Source: an optimization exercise on an open RTL-to-GDS flow (aim: small area). Production flows keep margins and buffers that such runs may drop. Function was checked by simulation only, so behaviour that the tests miss may differ from the original. The series may have gaps, and a smaller design here may also do less where the tests do not look.

===== design/flow/config.mk =====
export PLATFORM = sky130hd
export DESIGN_NAME = FFT_8pt
export DESIGN_NICKNAME = FFT_8pt
export VERILOG_FILES = /design/flow/design.v
export SDC_FILE = /design/flow/constraint.sdc
export NUM_CORES = 4
export LEC_CHECK = 0
export CAP_MARGIN = 20
export CORE_MARGIN = 2
export CORE_UTILIZATION = 40
export SLEW_MARGIN = 20

===== design/flow/run.sh =====
#!/bin/bash
# synth_recipe.tcl (not shown) runs the flow's synth.tcl, then flattens the netlist and writes it again
# the make line also repeats each setting of config.mk as NAME=value (left out here)
make -C /OpenROAD-flow-scripts/flow DESIGN_CONFIG=/design/flow/config.mk WORK_HOME=/design/flow/orfs CLKGATE_MAP_FILE= SYNTH_SCRIPT=/design/flow/synth_recipe.tcl finish

===== design/flow/constraint.sdc =====
create_clock -name core_clock -period 16.0 [get_ports {clk}]
set_input_delay 3.2000 -clock core_clock [delete_from_list [all_inputs] [get_ports {clk}]]
set_output_delay 3.2000 -clock core_clock [all_outputs]
set_load 0.01 [all_outputs]

===== design/flow/design.v =====
`timescale 1ns / 1ps
module FFT_8pt(
    input clk, reset,
    input [11:0] real_in, imag_in,
    input [2:0] addr_real, addr_imag,
    input wr_en_real, wr_en_imag,
    output [23:0] fft_real_out, fft_imag_out
);
    wire [11:0] mem_real_out, mem_imag_out;
    wire [11:0] parallel_real[0:7], parallel_imag[0:7];
    wire [23:0] fft_result_real[0:7], fft_result_imag[0:7];
    FFT_Memory memory_unit (
        .clk(clk),
        .real_in(real_in),
        .imag_in(imag_in),
        .addr_real(addr_real),
        .addr_imag(addr_imag),
        .wr_en_real(wr_en_real),
        .wr_en_imag(wr_en_imag),
        .real_out(mem_real_out),
        .imag_out(mem_imag_out)
    );
    S2P_Converter s2p_unit (
        .clk(clk),
        .reset(reset),
        .serial_real(mem_real_out),
        .serial_imag(mem_imag_out),
        .parallel_real_0(parallel_real[0]), .parallel_imag_0(parallel_imag[0]),
        .parallel_real_1(parallel_real[1]), .parallel_imag_1(parallel_imag[1]),
        .parallel_real_2(parallel_real[2]), .parallel_imag_2(parallel_imag[2]),
        .parallel_real_3(parallel_real[3]), .parallel_imag_3(parallel_imag[3]),
        .parallel_real_4(parallel_real[4]), .parallel_imag_4(parallel_imag[4]),
        .parallel_real_5(parallel_real[5]), .parallel_imag_5(parallel_imag[5]),
        .parallel_real_6(parallel_real[6]), .parallel_imag_6(parallel_imag[6]),
        .parallel_real_7(parallel_real[7]), .parallel_imag_7(parallel_imag[7])
    );
    FFT_Engine fft_core (
        .in0_real(parallel_real[0]), .in0_imag(parallel_imag[0]),
        .in1_real(parallel_real[1]), .in1_imag(parallel_imag[1]),
        .in2_real(parallel_real[2]), .in2_imag(parallel_imag[2]),
        .in3_real(parallel_real[3]), .in3_imag(parallel_imag[3]),
        .in4_real(parallel_real[4]), .in4_imag(parallel_imag[4]),
        .in5_real(parallel_real[5]), .in5_imag(parallel_imag[5]),
        .in6_real(parallel_real[6]), .in6_imag(parallel_imag[6]),
        .in7_real(parallel_real[7]), .in7_imag(parallel_imag[7]),
        .out0_real(fft_result_real[0]), .out0_imag(fft_result_imag[0]),
        .out1_real(fft_result_real[1]), .out1_imag(fft_result_imag[1]),
        .out2_real(fft_result_real[2]), .out2_imag(fft_result_imag[2]),
        .out3_real(fft_result_real[3]), .out3_imag(fft_result_imag[3]),
        .out4_real(fft_result_real[4]), .out4_imag(fft_result_imag[4]),
        .out5_real(fft_result_real[5]), .out5_imag(fft_result_imag[5]),
        .out6_real(fft_result_real[6]), .out6_imag(fft_result_imag[6]),
        .out7_real(fft_result_real[7]), .out7_imag(fft_result_imag[7])
    );
    P2S_Converter p2s_unit (
        .clk(clk),
        .reset(reset),
        .parallel_real_0(fft_result_real[0]), .parallel_imag_0(fft_result_imag[0]),
        .parallel_real_1(fft_result_real[1]), .parallel_imag_1(fft_result_imag[1]),
        .parallel_real_2(fft_result_real[2]), .parallel_imag_2(fft_result_imag[2]),
        .parallel_real_3(fft_result_real[3]), .parallel_imag_3(fft_result_imag[3]),
        .parallel_real_4(fft_result_real[4]), .parallel_imag_4(fft_result_imag[4]),
        .parallel_real_5(fft_result_real[5]), .parallel_imag_5(fft_result_imag[5]),
        .parallel_real_6(fft_result_real[6]), .parallel_imag_6(fft_result_imag[6]),
        .parallel_real_7(fft_result_real[7]), .parallel_imag_7(fft_result_imag[7]),
        .serial_real(fft_real_out),
        .serial_imag(fft_imag_out)
    );
endmodule
module FFT_Memory(
    input clk,
    input [11:0] real_in, imag_in,
    input [2:0] addr_real, addr_imag,
    input wr_en_real, wr_en_imag,
    output [11:0] real_out, imag_out
);
    reg [11:0] real_mem [0:7];
    reg [11:0] imag_mem [0:7];
    reg [2:0] read_addr_real, read_addr_imag;
    always @(posedge clk) begin
        if(wr_en_real) real_mem[addr_real] <= real_in;
        else read_addr_real <= addr_real;
        if(wr_en_imag) imag_mem[addr_imag] <= imag_in;
        else read_addr_imag <= addr_imag;
    end
    assign real_out = real_mem[read_addr_real];
    assign imag_out = imag_mem[read_addr_imag];
endmodule
module S2P_Converter(
    input clk, reset,
    input [11:0] serial_real, serial_imag,
    output [11:0] parallel_real_0, parallel_imag_0,
    output [11:0] parallel_real_1, parallel_imag_1,
    output [11:0] parallel_real_2, parallel_imag_2,
    output [11:0] parallel_real_3, parallel_imag_3,
    output [11:0] parallel_real_4, parallel_imag_4,
    output [11:0] parallel_real_5, parallel_imag_5,
    output [11:0] parallel_real_6, parallel_imag_6,
    output [11:0] parallel_real_7, parallel_imag_7
);
    reg [3:0] counter;
    reg [11:0] real_shift_reg [0:7];
    reg [11:0] imag_shift_reg [0:7];
    integer i;
    always @(posedge clk or posedge reset) begin
        if(reset) begin
            counter <= 0;
            for(i=0; i<8; i=i+1) begin
                real_shift_reg[i] <= 0;
                imag_shift_reg[i] <= 0;
            end
        end else if(counter < 8) begin
            for(i=7; i>0; i=i-1) begin
                real_shift_reg[i] <= real_shift_reg[i-1];
                imag_shift_reg[i] <= imag_shift_reg[i-1];
            end
            real_shift_reg[0] <= serial_real;
            imag_shift_reg[0] <= serial_imag;
            counter <= counter + 1;
        end
    end
    assign parallel_real_0 = real_shift_reg[7];
    assign parallel_imag_0 = imag_shift_reg[7];
    assign parallel_real_1 = real_shift_reg[6];
    assign parallel_imag_1 = imag_shift_reg[6];
    assign parallel_real_2 = real_shift_reg[5];
    assign parallel_imag_2 = imag_shift_reg[5];
    assign parallel_real_3 = real_shift_reg[4];
    assign parallel_imag_3 = imag_shift_reg[4];
    assign parallel_real_4 = real_shift_reg[3];
    assign parallel_imag_4 = imag_shift_reg[3];
    assign parallel_real_5 = real_shift_reg[2];
    assign parallel_imag_5 = imag_shift_reg[2];
    assign parallel_real_6 = real_shift_reg[1];
    assign parallel_imag_6 = imag_shift_reg[1];
    assign parallel_real_7 = real_shift_reg[0];
    assign parallel_imag_7 = imag_shift_reg[0];
endmodule
module FFT_Engine(
    input [11:0] in0_real, in0_imag,
    input [11:0] in1_real, in1_imag,
    input [11:0] in2_real, in2_imag,
    input [11:0] in3_real, in3_imag,
    input [11:0] in4_real, in4_imag,
    input [11:0] in5_real, in5_imag,
    input [11:0] in6_real, in6_imag,
    input [11:0] in7_real, in7_imag,
    output [23:0] out0_real, out0_imag,
    output [23:0] out1_real, out1_imag,
    output [23:0] out2_real, out2_imag,
    output [23:0] out3_real, out3_imag,
    output [23:0] out4_real, out4_imag,
    output [23:0] out5_real, out5_imag,
    output [23:0] out6_real, out6_imag,
    output [23:0] out7_real, out7_imag
);
    wire signed [12:0] s1_0r, s1_0i, s1_1r, s1_1i;   
    wire signed [12:0] s1_2r, s1_2i, s1_3r, s1_3i;   
    wire signed [12:0] s1_4r, s1_4i, s1_5r, s1_5i;   
    wire signed [12:0] s1_6r, s1_6i, s1_7r, s1_7i;   
    Butterfly_Stage1 bf1_0(
        .in_real_a(in0_real), .in_imag_a(in0_imag),
        .in_real_b(in4_real), .in_imag_b(in4_imag),
        .sum_real(s1_0r), .sum_imag(s1_0i),
        .diff_real(s1_1r), .diff_imag(s1_1i)
    );
    Butterfly_Stage1 bf1_1(
        .in_real_a(in2_real), .in_imag_a(in2_imag),
        .in_real_b(in6_real), .in_imag_b(in6_imag),
        .sum_real(s1_2r), .sum_imag(s1_2i),
        .diff_real(s1_3r), .diff_imag(s1_3i)
    );
    Butterfly_Stage1 bf1_2(
        .in_real_a(in1_real), .in_imag_a(in1_imag),
        .in_real_b(in5_real), .in_imag_b(in5_imag),
        .sum_real(s1_4r), .sum_imag(s1_4i),
        .diff_real(s1_5r), .diff_imag(s1_5i)
    );
    Butterfly_Stage1 bf1_3(
        .in_real_a(in3_real), .in_imag_a(in3_imag),
        .in_real_b(in7_real), .in_imag_b(in7_imag),
        .sum_real(s1_6r), .sum_imag(s1_6i),
        .diff_real(s1_7r), .diff_imag(s1_7i)
    );
    wire signed [13:0] e0r = s1_0r + s1_2r, e0i = s1_0i + s1_2i;
    wire signed [13:0] e2r = s1_0r - s1_2r, e2i = s1_0i - s1_2i;
    wire signed [13:0] e1r = s1_1r + s1_3i, e1i = s1_1i - s1_3r;   
    wire signed [13:0] e3r = s1_1r - s1_3i, e3i = s1_1i + s1_3r;
    wire signed [13:0] o0r = s1_4r + s1_6r, o0i = s1_4i + s1_6i;
    wire signed [13:0] o2r = s1_4r - s1_6r, o2i = s1_4i - s1_6i;
    wire signed [13:0] o1r = s1_5r + s1_7i, o1i = s1_5i - s1_7r;
    wire signed [13:0] o3r = s1_5r - s1_7i, o3i = s1_5i + s1_7r;
    wire signed [26:0] e0r_s = e0r <<< 11, e0i_s = e0i <<< 11;
    wire signed [26:0] e1r_s = e1r <<< 11, e1i_s = e1i <<< 11;
    wire signed [26:0] e2r_s = e2r <<< 11, e2i_s = e2i <<< 11;
    wire signed [26:0] e3r_s = e3r <<< 11, e3i_s = e3i <<< 11;
    wire signed [26:0] t0r = o0r <<< 11, t0i = o0i <<< 11;           
    wire signed [14:0] w1a = o1r + o1i, w1b = o1i - o1r;
    wire signed [26:0] t1r = w1a * 27'sd1448, t1i = w1b * 27'sd1448;  
    wire signed [26:0] t2r = o2i <<< 11, t2i = -(o2r <<< 11);        
    wire signed [14:0] w3a = o3i - o3r, w3b = -(o3r + o3i);
    wire signed [26:0] t3r = w3a * 27'sd1448, t3i = w3b * 27'sd1448;  
    wire signed [26:0] x0r = e0r_s + t0r, x0i = e0i_s + t0i;
    wire signed [26:0] x1r = e1r_s + t1r, x1i = e1i_s + t1i;
    wire signed [26:0] x2r = e2r_s + t2r, x2i = e2i_s + t2i;
    wire signed [26:0] x3r = e3r_s + t3r, x3i = e3i_s + t3i;
    wire signed [26:0] x4r = e0r_s - t0r, x4i = e0i_s - t0i;
    wire signed [26:0] x5r = e1r_s - t1r, x5i = e1i_s - t1i;
    wire signed [26:0] x6r = e2r_s - t2r, x6i = e2i_s - t2i;
    wire signed [26:0] x7r = e3r_s - t3r, x7i = e3i_s - t3i;
    assign out0_real = x0r[26:3]; assign out0_imag = x0i[26:3];
    assign out1_real = x1r[26:3]; assign out1_imag = x1i[26:3];
    assign out2_real = x2r[26:3]; assign out2_imag = x2i[26:3];
    assign out3_real = x3r[26:3]; assign out3_imag = x3i[26:3];
    assign out4_real = x4r[26:3]; assign out4_imag = x4i[26:3];
    assign out5_real = x5r[26:3]; assign out5_imag = x5i[26:3];
    assign out6_real = x6r[26:3]; assign out6_imag = x6i[26:3];
    assign out7_real = x7r[26:3]; assign out7_imag = x7i[26:3];
endmodule
module Butterfly_Stage1(
    input [11:0] in_real_a, in_imag_a,
    input [11:0] in_real_b, in_imag_b,
    output [12:0] sum_real, sum_imag,
    output [12:0] diff_real, diff_imag
);
    assign sum_real = $signed(in_real_a) + $signed(in_real_b);
    assign sum_imag = $signed(in_imag_a) + $signed(in_imag_b);
    assign diff_real = $signed(in_real_a) - $signed(in_real_b);
    assign diff_imag = $signed(in_imag_a) - $signed(in_imag_b);
endmodule
module P2S_Converter(
    input clk, reset,
    input [23:0] parallel_real_0, parallel_imag_0,
    input [23:0] parallel_real_1, parallel_imag_1,
    input [23:0] parallel_real_2, parallel_imag_2,
    input [23:0] parallel_real_3, parallel_imag_3,
    input [23:0] parallel_real_4, parallel_imag_4,
    input [23:0] parallel_real_5, parallel_imag_5,
    input [23:0] parallel_real_6, parallel_imag_6,
    input [23:0] parallel_real_7, parallel_imag_7,
    output reg [23:0] serial_real, serial_imag
);
    reg [2:0] count;
    always @(posedge clk or posedge reset) begin
        if(reset) count <= 0;
        else count <= (count == 7) ? 0 : count + 1;
    end
    always @(*) begin
        case(count)
            0: begin serial_real = parallel_real_0; serial_imag = parallel_imag_0; end
            1: begin serial_real = parallel_real_1; serial_imag = parallel_imag_1; end
            2: begin serial_real = parallel_real_2; serial_imag = parallel_imag_2; end
            3: begin serial_real = parallel_real_3; serial_imag = parallel_imag_3; end
            4: begin serial_real = parallel_real_4; serial_imag = parallel_imag_4; end
            5: begin serial_real = parallel_real_5; serial_imag = parallel_imag_5; end
            6: begin serial_real = parallel_real_6; serial_imag = parallel_imag_6; end
            7: begin serial_real = parallel_real_7; serial_imag = parallel_imag_7; end
        endcase
    end
endmodule

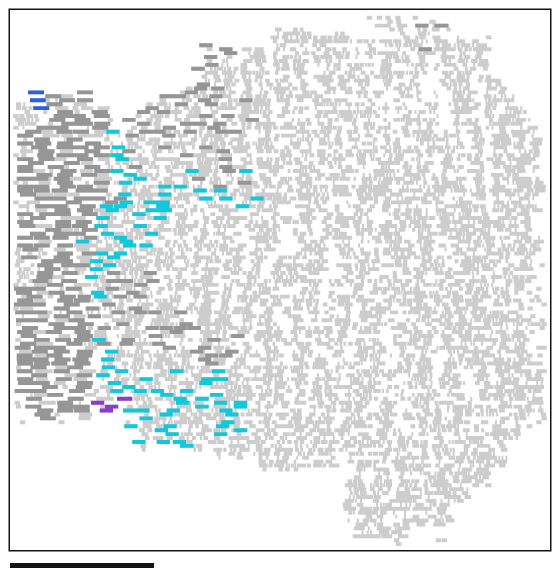
**Above:** run 1 (sequential cells grouped by signal name).
Scale bar: 100 microns. Other sequential cells in the stronger grey, the rest of the logic in the fainter grey.
legend:
  `s2p_unit.real_shift_reg`:
    colour: cyan
    placed_flops: 96
    where: west
  `memory_unit.read_addr_real`:
    colour: blue
    placed_flops: 3
  `s2p_unit.counter`:
    colour: purple
    placed_flops: 4
    where: south-west

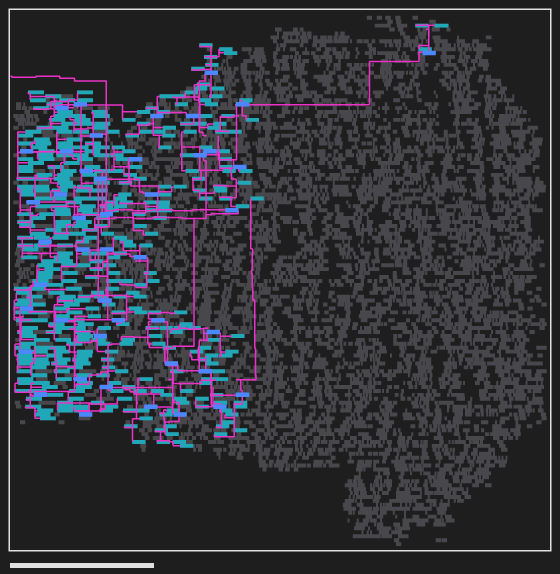
**Above:** run 1 (routed clock nets over the placement).
Scale bar: 100 microns.
legend:
  clock wires:
    colour: magenta
    length: 5,480 microns
  clock-net drivers:
    colour: blue
    count: 45
  flip-flops:
    colour: cyan
    count: 397
routed clock nets: 46

==> summary.txt, run 1 <==
Post-Synthesis Cells 6,230; leading cell type in the layout, fill and taps excluded inv_1; Die Area around 140,000 sq um; Initial DRC Count approximately 3,600; global-route wire length before repair about 260 mm; Clock Pin Slew Worst Setup and Hold Paths approximately 0.060 ns; average wire per cell in the routed design ~22 microns; type of element launching the critical path flop; pin count of the biggest net entering global routing 208; clock buffers created by TritonCTS between 40 and 50; placed insts between 7,000 and 8,000; number of routed nets with antenna violations 0; diode count 0; sequential element share of the synthesized area 0.1996; number of max-capacitance violations reported 0; I/O Buffers 81; number of hold buffers added after CTS 0; number of global-route vias before repair ~43,000; total wire length after detailed routing 173.9 mm; Required @ worst endpoint around 13 ns; number of synthesized register bits approximately 400; Avg Inst Size Synth around 9 sq um; total of warnings raised by yosys 6; slew at the pin with the worst max-slew slack 1.141 ns; placed wire-length estimate after detailed placement 146.7 mm; Overflow after GRT 0; Core Footprint approximately 140,000 sq um; vias after detailed routing roughly 44,000; Synth-to-Final Area Change 8.645%; initial antenna violation count 2; worst stage delay on the critical path around 0.6 ns; path type of the worst setup path flop to output port; fraction of the cycle the final worst path needs 0.9622; CP max-delay cell clkdlybuf4s50_1; final-stage net count 7,493; count of distinct cell types in the synthesized netlist 103; maximum number of buffers from clock root to sink 3; root buffer cell clkbuf_16; maximum clock rate between 0.06 and 0.07 GHz; post-synthesis async set-or-reset flop share 0.5013; number of nets in the synthesized netlist 7,455; Setup violations, final 0; Crit path arrival time 12.20 ns; most frequent cells in the layout inv_1 (1,073), ha_1 (981), a21oi_1 (516); status complete, no violations; source-to-sink clock delay at the later pin of the worst-skew pair roughly 0.6 ns; crit path from s2p_unit.real_shift_reg[4][0]; DRC 0; First-pass DRT Iterations 6; most used flip-flop cell after synthesis dfrtp_1; Clock Skew a little under 0.02 ns; start point of the worst min-delay path s2p_unit.counter[2]; DIE HEIGHT approximately 370 microns; standard-cell rows between 100 and 150; Chip Width approximately 370 microns; All-Layer GR Usage 0.2437; Top cell by count, worst path inv_1; via-per-instance ratio between 5 and 6; min Tclk post-route ~15 ns; number of synthesized flops with an enable pin 198; critical-path maximum fanout 14; worst hold path class flop to flop; share of cells above drive strength 1 0.05823; CTS HTree Levels 2; weighted congestion at the end of routability-driven global placement slightly below 1; total standard cell area after synthesis around 55,000 sq um; final cell utilization of the core 0.4384; max-slew violation count 0; worst relative slew slack 0.2337; source of the worst register-to-register timing path memory_unit.read_addr_real[0]; count of pins on the block boundary roughly 80; post-route worst hold slack between 0.4 and 0.5 ns; critical path capture point type output port; final instance count without filler cells 8,084; final hold violation count 0; clock sink total between 300 and 400; CTS tree done; Initial Utilization 0.4036; post-route setup TNS 0 ns
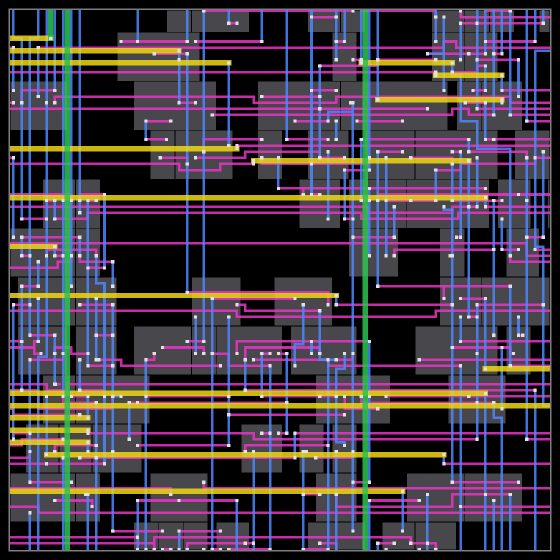
**Above:** run 1 (close-up of the layout).
Region (265, 265) to (295, 295) microns. Cells in grey, sequential cells in the stronger grey; small squares are vias.
legend:
  M4:
    colour: green
  M2:
    colour: blue
  M3:
    colour: yellow
  M1:
    colour: magenta
cells with their middle in the window: 67
most frequent: nor2_1 (9), ha_1 (9), xnor2_1 (8)
sequential cells in the window: 0

## run 1: layout make-up
cell class | instances | area (sq um)
clock inverter | 24 | 251.5
clock buffer | 58 | 1205
sequential | 397 | 10930
inverter | 1079 | 4058
timing repair buffer | 146 | 1331
tap | 1781 | 2228
fill | 13250 | 76170
multi-input combinational | 4599 | 39470
## run 1: final timing paths
| path | to | slack (ns) | depth (start not counted) |
|---|---|---|---|
| min in group asynchronous | s2p_unit.counter[0] | 3.17 | 2 |
| min reg2reg | s2p_unit.counter[2] | 0.50 | 1 |
| max reg2reg | s2p_unit.real_shift_reg[0][0] | 13.82 | 4 |
| max | fft_real_out[23] | 0.60 | 51 |
| min | s2p_unit.counter[2] | 0.50 | 1 |
| max in group asynchronous | p2s_unit.count[2] | 11.52 | 3 |
## run 1: cell usage after synthesis (31+ instances only)
| cell type | count | area (sq um) |
|---|---|---|
| edfxtp_1 | 198 | 5946 |
| mux2_2 | 75 | 844.6 |
| nor2_1 | 328 | 1231 |
| nand2b_1 | 71 | 444.2 |
| nand2_1 | 300 | 1126 |
| o21ai_0 | 317 | 1587 |
| xnor2_1 | 482 | 4222 |
| fa_1 | 201 | 4024 |
| nand3_1 | 42 | 210.2 |
| a21o_1 | 79 | 593.1 |
| a21oi_1 | 521 | 2608 |
| inv_1 | 1075 | 4035 |
| o21bai_1 | 202 | 1516 |
| ha_1 | 990 | 12390 |
| and3_1 | 38 | 237.7 |
| a31oi_1 | 41 | 256.5 |
| dfrtp_1 | 199 | 4980 |
| mux4_2 | 48 | 1081 |
| o31ai_1 | 54 | 405.4 |
| a22oi_1 | 34 | 255.2 |
| nor3_1 | 85 | 425.4 |
| a221oi_1 | 33 | 289.0 |
| o21a_1 | 43 | 322.8 |
| xor2_1 | 151 | 1323 |
| mux2i_1 | 31 | 310.3 |
| nor2b_1 | 67 | 419.2 |
| clkbuf_1 | 121 | 454.2 |
## run 1: timing repair
action | CTS | global route
resized for setup | 0 | 56
buffers inserted | 0 | 5
endpoints found under the setup margin | 0 | 16
## run 1: through the flow
stage               cell area, sq um  setup WS, ns
finish                         59470        0.6050
global route                   59470     -0.008051
CTS                            59120      0.008156
detailed placement             57670        0.7130
global placement               57670        0.7631
floorplan                      54740         2.758
## run 1: critical path, delay by kind of cell, from the launching register on
| kind | cells | cell delay, ns |
|---|---|---|
| xor+xnor | 3 | 0.45 |
| fa+ha+maj | 10 | 3.94 |
| mux | 1 | 0.08 |
| simple gates | 7 | 1.05 |
| buf+inv | 8 | 1.09 |
| compound gates | 22 | 4.63 |
| flops | 1 | 0.36 |
## run 1: cell families (layout without fill, tap and decap cells)
family	after synthesis	count (layout)	synth area share
xor gates and xnor gates	634	634	0.1017
and+or+nand+nor	1040	1040	0.08940
muxes	154	154	0.04085
adders and majority gates	1191	1191	0.2998
AOI/OAI and AO/OA	1580	1580	0.1836
DFF	397	397	0.1996
buffers and inverters	1234	1307	0.08503
## run 1: layer usage
metal	GRT usage	vias up	share of wire
met3	0.02354	230	0.058
met4	0.08930	2	0.043
met5	0	-	0.000075
met2	0.3951	1292	0.44
met1	0.3362	21440	0.45
li1	-	21200	-
**Run 1: clock tree branches**

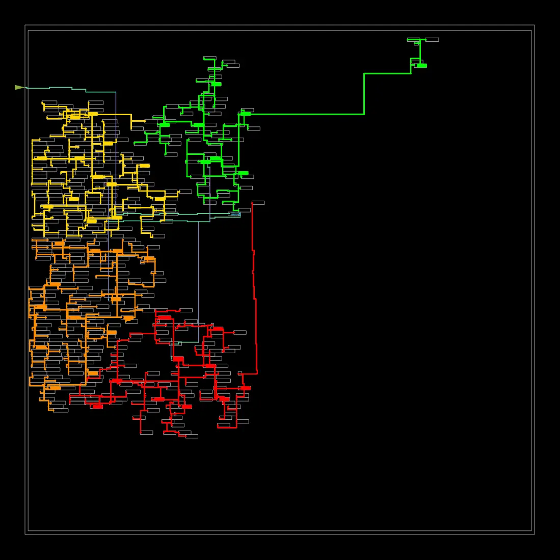

==> run 2: a larger rewrite; changed files in full <==
==> design/flow/design.v <==
`timescale 1ns / 1ps
module FFT_8pt(
    input clk, reset,
    input [11:0] real_in, imag_in,
    input [2:0] addr_real, addr_imag,
    input wr_en_real, wr_en_imag,
    output [23:0] fft_real_out, fft_imag_out
);
    reg [11:0] real_mem [0:7];
    reg [11:0] imag_mem [0:7];
    reg [2:0] read_addr_real, read_addr_imag;
    always @(posedge clk) begin
        if (wr_en_real) real_mem[addr_real] <= real_in;
        else read_addr_real <= addr_real;
        if (wr_en_imag) imag_mem[addr_imag] <= imag_in;
        else read_addr_imag <= addr_imag;
    end
    wire [11:0] mem_real_out = real_mem[read_addr_real];
    wire [11:0] mem_imag_out = imag_mem[read_addr_imag];
    reg [2:0] k;
    reg run;
    always @(posedge clk or posedge reset) begin
        if (reset) begin
            k <= 3'd0;
            run <= 1'b0;
        end else begin
            k <= k + 3'd1;
            if (k == 3'd7) run <= 1'b1;
        end
    end
    reg [11:0] rr [0:7];
    reg [11:0] ri [0:7];
    integer q;
    always @(posedge clk) begin
        for (q = 0; q < 7; q = q + 1) begin
            rr[q] <= rr[q+1];
            ri[q] <= ri[q+1];
        end
        rr[7] <= run ? rr[0] : mem_real_out;
        ri[7] <= run ? ri[0] : mem_imag_out;
    end
    wire odd = k[0];
    wire [12:0] b0r, b0i, b1r, b1i, b2r, b2i, b3r, b3i;
    addsub #(13) s10r(.a({rr[0][11], rr[0]}), .b({rr[4][11], rr[4]}), .sub(odd), .s(b0r));
    addsub #(13) s10i(.a({ri[0][11], ri[0]}), .b({ri[4][11], ri[4]}), .sub(odd), .s(b0i));
    addsub #(13) s11r(.a({rr[1][11], rr[1]}), .b({rr[5][11], rr[5]}), .sub(odd), .s(b1r));
    addsub #(13) s11i(.a({ri[1][11], ri[1]}), .b({ri[5][11], ri[5]}), .sub(odd), .s(b1i));
    addsub #(13) s12r(.a({rr[2][11], rr[2]}), .b({rr[6][11], rr[6]}), .sub(odd), .s(b2r));
    addsub #(13) s12i(.a({ri[2][11], ri[2]}), .b({ri[6][11], ri[6]}), .sub(odd), .s(b2i));
    addsub #(13) s13r(.a({rr[3][11], rr[3]}), .b({rr[7][11], rr[7]}), .sub(odd), .s(b3r));
    addsub #(13) s13i(.a({ri[3][11], ri[3]}), .b({ri[7][11], ri[7]}), .sub(odd), .s(b3i));
    wire [12:0] m2r = odd ? b2i : b2r;
    wire [12:0] m2i = odd ? b2r : b2i;
    wire [12:0] m3r = odd ? b3i : b3r;
    wire [12:0] m3i = odd ? b3r : b3i;
    wire nr = k[1], ni = k[1] ^ k[0];
    wire [13:0] c0r, c0i, c1r, c1i;
    addsub #(14) s20r(.a({b0r[12], b0r}), .b({m2r[12], m2r}), .sub(nr), .s(c0r));
    addsub #(14) s20i(.a({b0i[12], b0i}), .b({m2i[12], m2i}), .sub(ni), .s(c0i));
    addsub #(14) s21r(.a({b1r[12], b1r}), .b({m3r[12], m3r}), .sub(nr), .s(c1r));
    addsub #(14) s21i(.a({b1i[12], b1i}), .b({m3i[12], m3i}), .sub(ni), .s(c1i));
    reg [1:0] r;
    always @(*) begin
        case (k)
            3'd0: r = 2'd0; 3'd1: r = 2'd1; 3'd2: r = 2'd3; 3'd3: r = 2'd2;
            3'd4: r = 2'd2; 3'd5: r = 2'd3; 3'd6: r = 2'd1; default: r = 2'd0;
        endcase
    end
    wire [13:0] er = r[0] ? c1i : c1r;
    wire [13:0] ei = r[0] ? c1r : c1i;
    wire ner = r[1], nei = r[1] ^ r[0];
    wire [14:0] dr, di;
    addsub #(15) s3r(.a({c0r[13], c0r}), .b(odd ? {c0i[13], c0i} : 15'd0), .sub(1'b0), .s(dr));
    addsub #(15) s3i(.a({c0i[13], c0i}), .b(odd ? {c0r[13], c0r} : 15'd0), .sub(odd), .s(di));
    wire ng = ~odd & k[1];
    wire [14:0] gr = (odd ? 15'd0 : dr) ^ {15{ng}};
    wire [14:0] gi = (odd ? 15'd0 : di) ^ {15{ng}};
    wire [15:0] ar, ai;
    addsub #(16) s4r(.a({gr[14], gr}), .b({er[13], er[13], er}), .sub(ner), .s(ar));
    addsub #(16) s4i(.a({gi[14], gi}), .b({ei[13], ei[13], ei}), .sub(nei), .s(ai));
    wire [14:0] br = odd ? dr : 15'd0;
    wire [14:0] bi = odd ? di : 15'd0;
    mac181 m_r(.b(br), .a(ar), .c(ng), .y(fft_real_out));
    mac181 m_i(.b(bi), .a(ai), .c(ng), .y(fft_imag_out));
endmodule
module addsub #(parameter W = 8) (
    input [W-1:0] a, b,
    input sub,
    output [W-1:0] s
);
    wire [W-1:0] bx = b ^ {W{sub}};
    wire [W:0] c;
    assign c[0] = sub;
    genvar i;
    generate for (i = 0; i < W; i = i + 1) begin : g
        assign s[i] = a[i] ^ bx[i] ^ c[i];
        assign c[i+1] = (a[i] & bx[i]) | (a[i] & c[i]) | (bx[i] & c[i]);
    end endgenerate
endmodule
module rca #(parameter W = 8) (
    input [W-1:0] a, b,
    input ci,
    output [W-1:0] s
);
    wire [W:0] c;
    assign c[0] = ci;
    genvar i;
    generate for (i = 0; i < W; i = i + 1) begin : g
        assign s[i] = a[i] ^ b[i] ^ c[i];
        assign c[i+1] = (a[i] & b[i]) | (a[i] & c[i]) | (b[i] & c[i]);
    end endgenerate
endmodule
module mac181(
    input [14:0] b,
    input [15:0] a,
    input c,
    output [23:0] y
);
    wire [17:0] t5;
    rca #(18) u0(.a({{3{b[14]}}, b}), .b({b[14], b, 2'b00}), .ci(1'b0), .s(t5));
    wire [20:0] t45;
    rca #(21) u1(.a({{3{t5[17]}}, t5}), .b({t5, 3'b000}), .ci(1'b0), .s(t45));
    wire [23:0] t181;
    rca #(22) u2(.a({t45[20], t45}), .b({{9{b[14]}}, b[14:2]}), .ci(1'b0), .s(t181[23:2]));
    assign t181[1:0] = b[1:0];
    assign y[7:0] = t181[7:0];
    rca #(16) u3(.a(t181[23:8]), .b(a), .ci(c), .s(y[23:8]));
endmodule
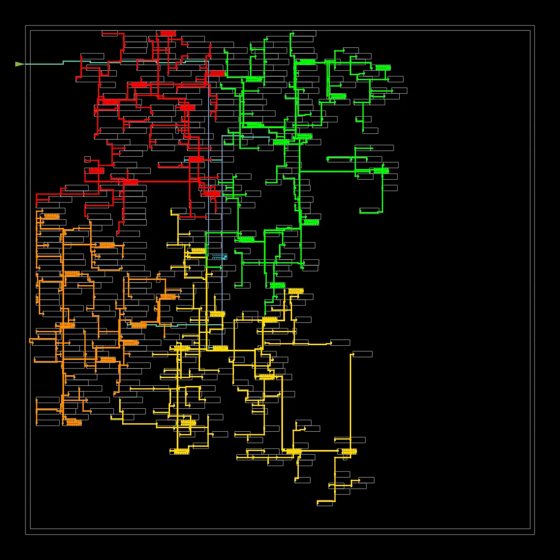
**Above:** run 2 (clock tree branches).
root buffer cell: clkbuf_16
clock sink total: 400
clock buffers created by TritonCTS: 41
CTS HTree Levels: 2
number of sequential cells in the layout: 400

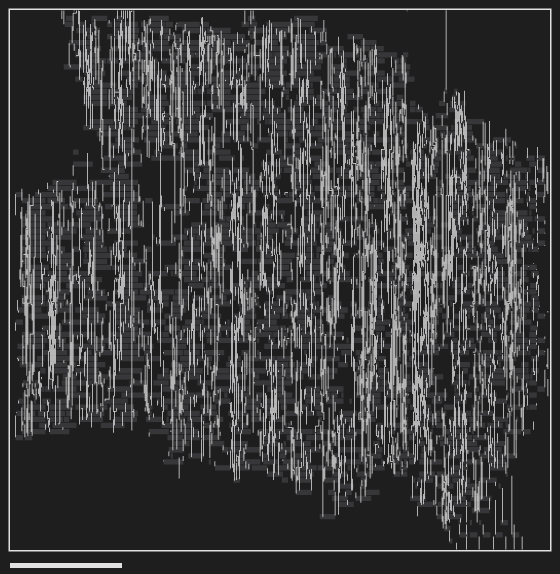
**Above:** run 2 (signal wires on met2).
Scale bar: 50 microns.
longest straight run: 135 microns
nets with wire on the layer: 1,881
main direction: vertical
share of all routed wire: 50%
wire length on this layer: 23.2 mm

==> run 2 against run 1 <==
The layout now fails its checks (setup timing). Clock skew about the same. Cell count decreased by 68%. Hold slack got worse by 0.15 ns. Die area decreased by 58%. Clock-buffer cell count increased by 1. Largest cell class unchanged. Highest routed layer is now met4.
==> summary.txt, run 2 <==
number of global-route vias before repair 13,350 (was 42,860); DIE HEIGHT 241.7 microns (was 373.9 microns); critical path capture point type output port (unchanged); final hold violation count 0 (unchanged); cell type contributing the most total cell area after synthesis fa_1 (was ha_1); post-synth top area share 0.2780 (was 0.2263); count of pins on the block boundary 82 (unchanged); diode count 0 (unchanged); via-per-instance ratio 4.566 (was 5.463); Core Footprint 56,170 sq um (was 135,600 sq um); vias after detailed routing 11,840 (was 44,160); maximum number of buffers from clock root to sink 3 (unchanged); worst relative slew slack 0.3411 (was 0.2337); Required @ worst endpoint 12.80 ns (about the same); total standard cell area after synthesis 22,610 sq um (was 54,740 sq um); worst hold path class flop to flop (unchanged); number of max-capacitance violations reported 0 (unchanged); pin count of the biggest net entering global routing 73 (was 208); met3 Usage GRT 0.01687 (was 0.02354); most frequent cells in the layout dfxtp_1 (198), edfxtp_1 (198), inv_1 (178) (was inv_1 (1,073), ha_1 (981), a21oi_1 (516)); top post-synthesis cells by count fa_1 (314), inv_1 (201), dfxtp_1 (198), edfxtp_1 (198), xnor2_1 (125) (was inv_1 (1,075), ha_1 (990), a21oi_1 (521)); most repeated cell in the gate-level netlist after synthesis fa_1 (was inv_1); share of cells above drive strength 1 0.2742 (was 0.05823); CP max-delay cell fa_2 (was clkdlybuf4s50_1); fraction of the cycle the final worst path needs 1.019 (was 0.9622); initial antenna violation count 0 (was 2); type of element launching the critical path flop (unchanged); average wire per cell in the routed design 17.77 microns (was 21.51 microns); Synth-to-Final Area Change 20.46% (was 8.645%); placed wire-length estimate after detailed placement 35.62 mm (was 146.7 mm); CTS tree done (unchanged); Post-Synthesis Cells 1,596 (was 6,230); maximum clock rate 0.06134 GHz (was 0.06496 GHz); number of nets in the synthesized netlist 1,955 (was 7,455); final-stage net count 2,165 (was 7,493); sequential element share of the synthesized area 0.4427 (was 0.1996); critical-path maximum fanout 6 (was 14); final worst slack -0.3019 ns (was 0.6050 ns); weighted congestion at the end of routability-driven global placement 0.8612 (was 0.9948); Initial Utilization 0.4025 (was 0.4036); DRC 0 (unchanged); Setup violations, final 4 (was 0); Most Crowded Layer GR met2 (unchanged); final cell utilization of the core 0.4848 (was 0.4384); Top cell by count, worst path fa_2 (was inv_1); I/O Buffers 81 (unchanged); Crit path arrival time 13.10 ns (was 12.20 ns); total of warnings raised by yosys 3 (was 6); Initial DRC Count 508 (was 3,618); source-to-sink clock delay at the later pin of the worst-skew pair 0.54 ns (was 0.60 ns); setup repair after global routing missed its margin true; path type of the worst setup path flop to output port (unchanged); final design instance area without fill 27,230 sq um (was 59,470 sq um); met2 track utilization from global routing 0.2781 (was 0.3951); min Tclk post-route 16.30 ns (was 15.40 ns); global-route wire length before repair 73.44 mm (was 261.2 mm); Clock Skew 0.01951 ns (was 0.01943 ns); met1 track demand over resource in global routing 0.2214 (was 0.3362); number of synthesized flops with an enable pin 198 (unchanged); count of distinct cell types in the synthesized netlist 37 (was 103); worst stage delay on the critical path 0.58 ns (was 0.59 ns); Area contributors post-synth fa_1 (28%), edfxtp_1 (26%), dfxtp_1 (18%), xnor2_1 (4.8%), mux4_2 (4.8%) (was ha_1 (23%), edfxtp_1 (11%), dfrtp_1 (9.1%), xnor2_1 (7.7%), inv_1 (7.4%)); Overflow after GRT 0 (unchanged); First-pass DRT Iterations 4 (was 6); max-slew violation count 0 (unchanged); Clock Pin Slew Worst Setup and Hold Paths 0.06 ns (about the same); number of routed nets with antenna violations 0 (unchanged); most used flip-flop cell after synthesis edfxtp_1 (was dfrtp_1); All-Layer GR Usage 0.1617 (was 0.2437); Chip Width 241.7 microns (was 373.9 microns); status finished with violations (was complete, no violations); number of synthesized register bits 400 (was 397); total wire length after detailed routing 46.11 mm (was 173.9 mm); Avg Inst Size Synth 14.17 sq um (was 8.786 sq um); layout check faults setup timing; instance area at placement 25,540 sq um (was 57,670 sq um); post-synthesis async set-or-reset flop share 0.01000 (was 0.5013); slew at the pin with the worst max-slew slack 0.9884 ns (was 1.141 ns); standard-cell rows 87 (was 135); Die Area 58,440 sq um (was 139,800 sq um)
-- run 2: cell types whose count changed in the layout (fill, tap and decap cells not counted), moves of 252 or more --
| cell | previous run | this run |
|---|---|---|
| xnor2_1 | 469 | 119 |
| ha_1 | 981 | 10 |
| nand2_1 | 300 | 48 |
| inv_1 | 1073 | 178 |
| a21oi_1 | 516 | 20 |
| o21ai_0 | 313 | 34 |
| nor2_1 | 326 | 70 |
-- run 2: final timing paths --
| path | depth (start not counted) | startpoint | endpoint | slack [ns] |
|---|---|---|---|---|
| min in group asynchronous | 2 | reset | k[0] | 3.01 |
| worst min-delay path | 0 | ri[6][7] | ri[5][7] | 0.34 |
| max in group asynchronous | 2 | reset | k[0] | 12.74 |
| worst min register to register | 0 | ri[6][7] | ri[5][7] | 0.34 |
| worst max-delay path | 38 | k[0] | fft_imag_out[23] | -0.30 |
| worst max register to register | 4 | flop | ri[7][0] | 13.94 |
-- run 2: layer usage --
| layer | vias up | wire (microns) |
|---|---|---|
| met5 | - | 0 |
| met4 | 0 | 903 |
| met3 | 55 | 1231 |
| met2 | 178 | 23190 |
| met1 | 6070 | 20780 |
| li1 | 5540 | - |
-- run 2: repair_timing --
action	CTS	global route
buffers inserted	6	2
pin swaps	69	20
hold endpoints to repair	0	0
resized for setup	119	27
hold buffers	0	0
setup endpoints to repair	9	8
gates cloned	0	0
-- run 2: critical path, delay by kind of cell, from the launching register on --
family,cells,cell delay [ns]
and+or+nand+nor,2,0.23
muxes,1,0.19
buffers and inverters,5,0.38
adders and majority gates,26,10.56
DFF,1,0.56
xor gates and xnor gates,4,0.63
-- run 2: cell type report --
class	count	area (sq um)
clock buffers	59	1176
flip-flops and latches	400	10010
multi-input cells	930	12250
clock inverters	16	141.4
inverters	204	768.2
well taps	756	945.9
fillers	4901	28940
repair buffers	229	1937
-- run 2: cells by family (layout without fill, tap and decap cells) --
| logic type | after synthesis | in the layout | share of synthesized area |
|---|---|---|---|
| fa+ha+maj | 325 | 325 | 0.2841 |
| compound gates | 61 | 61 | 0.01417 |
| xor+xnor | 216 | 216 | 0.08434 |
| mux | 149 | 149 | 0.09364 |
| flops | 400 | 400 | 0.4427 |
| simple gates | 179 | 179 | 0.03503 |
| buf+inv | 266 | 508 | 0.04593 |
-- run 2: metrics by stage --
stage               hold WS, ns   TNS (ns)  std cells  setup WS, ns
floorplan                0.3308  -0.006131       1596     -0.006131
finish                   0.3434    -0.9267       2594       -0.3019
global route             0.3601     -2.960       2594       -0.6832
global placement         0.3388     -1.869       2511       -0.6668
CTS                      0.3455     -1.496       2592       -0.5031
detailed placement       0.3387     -2.524       2511       -0.7906
**Run 2: close-up of the layout**

Region (166, 166) to (196, 196) microns. Cells in grey, sequential cells in the stronger grey; small squares are vias.
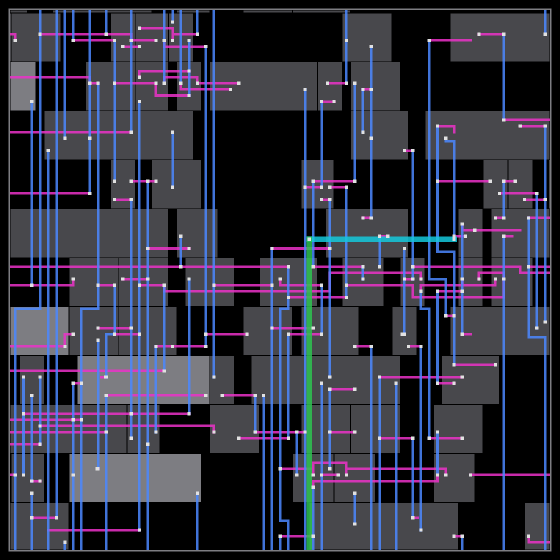

--- run 3: outline of the changes from run 2 ---
design/flow/design.v: 128 -> 831 lines; modules unchanged: 0
  FFT_8pt: edited, 84 -> 822 lines
  fft_fa: new, 4 lines
  fft_ha: new, 4 lines
  removed: addsub, rca, mac181
==> module fft_ha as of run 3 <==
module fft_ha(input a, b, output s, co);
    assign s = a ^ b;
    assign co = a & b;
endmodule
==> module fft_fa as of run 3 <==
module fft_fa(input a, b, c, output s, co);
    assign s = a ^ b ^ c;
    assign co = (a & b) | (a & c) | (b & c);
endmodule
--- a/design/flow/config.mk
+++ b/design/flow/config.mk
@@ -9,3 +9,5 @@
 export CORE_MARGIN = 2
 export CORE_UTILIZATION = 40
+export CTS_BUF_LIST = sky130_fd_sc_hd__clkbuf_8
 export SLEW_MARGIN = 20
+export SYNTH_HIERARCHICAL = 1
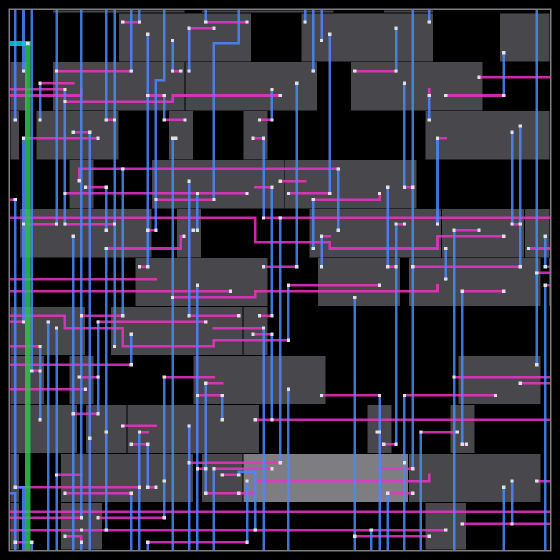
**Above:** run 3 (close-up of the layout).
Region (166, 166) to (196, 196) microns. Cells in grey, sequential cells in the stronger grey; small squares are vias.
legend:
  M1:
    colour: magenta
  M4:
    colour: green
  M2:
    colour: blue
  M3:
    colour: cyan
cells with their middle in the window: 36
sequential cells in the window: 1
netlist names of flops here include: `k` (1)
most frequent: fa_1 (19), inv_1 (8)

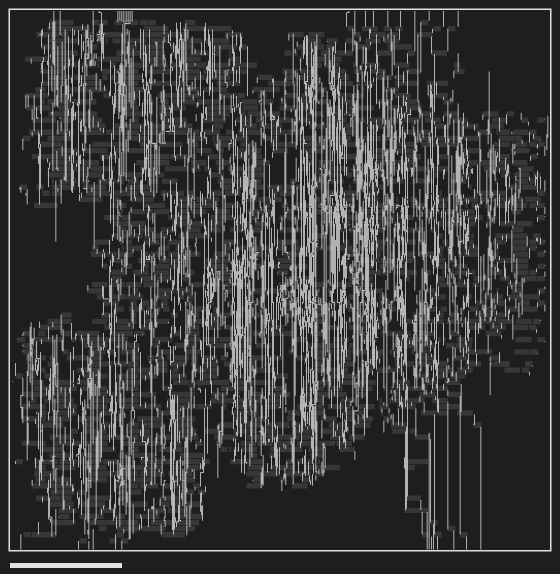
**Above:** run 3 (signal wires on met2).
Scale bar: 50 microns.
wire length on this layer: 23.5 mm
longest straight run: 94.7 microns
main direction: vertical

==> run 3 against run 2 <==
The run now finishes clean. Synthesized cell count shrank 10%. Area after synthesis shrank 0.75%. Clock-buffer cell count grew 35. Global-route usage grew 0.63 points.
==> summary.txt, run 3 <==
worst stage delay on the critical path 0.64 ns (was 0.58 ns); pin count of the biggest net entering global routing 87 (was 73); start point of the worst min-delay path ri[7][7] (was ri[6][7]); family with the most delay on the worst path adder cells (unchanged); Top cell by count, worst path fa_1 (was fa_2); Post-Synthesis Cells 1,429 (was 1,596); final hold violation count 0 (unchanged); critical-path maximum fanout 20 (was 6); post-CTS setup repair buffer count 0 (was 6); Clock Pin Slew Worst Setup and Hold Paths 0.06 ns (about the same); placement-stage worst setup slack 0.9399 ns (was -0.7906 ns); critical path capture point type flop (was output port); DRC 0 (unchanged); Avg Inst Size Synth 15.70 sq um (was 14.17 sq um); I/O Buffers 81 (unchanged); Resized cells post-CTS 0 (was 119); Die Area 58,010 sq um (was 58,440 sq um); First-pass DRT Iterations 5 (was 4); number of hold buffers added after CTS 0 (unchanged); DIE HEIGHT 240.9 microns (was 241.7 microns); number of synthesized register bits 442 (was 400); post-synthesis async set-or-reset flop share 0.009050 (was 0.01000); clock sink total 442 (was 400); number of routed nets with antenna violations 0 (unchanged); number of synthesized flops with an enable pin 198 (unchanged); most repeated cell in the gate-level netlist after synthesis fa_1 (unchanged); count of pins on the block boundary 82 (unchanged); worst hold path class flop to flop (unchanged); total wire length after detailed routing 46.64 mm (was 46.11 mm); worst reg-to-reg path cell count 35 (was 4); global-route wire length before repair 71.16 mm (was 73.44 mm); Initial Utilization 0.4057 (was 0.4025); slew at the pin with the worst max-slew slack 0.7443 ns (was 0.9884 ns); post-synth top area share 0.2650 (was 0.2780); total of warnings raised by yosys 9 (was 3); cell type contributing the most total cell area after synthesis edfxtp_1 (was fa_1); Synth-to-Final Area Change 15.16% (was 20.46%); CTS tree done (unchanged); Crit path arrival time 15.57 ns (was 13.10 ns); standard-cell rows 86 (was 87); vias after detailed routing 11,010 (was 11,840); max-slew violation count 0 (unchanged); setup repair after global routing missed its margin false (was true); final-stage net count 1,931 (was 2,165); diode count 0 (unchanged); setup slack of the worst register-to-register path 0.96 ns (was 13.94 ns); Setup violations, final 0 (was 4); Required @ worst endpoint 16.54 ns (was 12.80 ns); min Tclk post-route 15.04 ns (was 16.30 ns); top post-synthesis cells by count fa_1 (292), dfxtp_1 (240), edfxtp_1 (198) (was fa_1 (314), inv_1 (201), dfxtp_1 (198), edfxtp_1 (198), xnor2_1 (125)); initial antenna violation count 0 (unchanged); placed wire-length estimate after detailed placement 35.56 mm (was 35.62 mm); total standard cell area after synthesis 22,440 sq um (was 22,610 sq um); Area contributors post-synth edfxtp_1 (26%), fa_1 (26%), dfxtp_1 (21%), xnor2_1 (6.4%), mux4_2 (4.8%) (was fa_1 (28%), edfxtp_1 (26%), dfxtp_1 (18%), xnor2_1 (4.8%), mux4_2 (4.8%)); status complete, no violations (was finished with violations); weighted congestion at the end of routability-driven global placement 0.8802 (was 0.8612); Overflow after GRT 0 (unchanged); number of nets in the synthesized netlist 1,797 (was 1,955); Core Footprint 55,310 sq um (was 56,170 sq um); final worst slack 0.9634 ns (was -0.3019 ns); maximum number of buffers from clock root to sink 3 (unchanged); most used flip-flop cell after synthesis dfxtp_1 (was edfxtp_1); via-per-instance ratio 4.642 (was 4.566); number of global-route vias before repair 12,200 (was 13,350); maximum clock rate 0.06650 GHz (was 0.06134 GHz); sequential element share of the synthesized area 0.4836 (was 0.4427); average wire per cell in the routed design 19.67 microns (was 17.77 microns); worst relative slew slack 0.5038 (was 0.3411); Clock Skew 0.02995 ns (was 0.01951 ns); type of element launching the critical path flop (unchanged); clock buffers created by TritonCTS 77 (was 41); number of max-capacitance violations reported 0 (unchanged); hold endpoint ri[6][7] (was ri[5][7]); source-to-sink clock delay at the later pin of the worst-skew pair 0.66 ns (was 0.54 ns); CP bufs+invs 1 (was 5); leading cell type in the layout, fill and taps excluded fa_1; Chip Width 240.9 microns (was 241.7 microns); All-Layer GR Usage 0.1680 (was 0.1617); CTS HTree Levels 3 (was 2); path type of the worst setup path flop to flop (was flop to output port); fraction of the cycle the final worst path needs 0.9398 (was 1.019); CP max-delay cell dfrtp_4 (was fa_2); worst hold stages 0 (unchanged); root buffer cell clkbuf_8 (was clkbuf_16); most frequent cells in the layout fa_1 (292), dfxtp_1 (240), edfxtp_1 (198) (was dfxtp_1 (198), edfxtp_1 (198), inv_1 (178)); count of distinct cell types in the synthesized netlist 29 (was 37); post-route setup TNS 0 ns (was -0.9267 ns); critical register-to-register path endpoint out_i[23] (was ri[7][0]); Initial DRC Count 715 (was 508); share of cells above drive strength 1 0.1411 (was 0.2742); source of the worst register-to-register timing path k[0]
[run 3: cell count changes in the layout (fill, tap and decap cells not counted), moves of 24 or more]
| cell | delta |
|---|---|
| clkbuf_16 | -42 |
| mux2i_1 | -24 |
| xor2_1 | -45 |
| dfxtp_1 | +42 |
| nor2b_1 | +33 |
| xnor2_1 | +44 |
| inv_1 | -101 |
| buf_4 | -112 |
| fa_1 | +141 |
| o21ai_0 | -34 |
| fa_2 | -163 |
| ha_1 | +32 |
| clkbuf_8 | +88 |
[run 3: cell families after synthesis]
logic type / after synthesis / share of synthesized area
muxes: 114 / 0.07773
DFF: 442 / 0.4836
buffers and inverters: 123 / 0.02682
adders and majority gates: 334 / 0.2839
xor gates and xnor gates: 207 / 0.08113
AOI/OAI and AO/OA: 62 / 0.01701
and+or+nand+nor: 147 / 0.02983
[run 3: per-module statistics from Yosys, one instance, submodules excluded]
module	flops+latches	area, sq um	cells
FFT_8pt	442	16170	1103
fft_fa	0	20.02	1
fft_ha	0	12.51	1
[run 3: cell type report]
class,count,area [sq um]
fillers,4959,29470
repair buffers,115,1082
clock inverters,45,430.4
clock buffers,94,1294
well taps,748,935.9
inverters,63,236.5
multi-input cells,864,11010
flip-flops and latches,442,10860
[run 3: stage by stage]
stage / util / cells / hold slack [ns] / area (sq um)
floorplan: - / 1429 / 0.3499 / 22440
global placement: 0.4358 / 2231 / 0.3518 / 24100
detailed placement: 0.4358 / 2231 / 0.3561 / 24100
CTS: 0.4670 / 2370 / 0.3347 / 25830
global route: 0.4672 / 2371 / 0.3376 / 25840
finish: 0.4672 / 2371 / 0.3441 / 25840
[run 3: routing by layer]
metal	wire (microns)	global-route usage
met4	1629	0.07052
met1	19580	0.2052
met2	23490	0.2902
met3	1932	0.03477
met5	0	0
[run 3: worst max-delay path by stage]
stage | cells after the start | endpoint | slack [ns] | start
3_5_place_dp | 36 | out_r[23] | 0.94 | k[0]
5_1_grt | 35 | out_i[23] | 0.49 | k[0]
6_report | 35 | out_i[23] | 0.96 | k[0]
4_1_cts | 36 | out_r[23] | 0.90 | k[0]
2_1_floorplan | 39 | out_i[23] | 1.34 | k[0]
3_3_place_gp | 35 | out_r[23] | 1.08 | k[0]
**Run 3: routed clock nets over the placement**

Scale bar: 50 microns.
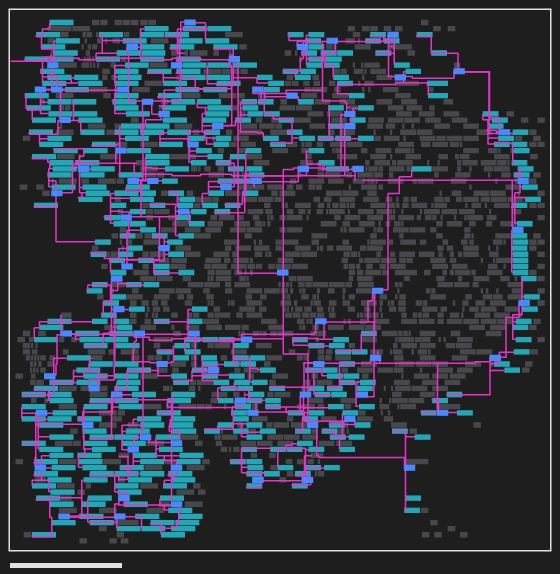

## Run 4: what changed since run 3
--- a/design/flow/config.mk
+++ b/design/flow/config.mk
@@ -8,6 +8,5 @@
 export CAP_MARGIN = 20
 export CORE_MARGIN = 2
 export CORE_UTILIZATION = 40
-export CTS_BUF_LIST = sky130_fd_sc_hd__clkbuf_8
 export SLEW_MARGIN = 20
 export SYNTH_HIERARCHICAL = 1
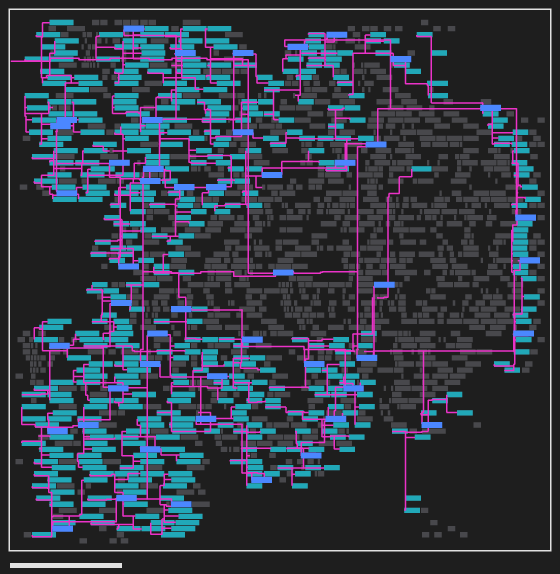
**Above:** run 4 (routed clock nets over the placement).
Scale bar: 50 microns.
legend:
  clock-net drivers:
    colour: blue
    count: 48
  clock wires:
    colour: magenta
    length: 5,460 microns
  flip-flops:
    colour: cyan
    count: 442
routed clock nets: 49

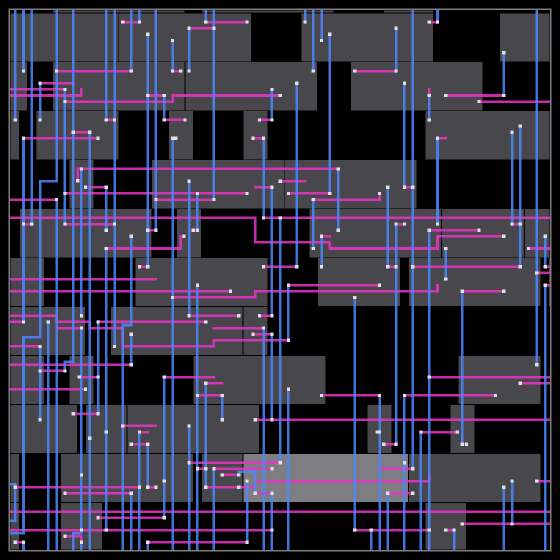
**Above:** run 4 (close-up of the layout).
Region (166, 166) to (196, 196) microns. Cells in grey, sequential cells in the stronger grey; small squares are vias.
legend:
  M2:
    colour: blue
  M1:
    colour: magenta
cells with their middle in the window: 37
most frequent: fa_1 (19), inv_1 (8)
netlist names of flops here include: `k` (1)
sequential cells in the window: 1

==> run 4 against run 3 <==
Largest cell class unchanged. Highest routed layer unchanged. Clock skew up 0.0033 ns. Via count down 1.7%. Maximum frequency about the same.
==> summary.txt, run 4 <==
number of synthesized register bits 442 (unchanged); source of the worst register-to-register timing path k[0] (unchanged); share of cells above drive strength 1 0.1209 (was 0.1411); post-CTS setup repair buffer count 0 (unchanged); Area contributors post-synth edfxtp_1 (26%), fa_1 (26%), dfxtp_1 (21%), xnor2_1 (6.4%), mux4_2 (4.8%) (unchanged); clock buffers created by TritonCTS 48 (was 77); average wire per cell in the routed design 19.88 microns (was 19.67 microns); initial antenna violation count 0 (unchanged); number of hold buffers added after CTS 0 (unchanged); post-synthesis async set-or-reset flop share 0.009050 (unchanged); DRC 0 (unchanged); total of warnings raised by yosys 9 (unchanged); worst hold stages 0 (unchanged); Die Area 58,010 sq um (unchanged); slew at the pin with the worst max-slew slack 0.7430 ns (was 0.7443 ns); leading cell type in the layout, fill and taps excluded fa_1 (unchanged); count of distinct cell types in the synthesized netlist 29 (unchanged); post-synthesis share of cell area spent on xor and xnor gates 0.08113 (unchanged); post-synthesis share of cell area spent on full adders, half adders and majority gates 0.2839 (unchanged); post-synth top area share 0.2650 (unchanged); placed wire-length estimate after detailed placement 35.56 mm (unchanged); standard-cell rows 86 (unchanged); crit path from k[0] (unchanged); worst stage delay on the critical path 0.63 ns (was 0.64 ns); worst hold path class flop to flop (unchanged); mux share of post-synthesis cell area 0.07773 (unchanged); number of routed nets with antenna violations 0 (unchanged); Clock Pin Slew Worst Setup and Hold Paths 0.06 ns (about the same); number of global-route vias before repair 11,950 (was 12,200); min Tclk post-route 15.04 ns (about the same); CP max-delay cell dfrtp_4 (unchanged); via-per-instance ratio 4.663 (was 4.642); most frequent cells in the layout fa_1 (292), dfxtp_1 (240), edfxtp_1 (198) (unchanged); most used flip-flop cell after synthesis dfxtp_1 (unchanged); most repeated cell in the gate-level netlist after synthesis fa_1 (unchanged); Core Footprint 55,310 sq um (unchanged); CTS tree done (unchanged); number of max-capacitance violations reported 0 (unchanged); path type of the worst setup path flop to flop (unchanged); final hold violation count 0 (unchanged); Initial DRC Count 680 (was 715); source-to-sink clock delay at the later pin of the worst-skew pair 0.59 ns (was 0.66 ns); filler instances 4,953 (was 4,959); Resized cells post-CTS 0 (unchanged); global-route wire length before repair 70.33 mm (was 71.16 mm); root buffer cell clkbuf_16 (was clkbuf_8); type of element launching the critical path flop (unchanged); final-stage net count 1,902 (was 1,931); maximum number of buffers from clock root to sink 3 (unchanged); Most Crowded Layer GR met2 (unchanged); clock sink total 442 (unchanged); Avg Inst Size Synth 15.70 sq um (unchanged); Top cell by count, worst path fa_1 (unchanged); count of pins on the block boundary 82 (unchanged); weighted congestion at the end of routability-driven global placement 0.8802 (unchanged); start point of the worst min-delay path rr[5][4] (was ri[7][7]); met2 track utilization from global routing 0.2898 (was 0.2902); setup repair after global routing missed its margin false (unchanged); post-route setup TNS 0 ns (unchanged); worst reg-to-reg path cell count 35 (unchanged); Initial Utilization 0.4057 (unchanged); main combinational cell family by area after synthesis adder cells (unchanged); number of synthesized flops with an enable pin 198 (unchanged); met1 track demand over resource in global routing 0.2083 (was 0.2052); Overflow after GRT 0 (unchanged); sequential element share of the synthesized area 0.4836 (unchanged); Setup violations, final 0 (unchanged); DIE HEIGHT 240.9 microns (unchanged); top post-synthesis cells by count fa_1 (292), dfxtp_1 (240), edfxtp_1 (198) (unchanged); cell type contributing the most total cell area after synthesis edfxtp_1 (unchanged); fraction of the cycle the final worst path needs 0.9401 (was 0.9398); status complete, no violations (unchanged); met3 Usage GRT 0.02345 (was 0.03477); worst relative slew slack 0.5047 (was 0.5038); Required @ worst endpoint 16.45 ns (was 16.54 ns); First-pass DRT Iterations 4 (was 5); maximum clock rate 0.06648 GHz (was 0.06650 GHz); Clock Skew 0.03329 ns (was 0.02995 ns); All-Layer GR Usage 0.1653 (was 0.1680); total wire length after detailed routing 46.11 mm (was 46.64 mm); pin count of the biggest net entering global routing 87 (unchanged); vias after detailed routing 10,820 (was 11,010); Crit path arrival time 15.49 ns (was 15.57 ns); Synth-to-Final Area Change 14.46% (was 15.16%); number of nets in the synthesized netlist 1,797 (unchanged); CTS HTree Levels 2 (was 3); Post-Synthesis Cells 1,429 (unchanged); simple-gate area share of the yosys netlist 0.02983 (unchanged); I/O Buffers 81 (unchanged); max-slew violation count 0 (unchanged); diode count 0 (unchanged); total standard cell area after synthesis 22,440 sq um (unchanged); area fraction in compound gates after synthesis 0.01701 (unchanged); critical path capture point type flop (unchanged); critical-path maximum fanout 20 (unchanged); Chip Width 240.9 microns (unchanged)
==> run 4: layout make-up <==
class                      instances  area, sq um  share of cell area
tap                              748        935.9             0.03644
multi-input combinational        864        11010              0.4285
inverter                          63        236.5            0.009207
timing repair buffer             115         1082             0.04214
clock buffer                      70         1406             0.05475
clock inverter                    18        162.7            0.006333
sequential                       442        10860              0.4226
==> run 4: routing by layer <==
layer	vias to the layer above	share of wire
li1	4986	-
met1	5563	0.42
met2	190	0.51
met3	80	0.032
met4	0	0.034
met5	-	0
==> run 4: critical path, delay by kind of cell, from the launching register on <==
family | cells | cell delay (ns)
flops | 1 | 0.63
xor+xnor | 2 | 0.39
buf+inv | 1 | 0.34
simple gates | 1 | 0.21
fa+ha+maj | 31 | 13.39
==> run 4: cells by family after synthesis <==
logic type,after synthesis
AOI/OAI and AO/OA,62
DFF,442
xor gates and xnor gates,207
buffers and inverters,123
adders and majority gates,334
muxes,114
and+or+nand+nor,147
==> run 4: modules after synthesis (local to each module, per instance) <==
module	cell area, sq um	cells inside	copies in the design	flops+latches
fft_ha	12.51	1	34	0
FFT_8pt	16170	1103	1	442
fft_fa	20.02	1	292	0
==> run 4: through the flow <==
step                setup slack, ns  std cells  utilization  instance area, sq um  hold WS, ns
finish                       0.9576       2320       0.4644                 25680       0.3606
detailed placement           0.9399       2231       0.4358                 24100       0.3561
global placement              1.083       2231       0.4358                 24100       0.3518
floorplan                     1.338       1429            -                 22440       0.3499
CTS                          0.9375       2319       0.4642                 25670       0.3567
global route                 0.4748       2320       0.4644                 25680       0.3647
==> run 4: path summary, 6_finish.rpt <==
path	slack, ns	to
worst max-delay path	0.96	out_i[23]
worst min-delay path	0.36	rr[4][4]
worst max register to register	0.96	out_i[23]
worst min register to register	0.36	rr[4][4]
max in group asynchronous	12.87	k[0]
min in group asynchronous	2.85	k[1]
**Run 4: signal wires on met2**

Scale bar: 50 microns.
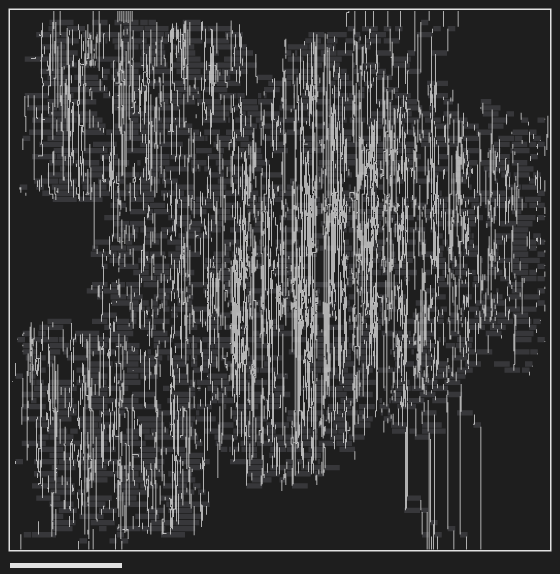

## Run 5: what changed since run 4
--- a/design/flow/config.mk
+++ b/design/flow/config.mk
@@ -8,5 +8,7 @@
 export CAP_MARGIN = 20
 export CORE_MARGIN = 2
 export CORE_UTILIZATION = 40
+export CTS_BUF_LIST = sky130_fd_sc_hd__clkbuf_4 sky130_fd_sc_hd__clkbuf_8
+export CTS_CLUSTER_SIZE = 16
 export SLEW_MARGIN = 20
 export SYNTH_HIERARCHICAL = 1
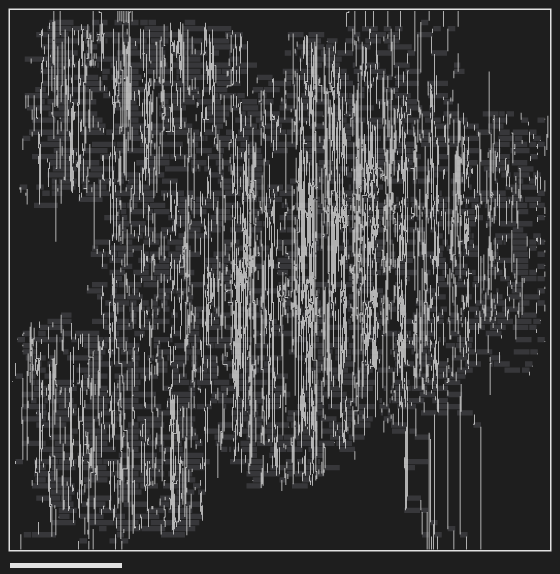
**Above:** run 5 (signal wires on met2).
Scale bar: 50 microns.
nets with wire on the layer: 1,696
share of all routed wire: 50%
longest straight run: 95.9 microns
wire length on this layer: 23.5 mm

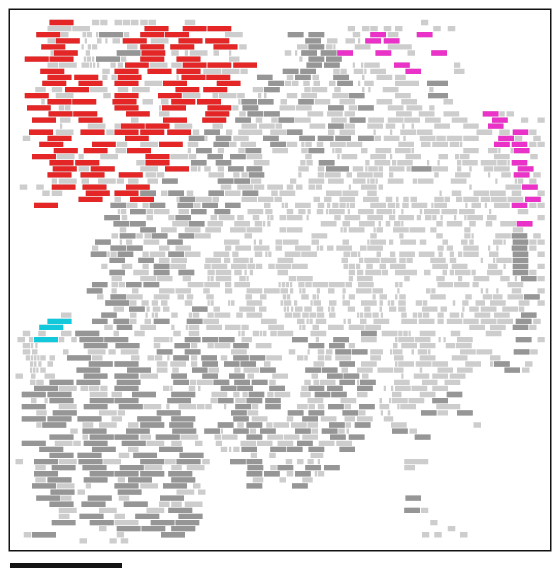
**Above:** run 5 (sequential cells grouped by signal name).
Scale bar: 50 microns. Other sequential cells in the stronger grey, the rest of the logic in the fainter grey.
legend:
  `out_i`:
    colour: magenta
    placed_flops: 24
    where: north-east
  `real_mem`:
    colour: red
    placed_flops: 96
    where: north-west
  `read_addr_imag`:
    colour: cyan
    placed_flops: 3
not coloured: 319

==> run 5 against run 4 <==
Core utilization rose by 0.39 points. Critical path depth unchanged. Die area unchanged. Global-route usage increased by 0.27 points. Synthesized cell count unchanged. Critical endpoint unchanged.
==> summary.txt, run 5 <==
total of warnings raised by yosys 9 (unchanged); post-route setup TNS 0 ns (unchanged); count of distinct cell types in the synthesized netlist 29 (unchanged); topmost layer with routed signal wires met4 (unchanged); worst relative slew slack 0.4982 (was 0.5047); initial antenna violation count 0 (unchanged); type of element launching the critical path flop (unchanged); number of global-route vias before repair 12,210 (was 11,950); clock sink total 442 (unchanged); Met1 Wirelength 19.58 mm (was 19.52 mm); fraction of the cycle the final worst path needs 0.9400 (was 0.9401); number of nets in the synthesized netlist 1,797 (unchanged); status complete, no violations (unchanged); maximum clock rate 0.06649 GHz (was 0.06648 GHz); post-synthesis async set-or-reset flop share 0.009050 (unchanged); CTS HTree Levels 3 (was 2); instance area at placement 24,100 sq um (unchanged); share of cells above drive strength 1 0.1510 (was 0.1209); diode count 0 (unchanged); top post-synthesis cells by count fa_1 (292), dfxtp_1 (240), edfxtp_1 (198) (unchanged); I/O Buffers 81 (unchanged); DIE HEIGHT 240.9 microns (unchanged); vias after detailed routing 11,020 (was 10,820); critical-path maximum fanout 20 (unchanged); path type of the worst setup path flop to flop (unchanged); wire length on met2 23.53 mm (about the same); maximum number of buffers from clock root to sink 3 (unchanged); placed wire-length estimate after detailed placement 35.56 mm (unchanged); setup slack of the worst register-to-register path 0.96 ns (about the same); number of hold buffers added after CTS 0 (unchanged); Post-Synthesis Cells 1,429 (unchanged); global-route wire length before repair 71.18 mm (was 70.33 mm); Clock Skew 0.03083 ns (was 0.03329 ns); Core Footprint 55,310 sq um (unchanged); Area contributors post-synth edfxtp_1 (26%), fa_1 (26%), dfxtp_1 (21%), xnor2_1 (6.4%), mux4_2 (4.8%) (unchanged); most used flip-flop cell after synthesis dfxtp_1 (unchanged); All-Layer GR Usage 0.1680 (was 0.1653); Die Area 58,010 sq um (unchanged); slew at the pin with the worst max-slew slack 0.7527 ns (was 0.7430 ns); Synth-to-Final Area Change 15.42% (was 14.46%); leading cell type in the layout, fill and taps excluded fa_1 (unchanged); critical register-to-register path endpoint out_i[23] (unchanged); DRC 0 (unchanged); most repeated cell in the gate-level netlist after synthesis fa_1 (unchanged); Resized cells post-CTS 0 (unchanged); weighted congestion at the end of routability-driven global placement 0.8802 (unchanged); setup repair after global routing missed its margin false (unchanged); Chip Width 240.9 microns (unchanged); Required @ worst endpoint 16.54 ns (was 16.45 ns); number of routed nets with antenna violations 0 (unchanged); worst stage delay on the critical path 0.64 ns (was 0.63 ns); critical path capture point type flop (unchanged); Crit path arrival time 15.58 ns (was 15.49 ns); source-to-sink clock delay at the later pin of the worst-skew pair 0.66 ns (was 0.59 ns); total wire length after detailed routing 46.70 mm (was 46.11 mm); final-stage net count 1,931 (was 1,902); Setup violations, final 0 (unchanged); Initial DRC Count 661 (was 680); CTS tree done (unchanged); number of synthesized flops with an enable pin 198 (unchanged); worst hold path class flop to flop (unchanged); final hold violation count 0 (unchanged); Avg Inst Size Synth 15.70 sq um (unchanged); sequential element share of the synthesized area 0.4836 (unchanged); max-slew violation count 0 (unchanged); pin count of the biggest net entering global routing 87 (unchanged); Clock Pin Slew Worst Setup and Hold Paths 0.06 ns (about the same); min Tclk post-route 15.04 ns (about the same); total standard cell area after synthesis 22,440 sq um (unchanged); number of synthesized register bits 442 (unchanged); Top cell by count, worst path fa_1 (unchanged); most frequent cells in the layout fa_1 (292), dfxtp_1 (240), edfxtp_1 (198) (unchanged); root buffer cell clkbuf_8 (was clkbuf_16); Overflow after GRT 0 (unchanged); count of pins on the block boundary 82 (unchanged)
==> run 5: cell counts after synthesis <==
Identical to the previous run, type by type.
==> run 5: cell type report <==
| class | count | area (sq um) | share of cell area |
|---|---|---|---|
| Clock buffer | 110 | 1414 | 0.05459 |
| Clock inverter | 29 | 370.4 | 0.01430 |
| Inverter | 63 | 236.5 | 0.009130 |
| Multi-Input combinational cell | 864 | 11010 | 0.4249 |
| Sequential cell | 442 | 10860 | 0.4191 |
| Tap cell | 748 | 935.9 | 0.03614 |
| Timing Repair Buffer | 115 | 1082 | 0.04179 |
==> run 5: critical path: cells and delay by family, from the launching register on <==
family / cells / cell delay (ns)
buf+inv: 1 / 0.34
xor+xnor: 2 / 0.39
flops: 1 / 0.64
simple gates: 1 / 0.21
fa+ha+maj: 31 / 13.37
==> run 5: metal layers <==
metal / GRT usage / vias up
met1: 0.2054 / 5631
met5: 0 / -
met3: 0.03477 / 89
met2: 0.2900 / 243
li1: - / 5056
met4: 0.07052 / 0
==> run 5: cells by family (layout without fill, tap and decap cells) <==
logic type / after synthesis / after routing / share of synthesized area
buffers and inverters: 123 / 317 / 0.02682
adder cells (fa/ha/maj): 334 / 334 / 0.2839
AND/OR/NAND/NOR: 147 / 147 / 0.02983
XOR/XNOR: 207 / 207 / 0.08113
flip-flops: 442 / 442 / 0.4836
multiplexers: 114 / 114 / 0.07773
AO/OA/AOI/OAI: 62 / 62 / 0.01701
==> run 5: how the worst min path moves through the flow <==
| stage | end | slack, ns | depth (start not counted) |
|---|---|---|---|
| floorplan | ri[4][0] | 0.35 | 0 |
| global placement | rr[6][10] | 0.35 | 0 |
| detailed placement | ri[5][7] | 0.36 | 0 |
| CTS | ri[6][7] | 0.33 | 0 |
| global route | ri[6][7] | 0.34 | 0 |
| finish | ri[6][7] | 0.34 | 0 |
==> run 5: stage by stage <==
stage,setup slack (ns),hold WS (ns),instances,utilization
after floorplan,1.338,0.3499,1429,-
after global placement,1.083,0.3518,2231,0.4358
after detailed placement,0.9399,0.3561,2231,0.4358
after CTS,0.9051,0.3345,2370,0.4681
after global routing,0.4857,0.3373,2371,0.4683
final,0.9601,0.3409,2371,0.4683
==> run 5: Yosys stat by module (local to each module, per instance) <==
| module | copies in the design | cell area, sq um | cells inside | flip-flops and latches |
|---|---|---|---|---|
| FFT_8pt | 1 | 16170 | 1103 | 442 |
| fft_fa | 292 | 20.02 | 1 | 0 |
| fft_ha | 34 | 12.51 | 1 | 0 |
**Run 5: clock tree branches**

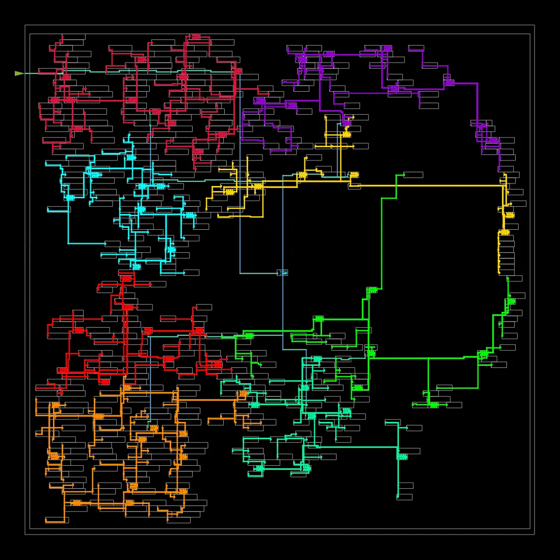

## Run 6: what changed since run 5
==> design/flow/config.mk (replaced) <==
export PLATFORM = sky130hd
export DESIGN_NAME = FFT_8pt
export DESIGN_NICKNAME = FFT_8pt
export VERILOG_FILES = /design/flow/design.v
export SDC_FILE = /design/flow/constraint.sdc
export NUM_CORES = 4
export LEC_CHECK = 0
export CAP_MARGIN = 20
export CORE_MARGIN = 2
export CORE_UTILIZATION = 65
export CTS_CLUSTER_DIAMETER = 150
export CTS_CLUSTER_SIZE = 30
export SLEW_MARGIN = 20
export SYNTH_HIERARCHICAL = 1
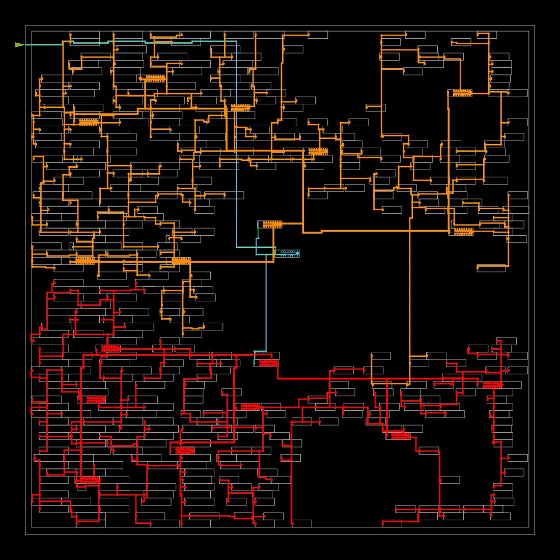
**Above:** run 6 (clock tree branches).
clock buffers created by TritonCTS: 18
clock sink total: 442
number of sequential cells in the layout: 442
CTS HTree Levels: 1

==> run 6 against run 5 <==
Via count fell by 3.4%. Critical path depth unchanged. Worst setup slack lost 0.090 ns. Die area decreased by 38%. Largest cell class unchanged. Cell count down 17%. Global-route usage is 8.1 points higher. Still clean.
==> summary.txt, run 6 <==
DRC 0 (unchanged); number of synthesized flops with an enable pin 198 (unchanged); final cell utilization of the core 0.7073 (was 0.4683); share of cells above drive strength 1 0.08658 (was 0.1510); sequential element share of the synthesized area 0.4836 (unchanged); All-Layer GR Usage 0.2487 (was 0.1680); number of hold buffers added after CTS 0 (unchanged); diode count 0 (unchanged); Post-Synthesis Cells 1,429 (unchanged); critical-path maximum fanout 35 (was 20); root buffer cell clkbuf_16 (was clkbuf_8); total of warnings raised by yosys 9 (unchanged); source-to-sink clock delay at the later pin of the worst-skew pair 0.56 ns (was 0.66 ns); fraction of the cycle the final worst path needs 0.9456 (was 0.9400); final hold violation count 0 (unchanged); worst hold stages 0 (unchanged); slew at the pin with the worst max-slew slack 0.8051 ns (was 0.7527 ns); First-pass DRT Iterations 7 (unchanged); number of nets in the synthesized netlist 1,797 (unchanged); leading cell type in the layout, fill and taps excluded fa_1 (unchanged); max-slew violation count 0 (unchanged); number of routed nets with antenna violations 0 (unchanged); Required @ worst endpoint 16.43 ns (was 16.54 ns); standard-cell rows 68 (was 86); Crit path arrival time 15.56 ns (was 15.58 ns); Area contributors post-synth edfxtp_1 (26%), fa_1 (26%), dfxtp_1 (21%), xnor2_1 (6.4%), mux4_2 (4.8%) (unchanged); post-CTS setup repair buffer count 0 (unchanged); number of synthesized register bits 442 (unchanged); Avg Inst Size Synth 15.70 sq um (unchanged); type of element launching the critical path flop (unchanged); maximum number of buffers from clock root to sink 3 (unchanged); min Tclk post-route 15.13 ns (was 15.04 ns); number of global-route vias before repair 11,820 (was 12,210); maximum clock rate 0.06609 GHz (was 0.06649 GHz); worst hold path class flop to flop (unchanged); Overflow after GRT 0 (unchanged); Die Area 36,020 sq um (was 58,010 sq um); total standard cell area after synthesis 22,440 sq um (unchanged); weighted congestion at the end of routability-driven global placement 0.8570 (was 0.8802); pin count of the biggest net entering global routing 60 (was 87); via-per-instance ratio 5.411 (was 4.647); setup repair after global routing missed its margin false (unchanged); DIE HEIGHT 189.8 microns (was 240.9 microns); Synth-to-Final Area Change 8.074% (was 15.42%); total wire length after detailed routing 42.40 mm (was 46.70 mm); CTS tree done (unchanged); count of pins on the block boundary 82 (unchanged); Core Footprint 34,290 sq um (was 55,310 sq um); Clock Pin Slew Worst Setup and Hold Paths 0.12 ns (was 0.06 ns); Setup violations, final 0 (unchanged); count of distinct cell types in the synthesized netlist 29 (unchanged); Resized cells post-CTS 0 (unchanged); final-stage net count 1,872 (was 1,931); number of max-capacitance violations reported 0 (unchanged); most used flip-flop cell after synthesis dfxtp_1 (unchanged); initial antenna violation count 0 (unchanged); I/O Buffers 81 (unchanged); most repeated cell in the gate-level netlist after synthesis fa_1 (unchanged); cell type contributing the most total cell area after synthesis edfxtp_1 (unchanged); Clock Skew 0.04075 ns (was 0.03083 ns); average wire per cell in the routed design 21.54 microns (was 19.69 microns); post-synth top area share 0.2650 (unchanged); placed wire-length estimate after detailed placement 33.10 mm (was 35.56 mm); CP max-delay cell dfrtp_4 (unchanged); global-route wire length before repair 66.35 mm (was 71.18 mm); worst reg-to-reg path cell count 35 (unchanged); status complete, no violations (unchanged); top post-synthesis cells by count fa_1 (292), dfxtp_1 (240), edfxtp_1 (198) (unchanged); vias after detailed routing 10,650 (was 11,020); post-synthesis async set-or-reset flop share 0.009050 (unchanged); post-route setup TNS 0 ns (unchanged); Initial DRC Count 475 (was 661); path type of the worst setup path flop to flop (unchanged); Chip Width 189.8 microns (was 240.9 microns); worst relative slew slack 0.4633 (was 0.4982); most frequent cells in the layout fa_1 (292), dfxtp_1 (240), edfxtp_1 (198) (unchanged); worst stage delay on the critical path 0.63 ns (was 0.64 ns); critical path capture point type flop (unchanged); Initial Utilization 0.6544 (was 0.4057); Top cell by count, worst path fa_1 (unchanged)
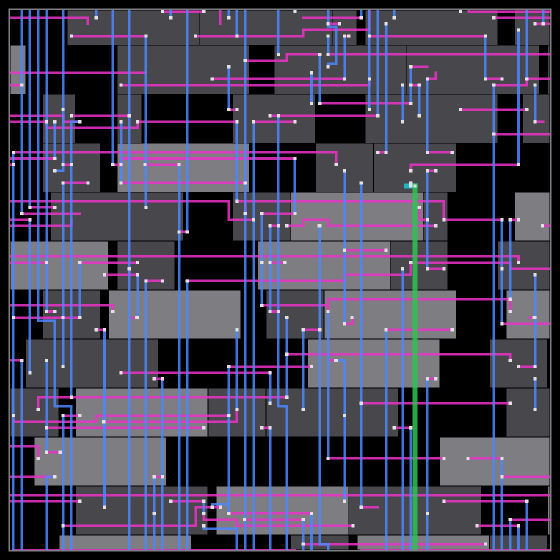
**Above:** run 6 (close-up of the layout).
Region (127, 127) to (157, 157) microns. Cells in grey, sequential cells in the stronger grey; small squares are vias.

-- run 6: cell counts after synthesis --
No cell type changed its count.
-- run 6: path summary, 6_finish.rpt --
check | start | endpoint | slack, ns
hold reg to reg | ri[4][2] | ri[3][2] | 0.35
hold / removal | ri[4][2] | ri[3][2] | 0.35
max in group asynchronous | reset | k[0] | 12.99
min in group asynchronous | reset | k[1] | 2.82
setup / recovery | k[0] | out_r[23] | 0.87
setup reg to reg | k[0] | out_r[23] | 0.87
-- run 6: worst max-delay path, delay by kind of cell, from the launching register on --
kind          cells  cell delay [ns]
fa+ha+maj        31            13.19
flops             1             0.63
buf+inv           1             0.55
xor+xnor          2             0.42
simple gates      1             0.21
-- run 6: cell families after synthesis --
kind of cell | Yosys count | synth area share
AOI/OAI and AO/OA | 62 | 0.01701
xor gates and xnor gates | 207 | 0.08113
adders and majority gates | 334 | 0.2839
buffers and inverters | 123 | 0.02682
DFF | 442 | 0.4836
muxes | 114 | 0.07773
and+or+nand+nor | 147 | 0.02983
-- run 6: cell type report --
type,instances,area (sq um)
inverter,63,236.5
fill,2304,10040
multi-input combinational,864,11010
clock inverter,1,8.758
tap,455,569.3
clock buffer,28,509.2
timing repair buffer,115,1066
sequential,442,10860
-- run 6: per-module statistics from Yosys, one instance, submodules excluded --
module	copies in the design	flip-flops and latches	cell area (sq um)
fft_ha	34	0	12.51
fft_fa	292	0	20.02
FFT_8pt	1	442	16170
-- run 6: through the flow --
stage / cell area, sq um / hold WS (ns) / setup WS, ns / instances
3_3_place_gp: 23730 / 0.3521 / 0.9774 / 1939
2_1_floorplan: 22440 / 0.3499 / 1.338 / 1429
5_1_grt: 24250 / 0.3724 / 0.4001 / 1968
6_report: 24250 / 0.3543 / 0.8699 / 1968
3_5_place_dp: 23730 / 0.3560 / 0.8122 / 1939
4_1_cts: 24250 / 0.3609 / 0.7703 / 1968
-- run 6: metal layers --
metal	global-route usage	part of all wire	vias up
met5	0	0	-
met4	0.07454	0.033	0
met3	0.02343	0.030	63
met2	0.4618	0.54	184
met1	0.3112	0.40	5517
li1	-	-	4884
**Run 6: sequential cells grouped by signal name**

Scale bar: 50 microns. Other sequential cells in the stronger grey, the rest of the logic in the fainter grey.
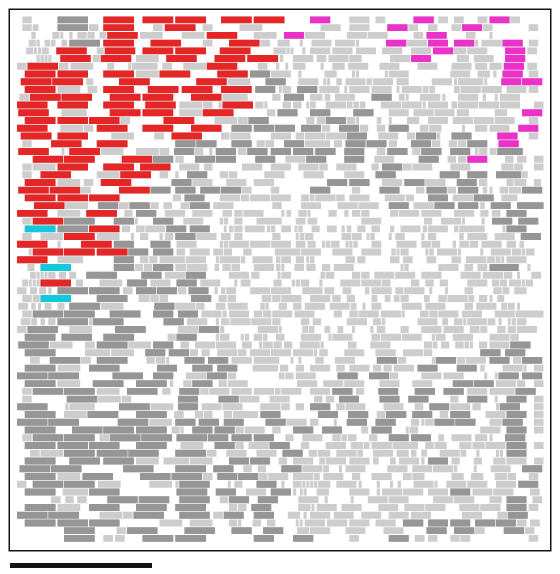

## Run 7: what changed since run 6
==> design/flow/flow/run.sh (new file) <==
#!/bin/bash
# Standard layout, with two changes: ports are buffered with the smallest
# buffer, and the clock tree uses larger sink clusters and no dummy loads.
set -euo pipefail
export BUFFER_PORTS_ARGS="-buffer_cell sky130_fd_sc_hd__buf_1"
export CTS_ARGS="-sink_clustering_enable -repair_clock_nets -dont_use_dummy_load -sink_clustering_size 30 -sink_clustering_max_diameter 150"
bash standard.sh > standard.log 2>&1
==> design/flow/standard.sh (new file) <==
#!/bin/bash
# synth_recipe.tcl (not shown) runs the flow's synth.tcl, then flattens the netlist and writes it again
# the make line also repeats each setting of config.mk as NAME=value (left out here)
make -C /OpenROAD-flow-scripts/flow DESIGN_CONFIG=/design/flow/config.mk WORK_HOME=/design/flow/orfs CLKGATE_MAP_FILE= SYNTH_SCRIPT=/design/flow/synth_recipe.tcl "${@:-finish}"
--- a/design/flow/config.mk
+++ b/design/flow/config.mk
@@ -8,7 +8,5 @@
 export CAP_MARGIN = 20
 export CORE_MARGIN = 2
 export CORE_UTILIZATION = 65
-export CTS_CLUSTER_DIAMETER = 150
-export CTS_CLUSTER_SIZE = 30
 export SLEW_MARGIN = 20
 export SYNTH_HIERARCHICAL = 1
removed: design/flow/run.sh
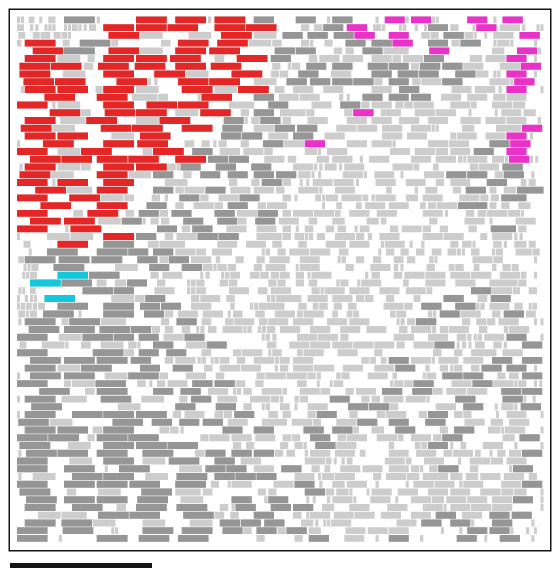
**Above:** run 7 (sequential cells grouped by signal name).
Scale bar: 50 microns. Other sequential cells in the stronger grey, the rest of the logic in the fainter grey.
final cell utilization of the core: 0.6904
Storage cell area: 10,860 sq um
sequential cell area share: 0.4586

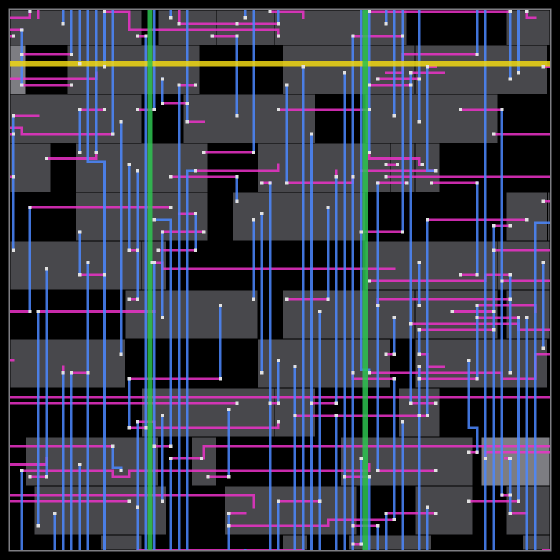
**Above:** run 7 (close-up of the layout).
Region (127, 127) to (157, 157) microns. Cells in grey, sequential cells in the stronger grey; small squares are vias.

==> run 7 against run 6 <==
Die area unchanged. Clock skew decreased by 0.010 ns. Critical endpoint is now out_i[23]. Highest routed layer is now met5. Critical path depth increased by 2.
==> summary.txt, run 7 <==
top post-synthesis cells by count fa_1 (292), dfxtp_1 (240), edfxtp_1 (198) (unchanged); hold endpoint ri[6][5] (was ri[3][2]); post-synthesis share of cell area spent on full adders, half adders and majority gates 0.2839 (unchanged); total standard cell area after synthesis 22,440 sq um (unchanged); Post-Synthesis Cells 1,429 (unchanged); cell type contributing the most total cell area after synthesis edfxtp_1 (unchanged); critical path capture point type flop (unchanged); source-to-sink clock delay at the later pin of the worst-skew pair 0.53 ns (was 0.56 ns); Core Footprint 34,290 sq um (unchanged); post-CTS setup repair buffer count 0 (unchanged); initial antenna violation count 1 (was 0); number of synthesized register bits 442 (unchanged); number of nets in the synthesized netlist 1,797 (unchanged); Avg Inst Size Synth 15.70 sq um (unchanged); post-synthesis async set-or-reset flop share 0.009050 (unchanged); setup repair after global routing missed its margin false (unchanged); number of synthesized flops with an enable pin 198 (unchanged); main combinational cell family by area after synthesis adder cells (unchanged); most repeated cell in the gate-level netlist after synthesis fa_1 (unchanged); final-stage net count 1,869 (was 1,872); diode count 0 (unchanged); number of hold buffers added after CTS 0 (unchanged); vias after detailed routing 10,550 (was 10,650); number of max-capacitance violations reported 0 (unchanged); Area contributors post-synth edfxtp_1 (26%), fa_1 (26%), dfxtp_1 (21%), xnor2_1 (6.4%), mux4_2 (4.8%) (unchanged); Clock Pin Slew Worst Setup and Hold Paths 0.11 ns (was 0.12 ns); max-slew violation count 0 (unchanged); mux share of post-synthesis cell area 0.07773 (unchanged); DIE HEIGHT 189.8 microns (unchanged); All-Layer GR Usage 0.2531 (was 0.2487); start point of the worst min-delay path ri[7][5] (was ri[4][2]); share of cells above drive strength 1 0.08472 (was 0.08658); simple-gate area share of the yosys netlist 0.02983 (unchanged); status complete, no violations (unchanged); Overflow after GRT 0 (unchanged); area fraction in compound gates after synthesis 0.01701 (unchanged); path type of the worst setup path flop to flop (unchanged); Clock Skew 0.03071 ns (was 0.04075 ns); post-synthesis share of cell area spent on xor and xnor gates 0.08113 (unchanged); global-route wire length before repair 67.28 mm (was 66.35 mm); maximum number of buffers from clock root to sink 3 (unchanged); standard-cell rows 68 (unchanged); count of distinct cell types in the synthesized netlist 29 (unchanged); total wire length after detailed routing 42.86 mm (was 42.40 mm); most used flip-flop cell after synthesis dfxtp_1 (unchanged); via-per-instance ratio 5.397 (was 5.411); Initial DRC Count 492 (was 475); final hold violation count 0 (unchanged); average wire per cell in the routed design 21.93 microns (was 21.54 microns); fraction of the cycle the final worst path needs 0.9378 (was 0.9456); weighted congestion at the end of routability-driven global placement 0.8578 (was 0.8570); min Tclk post-route 15.00 ns (was 15.13 ns); CTS tree done (unchanged); Initial Utilization 0.6544 (unchanged); filler instances 2,444 (was 2,304); clock sink total 442 (unchanged); I/O Buffers 81 (unchanged); family with the most delay on the worst path adder cells (unchanged); Required @ worst endpoint 16.42 ns (was 16.43 ns); Synth-to-Final Area Change 5.493% (was 8.074%); count of pins on the block boundary 82 (unchanged); critical-path maximum fanout 80 (was 35); pin count of the biggest net entering global routing 81 (was 60); DRC 0 (unchanged); number of routed nets with antenna violations 0 (unchanged); First-pass DRT Iterations 4 (was 7); setup slack of the worst register-to-register path 1.0 ns (was 0.87 ns); placed wire-length estimate after detailed placement 33.73 mm (was 33.10 mm); post-route worst hold slack 0.3619 ns (was 0.3543 ns); post-synth top area share 0.2650 (unchanged); worst stage delay on the critical path 0.59 ns (was 0.63 ns); CP bufs+invs 1 (unchanged); Resized cells post-CTS 0 (unchanged); Setup violations, final 0 (unchanged); CTS HTree Levels 1 (unchanged); post-route setup TNS 0 ns (unchanged); root buffer cell clkbuf_16 (unchanged); worst hold path class flop to flop (unchanged); worst hold stages 0 (unchanged); worst relative slew slack 0.4574 (was 0.4633); Die Area 36,020 sq um (unchanged); Crit path arrival time 15.43 ns (was 15.56 ns); maximum clock rate 0.06665 GHz (was 0.06609 GHz); sequential element share of the synthesized area 0.4836 (unchanged); CP max-delay cell fa_1 (was dfrtp_4); worst reg-to-reg path cell count 37 (was 35); type of element launching the critical path flop (unchanged); number of global-route vias before repair 11,850 (was 11,820); source of the worst register-to-register timing path k[0] (unchanged); Chip Width 189.8 microns (unchanged); slew at the pin with the worst max-slew slack 0.8138 ns (was 0.8051 ns); total of warnings raised by yosys 9 (unchanged); Top cell by count, worst path fa_1 (unchanged); critical register-to-register path endpoint out_i[23] (was out_r[23]); leading cell type in the layout, fill and taps excluded fa_1 (unchanged); clock buffers created by TritonCTS 18 (unchanged); most frequent cells in the layout fa_1 (292), dfxtp_1 (240), edfxtp_1 (198) (unchanged)
## run 7: through the flow
stage / cell area (sq um) / worst slack [ns] / std cells / utilization
3_3_place_gp: 23220 / 1.100 / 1936 / 0.6772
5_1_grt: 23670 / 0.4821 / 1954 / 0.6904
6_report: 23670 / 0.9954 / 1954 / 0.6904
3_5_place_dp: 23220 / 0.9355 / 1936 / 0.6772
4_1_cts: 23670 / 0.9214 / 1954 / 0.6904
2_1_floorplan: 22440 / 1.338 / 1429 / -
## run 7: worst max-delay path by stage
stage | startpoint | to | cells past startpoint
after floorplan | k[0] | out_i[23] | 39
after global placement | k[0] | out_i[23] | 35
after detailed placement | k[0] | out_i[23] | 37
after CTS | k[0] | out_i[23] | 37
after global routing | k[0] | out_i[23] | 37
final | k[0] | out_i[23] | 37
## run 7: Yosys stat by module, one instance, submodules excluded
| module | area, sq um | copies in the design | cells inside |
|---|---|---|---|
| FFT_8pt | 16170 | 1 | 1103 |
| fft_fa | 20.02 | 292 | 1 |
| fft_ha | 12.51 | 34 | 1 |
## run 7: logic make-up (layout without fill, tap and decap cells)
logic type | count (synthesis) | in the layout
compound gates | 62 | 62
xor+xnor | 207 | 207
simple gates | 147 | 147
flops | 442 | 442
mux | 114 | 114
fa+ha+maj | 334 | 334
buf+inv | 123 | 193
## run 7: cell type report
cell class | count | area, sq um | area share
timing repair buffer | 112 | 549.3 | 0.02320
sequential | 442 | 10860 | 0.4586
tap | 455 | 569.3 | 0.02405
multi-input combinational | 864 | 11010 | 0.4651
clock buffer | 18 | 450.4 | 0.01903
inverter | 63 | 236.5 | 0.009990
## run 7: layer usage
metal,global-route usage,routed length (microns),up-vias
li1,-,-,4871
met4,0.07573,1351,2
met3,0.02269,1190,59
met5,0,13,-
met1,0.3234,17360,5455
met2,0.4639,22940,158
## run 7: worst register-to-register path: cells and delay by family, from the launching register on
family | cells | cell delay, ns
XOR/XNOR | 3 | 0.70
AND/OR/NAND/NOR | 2 | 0.29
buffers and inverters | 1 | 0.39
AO/OA/AOI/OAI | 1 | 0.22
flip-flops | 1 | 0.49
adder cells (fa/ha/maj) | 30 | 12.83
**Run 7: signal wires on met2**

Scale bar: 50 microns.
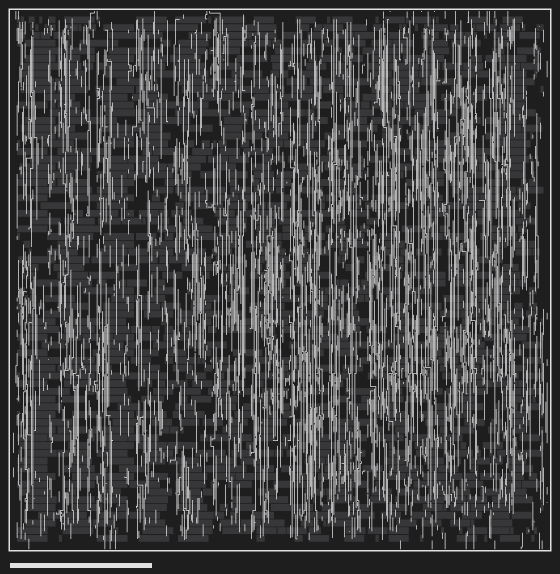

## Run 8: what changed since run 7
==> design/flow/flow/run.sh (replaced) <==
#!/bin/bash
# Standard layout, with two changes: ports are buffered with the smallest
# buffer, and the clock tree uses larger sink clusters and no dummy loads.
set -euo pipefail
export BUFFER_PORTS_ARGS="-buffer_cell sky130_fd_sc_hd__buf_1"
export CTS_ARGS="-sink_clustering_enable -repair_clock_nets -dont_use_dummy_load -sink_clustering_size 24 -sink_clustering_max_diameter 120"
bash standard.sh > standard.log 2>&1
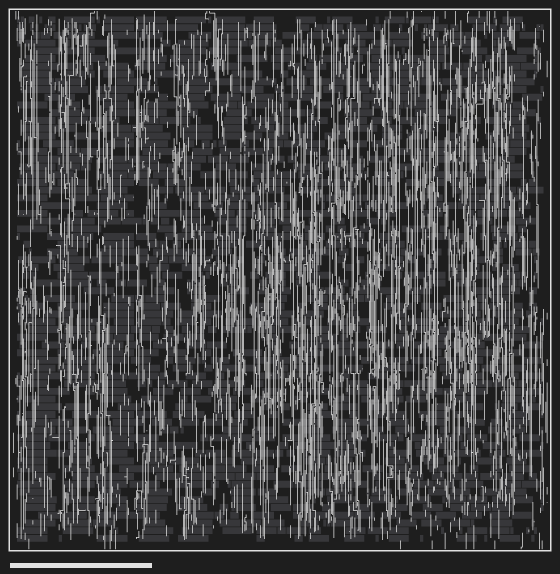
**Above:** run 8 (signal wires on met2).
Scale bar: 50 microns.
wire length on this layer: 23.0 mm
main direction: vertical
longest straight run: 141 microns
nets with wire on the layer: 1,655

==> run 8 against run 7 <==
Area after synthesis did not move. Maximum frequency down 0.10%. Die area unchanged. Synthesized cell count is the same. Critical path depth did not move. Worst setup slack lost 0.015 ns. Hold slack worse by 0.014 ns. Register-to-register slack got worse by 0.02 ns. Critical endpoint unchanged. Highest routed layer unchanged.
==> summary.txt, run 8 <==
max-slew violation count 0 (unchanged); maximum number of buffers from clock root to sink 3 (unchanged); placed insts 1,936 (unchanged); Initial DRC Count 527 (was 492); source-to-sink clock delay at the later pin of the worst-skew pair 0.54 ns (was 0.53 ns); DRC 0 (unchanged); pin count of the biggest net entering global routing 81 (unchanged); top post-synthesis cells by count fa_1 (292), dfxtp_1 (240), edfxtp_1 (198) (unchanged); final hold violation count 0 (unchanged); final instance count without filler cells 1,958 (was 1,954); most frequent cells in the layout fa_1 (292), dfxtp_1 (240), edfxtp_1 (198) (unchanged); initial antenna violation count 1 (unchanged); total of warnings raised by yosys 9 (unchanged); final design instance area without fill 23,770 sq um (was 23,670 sq um); Post-Synthesis Cells 1,429 (unchanged); share of cells above drive strength 1 0.08716 (was 0.08472); worst relative slew slack 0.4564 (was 0.4574); worst stage delay on the critical path 0.61 ns (was 0.59 ns); critical path capture point type flop (unchanged); Clock Pin Slew Worst Setup and Hold Paths 0.11 ns (about the same); simple-gate area share of the yosys netlist 0.02983 (unchanged); instance area at placement 23,220 sq um (unchanged); critical-path maximum fanout 7 (was 80); CTS HTree Levels 1 (unchanged); I/O Buffers 81 (unchanged); number of global-route vias before repair 11,860 (was 11,850); post-synthesis share of cell area spent on xor and xnor gates 0.08113 (unchanged); post-synthesis share of cell area spent on full adders, half adders and majority gates 0.2839 (unchanged); total standard cell area after synthesis 22,440 sq um (unchanged); cell type contributing the most total cell area after synthesis edfxtp_1 (unchanged); setup repair after global routing missed its margin false (unchanged); sequential element share of the synthesized area 0.4836 (unchanged); CTS tree done (unchanged); final-stage net count 1,873 (was 1,869); Crit path arrival time 15.45 ns (was 15.43 ns); path type of the worst setup path flop to flop (unchanged); slew at the pin with the worst max-slew slack 0.8154 ns (was 0.8138 ns); area fraction in compound gates after synthesis 0.01701 (unchanged); number of routed nets with antenna violations 0 (unchanged); average wire per cell in the routed design 22.06 microns (was 21.93 microns); main combinational cell family by area after synthesis adder cells (unchanged); Die Area 36,020 sq um (unchanged); min Tclk post-route 15.02 ns (was 15.00 ns); Synth-to-Final Area Change 5.938% (was 5.493%); number of synthesized register bits 442 (unchanged); maximum clock rate 0.06658 GHz (was 0.06665 GHz); number of synthesized flops with an enable pin 198 (unchanged); placed wire-length estimate after detailed placement 33.73 mm (unchanged); number of max-capacitance violations reported 0 (unchanged); Resized cells post-CTS 0 (unchanged); root buffer cell clkbuf_16 (unchanged); total wire length after detailed routing 43.19 mm (was 42.86 mm); fraction of the cycle the final worst path needs 0.9388 (was 0.9378); final cell utilization of the core 0.6933 (was 0.6904); Avg Inst Size Synth 15.70 sq um (unchanged); mux share of post-synthesis cell area 0.07773 (unchanged); Required @ worst endpoint 16.43 ns (was 16.42 ns); Area contributors post-synth edfxtp_1 (26%), fa_1 (26%), dfxtp_1 (21%), xnor2_1 (6.4%), mux4_2 (4.8%) (unchanged); most repeated cell in the gate-level netlist after synthesis fa_1 (unchanged); status complete, no violations (unchanged); worst hold path class flop to flop (unchanged); clock sink total 442 (unchanged); count of distinct cell types in the synthesized netlist 29 (unchanged); vias after detailed routing 10,610 (was 10,550); diode count 0 (unchanged); Setup violations, final 0 (unchanged); Top cell by count, worst path fa_1 (unchanged); number of nets in the synthesized netlist 1,797 (unchanged); post-synthesis async set-or-reset flop share 0.009050 (unchanged); post-CTS setup repair buffer count 0 (unchanged); standard-cell rows 68 (unchanged); Initial Utilization 0.6544 (unchanged); Chip Width 189.8 microns (unchanged); clock buffers created by TritonCTS 22 (was 18); via-per-instance ratio 5.417 (was 5.397); Clock Skew 0.03614 ns (was 0.03071 ns); First-pass DRT Iterations 5 (was 4); post-synth top area share 0.2650 (unchanged); CP max-delay cell fa_1 (unchanged); most used flip-flop cell after synthesis dfxtp_1 (unchanged); global-route wire length before repair 67.66 mm (was 67.28 mm); Core Footprint 34,290 sq um (unchanged); count of pins on the block boundary 82 (unchanged); leading cell type in the layout, fill and taps excluded fa_1 (unchanged); Overflow after GRT 0 (unchanged); post-route setup TNS 0 ns (unchanged); number of hold buffers added after CTS 0 (unchanged); type of element launching the critical path flop (unchanged)
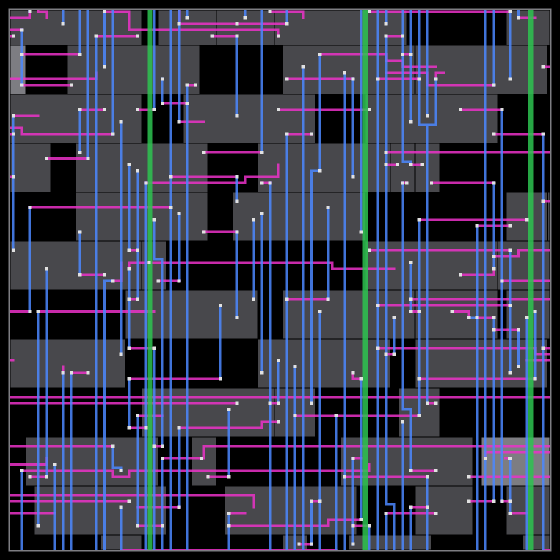
**Above:** run 8 (close-up of the layout).
Region (127, 127) to (157, 157) microns. Cells in grey, sequential cells in the stronger grey; small squares are vias.
legend:
  M1:
    colour: magenta
  M2:
    colour: blue
  M4:
    colour: green
sequential cells in the window: 1
cells with their middle in the window: 36
most frequent: fa_1 (24), inv_1 (4), nor2b_1 (3)
netlist names of flops here include: `rr` (1)

-- run 8: cell counts after synthesis --
No cell type changed its count.
-- run 8: cell type report --
cell class | instances | area (sq um)
fillers | 2433 | 10520
repair buffers | 112 | 549.3
inverters | 63 | 236.5
well taps | 455 | 569.3
flip-flops and latches | 442 | 10860
clock buffers | 22 | 550.5
multi-input cells | 864 | 11010
-- run 8: worst max-delay path: cells and delay by family (launching register included) --
family,cells,cell delay (ns)
fa+ha+maj,31,13.27
xor+xnor,3,0.60
flops,1,0.53
simple gates,2,0.28
compound gates,1,0.22
-- run 8: logic make-up after synthesis --
family | count (synthesis)
DFF | 442
adders and majority gates | 334
xor gates and xnor gates | 207
and+or+nand+nor | 147
buffers and inverters | 123
muxes | 114
AOI/OAI and AO/OA | 62
-- run 8: final timing paths --
kind / start / endpoint / slack, ns / cells past startpoint
setup reg to reg: k[0] / out_i[23] / 0.98 / 37
hold / removal: ri[7][5] / ri[6][5] / 0.35 / 0
min in group asynchronous: reset / k[0] / 2.54 / 2
max in group asynchronous: reset / k[0] / 13.27 / 2
setup / recovery: k[0] / out_i[23] / 0.98 / 37
hold reg to reg: ri[7][5] / ri[6][5] / 0.35 / 0
-- run 8: stage by stage --
| stage | setup slack [ns] | hold slack (ns) |
|---|---|---|
| 6_report | 0.9799 | 0.3481 |
| 5_1_grt | 0.5036 | 0.3718 |
| 4_1_cts | 0.9496 | 0.3561 |
| 3_5_place_dp | 0.9355 | 0.3553 |
| 3_3_place_gp | 1.100 | 0.3512 |
| 2_1_floorplan | 1.338 | 0.3499 |
-- run 8: metal layers --
layer	global-route usage	vias up	share of wire
met5	0	-	0.00030
met4	0.07484	2	0.032
met3	0.02269	63	0.028
met2	0.4645	191	0.53
met1	0.3274	5470	0.41
li1	-	4881	-
-- run 8: modules after synthesis (local to each module, per instance) --
| module | area [sq um] | flip-flops and latches |
|---|---|---|
| FFT_8pt | 16170 | 442 |
| fft_fa | 20.02 | 0 |
| fft_ha | 12.51 | 0 |
**Run 8: sequential cells grouped by signal name**

Scale bar: 50 microns. Other sequential cells in the stronger grey, the rest of the logic in the fainter grey.
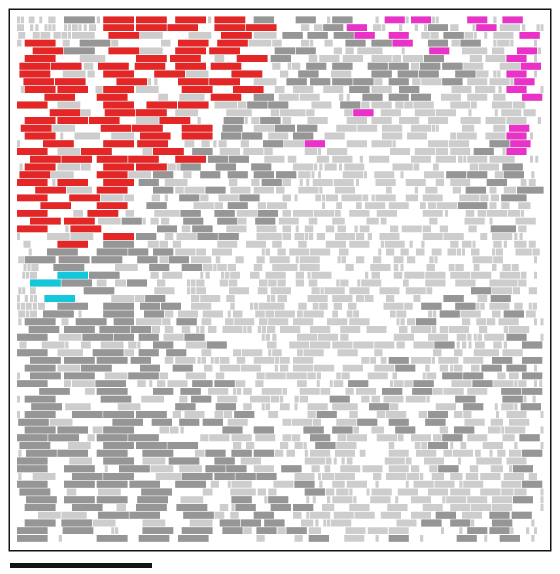

--- run 9: outline of the changes from run 8 ---
design/flow/design.v: 831 -> 826 lines; modules unchanged: 2
  FFT_8pt: edited, 822 -> 817 lines
==> design/flow/run.sh (new file) <==
#!/bin/bash
# synth_recipe.tcl (not shown) runs the flow's synth.tcl, then flattens the netlist and writes it again
# the make line also repeats each setting of config.mk as NAME=value (left out here)
make -C /OpenROAD-flow-scripts/flow DESIGN_CONFIG=/design/flow/config.mk WORK_HOME=/design/flow/orfs CLKGATE_MAP_FILE= SYNTH_SCRIPT=/design/flow/synth_recipe.tcl finish
--- a/design/flow/config.mk
+++ b/design/flow/config.mk
@@ -8,5 +8,5 @@
 export CAP_MARGIN = 20
 export CORE_MARGIN = 2
-export CORE_UTILIZATION = 65
+export CORE_UTILIZATION = 40
 export SLEW_MARGIN = 20
 export SYNTH_HIERARCHICAL = 1
removed: design/flow/flow/run.sh
removed: design/flow/standard.sh
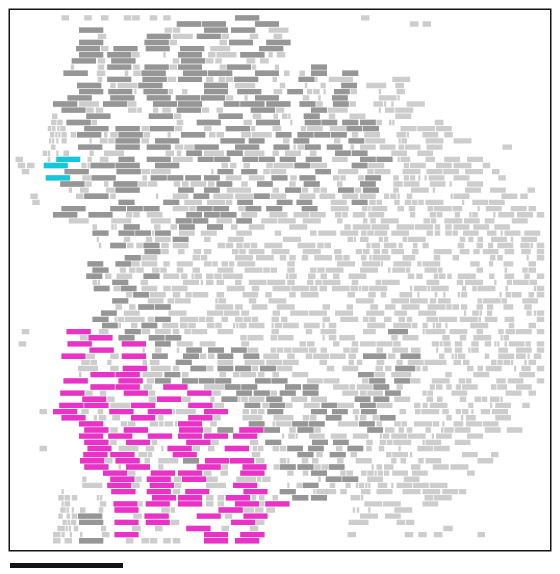
**Above:** run 9 (sequential cells grouped by signal name).
Scale bar: 50 microns. Other sequential cells in the stronger grey, the rest of the logic in the fainter grey.
legend:
  `real_mem`:
    colour: magenta
    placed_flops: 96
  `read_addr_imag`:
    colour: cyan
    placed_flops: 3

==> run 9 against run 8 <==
Now fails the layout checks on setup timing. Clock skew down 0.028 ns. Register-to-register slack better by 13 ns. Die area up 58%. Sequential cell count down 48. Wire length up 7.5%.
==> summary.txt, run 9 <==
Initial DRC Count 532 (was 527); fraction of the cycle the final worst path needs 1.105 (was 0.9388); most used flip-flop cell after synthesis edfxtp_1 (was dfxtp_1); Core Footprint 54,770 sq um (was 34,290 sq um); Die Area 57,010 sq um (was 36,020 sq um); worst stage delay on the critical path 0.58 ns (was 0.61 ns); maximum number of buffers from clock root to sink 3 (unchanged); DRC 0 (unchanged); min Tclk post-route 17.68 ns (was 15.02 ns); number of nets in the synthesized netlist 1,853 (was 1,797); hold endpoint ri[5][7] (was ri[6][5]); setup repair after global routing missed its margin true (was false); count of distinct cell types in the synthesized netlist 33 (was 29); Initial Utilization 0.4025 (was 0.6544); CTS HTree Levels 2 (was 1); share of cells above drive strength 1 0.2436 (was 0.08716); worst hold path class flop to flop (unchanged); DIE HEIGHT 238.8 microns (was 189.8 microns); critical path capture point type output port (was flop); clock buffers created by TritonCTS 38 (was 22); Clock Pin Slew Worst Setup and Hold Paths 0.07 ns (was 0.11 ns); worst reg-to-reg path cell count 5 (was 37); cell type contributing the most total cell area after synthesis edfxtp_1 (unchanged); total of warnings raised by yosys 9 (unchanged); most repeated cell in the gate-level netlist after synthesis fa_1 (unchanged); root buffer cell clkbuf_16 (unchanged); Chip Width 238.8 microns (was 189.8 microns); average wire per cell in the routed design 19.73 microns (was 22.06 microns); worst hold stages 0 (unchanged); type of element launching the critical path flop (unchanged); setup slack of the worst register-to-register path 13.87 ns (was 0.98 ns); total standard cell area after synthesis 22,040 sq um (was 22,440 sq um); start point of the worst min-delay path ri[6][7] (was ri[7][5]); via-per-instance ratio 4.720 (was 5.417); max-slew violation count 0 (unchanged); worst relative slew slack 0.3174 (was 0.4564); I/O Buffers 81 (unchanged); diode count 0 (unchanged); filler instances 4,735 (was 2,433); Required @ worst endpoint 12.80 ns (was 16.43 ns); placed wire-length estimate after detailed placement 36.87 mm (was 33.73 mm); number of max-capacitance violations reported 0 (unchanged); number of global-route vias before repair 12,550 (was 11,860); Crit path arrival time 14.48 ns (was 15.45 ns); number of routed nets with antenna violations 0 (unchanged); layout check faults setup timing; number of synthesized register bits 394 (was 442); Clock Skew 0.007759 ns (was 0.03614 ns); weighted congestion at the end of routability-driven global placement 0.8722 (was 0.8578); pin count of the biggest net entering global routing 49 (was 81); standard-cell rows 86 (was 68); top post-synthesis cells by count fa_1 (292), edfxtp_1 (198), dfxtp_1 (192) (was fa_1 (292), dfxtp_1 (240), edfxtp_1 (198)); Area contributors post-synth edfxtp_1 (27%), fa_1 (27%), dfxtp_1 (17%), mux2i_1 (5.8%), xor2_1 (5.0%) (was edfxtp_1 (26%), fa_1 (26%), dfxtp_1 (21%), xnor2_1 (6.4%), mux4_2 (4.8%)); status finished with violations (was complete, no violations); count of pins on the block boundary 82 (unchanged); Post-Synthesis Cells 1,485 (was 1,429); Setup violations, final 12 (was 0); global-route wire length before repair 71.89 mm (was 67.66 mm); All-Layer GR Usage 0.1682 (was 0.2544); slew at the pin with the worst max-slew slack 1.020 ns (was 0.8154 ns); clock sink total 394 (was 442); maximum clock rate 0.05656 GHz (was 0.06658 GHz); final worst slack -1.681 ns (was 0.9799 ns); vias after detailed routing 11,110 (was 10,610); source of the worst register-to-register timing path k[0] (unchanged); initial antenna violation count 0 (was 1); final-stage net count 1,989 (was 1,873); number of hold buffers added after CTS 0 (unchanged); final hold violation count 0 (unchanged); Synth-to-Final Area Change 16.54% (was 5.938%); CP max-delay cell fa_2 (was fa_1); final cell utilization of the core 0.4691 (was 0.6933); critical register-to-register path endpoint k[1] (was out_i[23]); critical-path maximum fanout 5 (was 7)
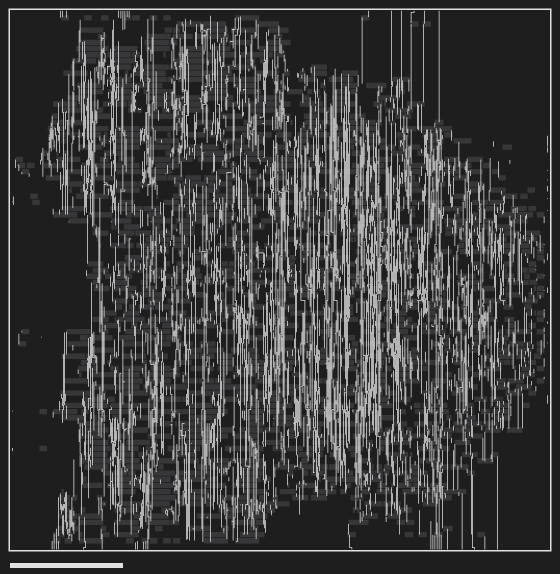
**Above:** run 9 (signal wires on met2).
Scale bar: 50 microns.
share of all routed wire: 53%
longest straight run: 88.4 microns
wire length on this layer: 24.6 mm
main direction: vertical

-- run 9: cell count changes after synthesis, sizes merged, moves of 44 or more --
cell   delta
xnor2    -84
mux2i    +64
dfxtp    -48
mux2     +46
xor2     +83
mux4     -48
buf      +44
-- run 9: logic make-up after synthesis --
kind of cell,after synthesis,share of synthesized area
xor+xnor,206,0.08184
compound gates,72,0.02588
fa+ha+maj,334,0.2890
buf+inv,186,0.04631
simple gates,117,0.02571
flops,394,0.4486
mux,176,0.08264
-- run 9: repair_timing --
action | 4_1_cts | 5_1_grt
buffers inserted | 4 | 2
gates resized for setup | 73 | 25
pin swaps | 22 | 44
setup endpoints to repair | 15 | 16
-- run 9: per-module statistics from Yosys (local to each module, per instance) --
module / flip-flops and latches / times used / cells inside
fft_ha: 0 / 34 / 1
FFT_8pt: 394 / 1 / 1159
fft_fa: 0 / 292 / 1
-- run 9: cell type report --
type                            count  area [sq um]  share of cell area
Clock buffer                       59          1122             0.04369
Timing Repair Buffer              207          1787             0.06955
Sequential cell                   394          9893              0.3851
Clock inverter                     10         108.9            0.004237
Inverter                           75         281.5             0.01096
Multi-Input combinational cell    905         11620              0.4522
Tap cell                          704         880.8             0.03429
-- run 9: routing by layer --
layer,vias up,GRT usage,part of all wire
met3,50,0.01674,0.023
met4,0,0.03561,0.017
met2,136,0.3114,0.53
met5,-,0,0
li1,5161,-,-
met1,5764,0.2127,0.43
-- run 9: how the worst max path moves through the flow --
stage          from               end  depth (start not counted)
3_3_place_gp   k[0]  fft_real_out[23]                         36
2_1_floorplan  k[0]  fft_real_out[23]                         40
5_1_grt        k[0]  fft_real_out[23]                         37
6_report       k[0]  fft_real_out[23]                         37
3_5_place_dp   k[0]  fft_imag_out[23]                         37
4_1_cts        k[0]  fft_real_out[23]                         37
-- run 9: critical path, delay by kind of cell, from the launching register on --
kind,cells,cell delay [ns]
buffers and inverters,1,0.09
DFF,1,0.54
muxes,1,0.10
and+or+nand+nor,1,0.18
adders and majority gates,31,12.47
xor gates and xnor gates,3,0.56
-- run 9: stage by stage --
| step | hold slack, ns | setup WS (ns) | setup TNS (ns) | area [sq um] | instances |
|---|---|---|---|---|---|
| after floorplan | 0.3487 | -1.038 | -5.472 | 22490 | 1485 |
| after global placement | 0.3510 | -1.508 | -10.08 | 24290 | 2279 |
| after detailed placement | 0.3537 | -1.609 | -11.02 | 24290 | 2279 |
| after CTS | 0.3592 | -1.687 | -11.69 | 25600 | 2352 |
| after global routing | 0.3616 | -2.038 | -15.68 | 25690 | 2354 |
| final | 0.3542 | -1.681 | -11.29 | 25690 | 2354 |
**Run 9: clock tree branches**

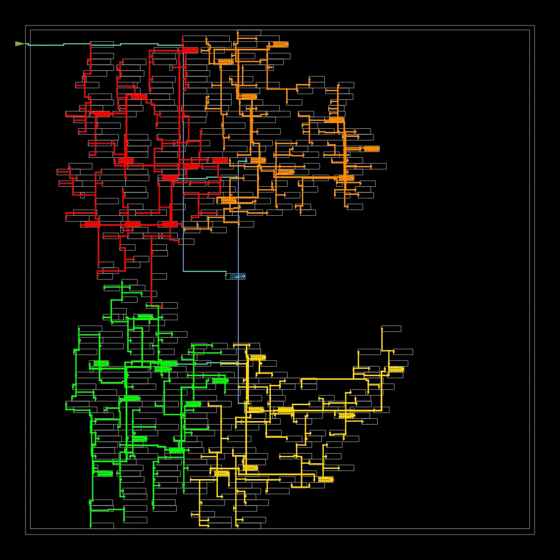

==> run 10: too many edits to list; what changed since run 9 <==
design/flow/design.v: 826 -> 752 lines; modules unchanged: 2
  FFT_8pt: edited, 817 -> 743 lines
==> design/flow/flow/run.sh (new file) <==
#!/bin/bash
# Standard layout, with two changes: ports are buffered with the smallest
# buffer, and the clock tree uses larger sink clusters and no dummy loads.
set -euo pipefail
export BUFFER_PORTS_ARGS="-buffer_cell sky130_fd_sc_hd__buf_1"
export CTS_ARGS="-sink_clustering_enable -repair_clock_nets -dont_use_dummy_load -sink_clustering_size 24 -sink_clustering_max_diameter 100 -buf_list {sky130_fd_sc_hd__clkbuf_8 sky130_fd_sc_hd__clkbuf_16}"
bash standard.sh > standard.log 2>&1
==> design/flow/standard.sh (new file) <==
#!/bin/bash
# synth_recipe.tcl (not shown) runs the flow's synth.tcl, then flattens the netlist and writes it again
# the make line also repeats each setting of config.mk as NAME=value (left out here)
make -C /OpenROAD-flow-scripts/flow DESIGN_CONFIG=/design/flow/config.mk WORK_HOME=/design/flow/orfs CLKGATE_MAP_FILE= SYNTH_SCRIPT=/design/flow/synth_recipe.tcl "${@:-finish}"
--- a/design/flow/config.mk
+++ b/design/flow/config.mk
@@ -8,5 +8,5 @@
 export CAP_MARGIN = 20
 export CORE_MARGIN = 2
-export CORE_UTILIZATION = 40
+export CORE_UTILIZATION = 80
 export SLEW_MARGIN = 20
 export SYNTH_HIERARCHICAL = 1
removed: design/flow/run.sh
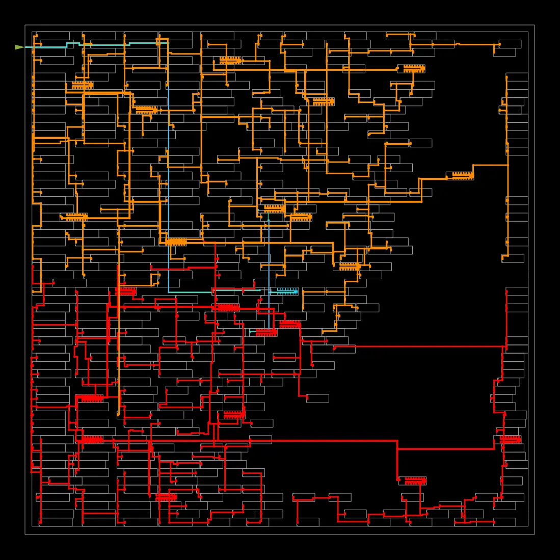
**Above:** run 10 (clock tree branches).
clock buffers created by TritonCTS: 22

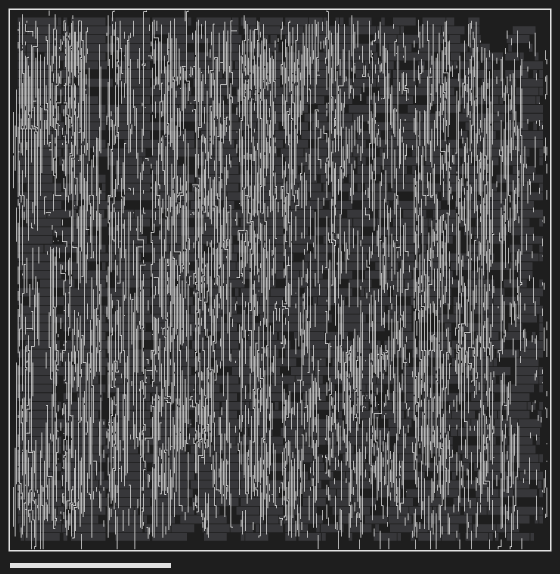
**Above:** run 10 (signal wires on met2).
Scale bar: 50 microns.
share of all routed wire: 53%
nets with wire on the layer: 1,592
longest straight run: 70.0 microns
main direction: vertical

==> run 10 against run 9 <==
The run now finishes clean. Non-clock buffer count shrank 97. Register-to-register slack worse by 13 ns. Synthesized cell count decreased by 14%. First-iteration DRC count up 57%. Via count fell by 5.8%. Critical path depth is 1 lower. Critical path type is now flop to flop.
==> summary.txt, run 10 <==
status complete, no violations (was finished with violations); most frequent cells in the layout fa_1 (296), dfxtp_1 (240), edfxtp_1 (198) (was edfxtp_1 (198), dfxtp_1 (192), fa_1 (189)); number of routed nets with antenna violations 0 (unchanged); Post-Synthesis Cells 1,284 (was 1,485); critical path capture point type flop (was output port); Synth-to-Final Area Change 5.927% (was 16.54%); Resized cells post-CTS 0 (was 73); number of max-capacitance violations reported 0 (unchanged); post-CTS setup repair buffer count 0 (was 4); count of pins on the block boundary 82 (unchanged); setup repair after global routing missed its margin false (was true); Initial DRC Count 833 (was 532); max-slew violation count 0 (unchanged); number of global-route vias before repair 11,890 (was 12,550); weighted congestion at the end of routability-driven global placement 0.8692 (was 0.8722); Setup violations, final 0 (was 12); via-per-instance ratio 6.106 (was 4.720); average wire per cell in the routed design 25.46 microns (was 19.73 microns); number of hold buffers added after CTS 0 (unchanged); worst hold path class flop to flop (unchanged); Chip Width 168.1 microns (was 238.8 microns); I/O Buffers 81 (unchanged); Top cell by count, worst path fa_1 (was fa_2); cell type contributing the most total cell area after synthesis edfxtp_1 (unchanged); Clock Skew 0.04640 ns (was 0.007759 ns); pin count of the biggest net entering global routing 43 (was 49); final hold violation count 0 (unchanged); most repeated cell in the gate-level netlist after synthesis fa_1 (unchanged); CTS HTree Levels 1 (was 2); count of distinct cell types in the synthesized netlist 28 (was 33); Area contributors post-synth edfxtp_1 (28%), fa_1 (27%), dfxtp_1 (22%), mux4_2 (4.8%), xnor2_1 (3.3%) (was edfxtp_1 (27%), fa_1 (27%), dfxtp_1 (17%), mux2i_1 (5.8%), xor2_1 (5.0%)); path type of the worst setup path flop to flop (was flop to output port); Die Area 28,270 sq um (was 57,010 sq um); Clock Pin Slew Worst Setup and Hold Paths 0.10 ns (was 0.07 ns); slew at the pin with the worst max-slew slack 1.040 ns (was 1.020 ns); total standard cell area after synthesis 21,550 sq um (was 22,040 sq um); placed wire-length estimate after detailed placement 31.93 mm (was 36.87 mm); critical-path maximum fanout 7 (was 5); Crit path arrival time 15.67 ns (was 14.48 ns); total wire length after detailed routing 43.67 mm (was 46.44 mm); standard-cell rows 60 (was 86); number of synthesized flops with an enable pin 198 (unchanged); fraction of the cycle the final worst path needs 0.9542 (was 1.105); top post-synthesis cells by count fa_1 (296), dfxtp_1 (240), edfxtp_1 (198) (was fa_1 (292), edfxtp_1 (198), dfxtp_1 (192)); DIE HEIGHT 168.1 microns (was 238.8 microns); sequential element share of the synthesized area 0.5034 (was 0.4486); CTS tree done (unchanged); number of synthesized register bits 442 (was 394); Avg Inst Size Synth 16.79 sq um (was 14.85 sq um); clock sink total 442 (was 394); First-pass DRT Iterations 5 (was 4); share of cells above drive strength 1 0.1019 (was 0.2436); Core Footprint 26,730 sq um (was 54,770 sq um); post-route setup TNS 0 ns (was -11.29 ns); initial antenna violation count 0 (unchanged); worst stage delay on the critical path 0.56 ns (was 0.58 ns); root buffer cell clkbuf_16 (unchanged); source-to-sink clock delay at the later pin of the worst-skew pair 0.55 ns (was 0.52 ns); post-synth top area share 0.2758 (was 0.2697); most used flip-flop cell after synthesis dfxtp_1 (was edfxtp_1); number of nets in the synthesized netlist 1,637 (was 1,853); Overflow after GRT 0 (unchanged); Initial Utilization 0.8065 (was 0.4025); leading cell type in the layout, fill and taps excluded fa_1 (was edfxtp_1); total of warnings raised by yosys 9 (unchanged); min Tclk post-route 15.27 ns (was 17.68 ns); maximum number of buffers from clock root to sink 3 (unchanged); final-stage net count 1,729 (was 1,989); diode count 0 (unchanged); CP max-delay cell fa_1 (was fa_2); maximum clock rate 0.06550 GHz (was 0.05656 GHz); type of element launching the critical path flop (unchanged); Required @ worst endpoint 16.40 ns (was 12.80 ns); post-synthesis async set-or-reset flop share 0.009050 (was 0.01015); vias after detailed routing 10,470 (was 11,110); DRC 0 (unchanged); All-Layer GR Usage 0.3270 (was 0.1682); worst relative slew slack 0.3012 (was 0.3174); global-route wire length before repair 67.56 mm (was 71.89 mm)
## run 10: cell types whose count changed after synthesis, moves of 18 or more
cell     delta
inv_1      +34
ha_1       -19
mux2_2     -46
nor2b_1    +51
a22o_1     -22
o22ai_1    -22
nor2_1     -18
buf_4      -59
dfxtp_1    +48
xor2_1    -111
mux4_2     +46
mux2i_1    -73
and2_1     -37
## run 10: final timing paths
kind / start / end / slack, ns / cells after the start
max in group asynchronous: reset / k[2] / 13.33 / 2
min reg2reg: ri[7][7] / ri[6][7] / 0.34 / 0
max: k[0] / out_r[23] / 0.73 / 36
max reg2reg: k[0] / out_r[23] / 0.73 / 36
min: ri[7][7] / ri[6][7] / 0.34 / 0
min in group asynchronous: reset / k[0] / 2.50 / 2
## run 10: logic make-up after synthesis
kind of cell,Yosys count,share of synthesized area
XOR/XNOR,97,0.03942
flip-flops,442,0.5034
AND/OR/NAND/NOR,135,0.03210
AO/OA/AOI/OAI,12,0.008359
adder cells (fa/ha/maj),319,0.2883
buffers and inverters,151,0.02966
multiplexers,128,0.09880
## run 10: per-stage QoR
stage	util	instances	hold WS [ns]	cell area [sq um]	setup WS (ns)
floorplan	-	1284	0.3308	21550	1.291
global placement	0.8337	1693	0.3338	22280	1.114
detailed placement	0.8337	1693	0.3363	22280	0.8194
CTS	0.8543	1715	0.3480	22830	0.7369
global route	0.8543	1715	0.3539	22830	0.2624
finish	0.8543	1715	0.3412	22830	0.7323
## run 10: final cells by class
| class | instances | area, sq um |
|---|---|---|
| clock buffer | 22 | 550.5 |
| fill | 1176 | 3894 |
| inverter | 109 | 409.1 |
| multi-input combinational | 691 | 10070 |
| sequential | 442 | 10850 |
| tap | 341 | 426.7 |
| timing repair buffer | 110 | 521.8 |
## run 10: critical path, delay by kind of cell, from the launching register on
kind	cells	cell delay [ns]
multiplexers	1	0.36
AND/OR/NAND/NOR	2	0.30
flip-flops	1	0.50
adder cells (fa/ha/maj)	32	13.70
XOR/XNOR	1	0.25
## run 10: per-module statistics from Yosys, one instance, submodules excluded
module | flops+latches | cell area (sq um) | copies in the design | cells inside
FFT_8pt | 442 | 15450 | 1 | 974
fft_fa | 0 | 20.02 | 296 | 1
fft_ha | 0 | 12.51 | 14 | 1
## run 10: per-layer routing
metal,track usage,vias up,part of all wire
li1,-,4418,-
met1,0.4338,5536,0.38
met2,0.5814,453,0.53
met3,0.03949,64,0.054
met4,0.1016,0,0.031
met5,0,-,0

## re-timing with driven ports
How much do the figures lean on ideal ports? The routed layouts below were timed once more, with nothing changed but the port constraints. Step 1 assumes that a clkbuf_16 drives the clock port and a buf_2 every other input. Step 2 moves the port delays by t, midway between the first and last clock arrival at a register: inputs arrive t later, outputs are due t later. That takes back most of the time a late clock gives input paths. Slacks: ideal ports / drivers / drivers and shift; pairs: ideal ports / drivers.
| run | t (ns) | setup WS [ns] | hold WS [ns] | slew at the worst register clock pin (ns) | cell pins on the clock port's net |
|---|---|---|---|---|---|
| run 1 | 0.653 | 0.605 / 0.543 / 1.197 | 0.495 / 0.495 / 0.495 | 0.08 / 0.08 | 1 |
| run 2 | 0.580 | -0.302 / -0.355 / 0.225 | 0.343 / 0.343 / 0.343 | 0.06 / 0.06 | 1 |
| run 3 | 0.699 | 0.963 / 0.963 / 0.963 | 0.344 / 0.344 / 0.344 | 0.07 / 0.07 | 1 |
| run 4 | 0.637 | 0.958 / 0.958 / 0.958 | 0.361 / 0.361 / 0.361 | 0.06 / 0.06 | 1 |
| run 5 | 0.698 | 0.960 / 0.960 / 0.960 | 0.341 / 0.341 / 0.341 | 0.07 / 0.07 | 1 |
| run 6 | 0.587 | 0.870 / 0.870 / 0.870 | 0.354 / 0.354 / 0.354 | 0.12 / 0.12 | 1 |
| run 7 | 0.574 | 0.995 / 0.995 / 0.995 | 0.362 / 0.362 / 0.362 | 0.12 / 0.12 | 1 |
| run 8 | 0.579 | 0.980 / 0.980 / 0.980 | 0.348 / 0.348 / 0.348 | 0.11 / 0.11 | 1 |
| run 9 | 0.576 | -1.681 / -1.736 / -1.160 | 0.354 / 0.354 / 0.354 | 0.07 / 0.07 | 1 |
| run 10 | 0.580 | 0.732 / 0.732 / 0.732 | 0.341 / 0.341 / 0.341 | 0.10 / 0.10 | 1 |
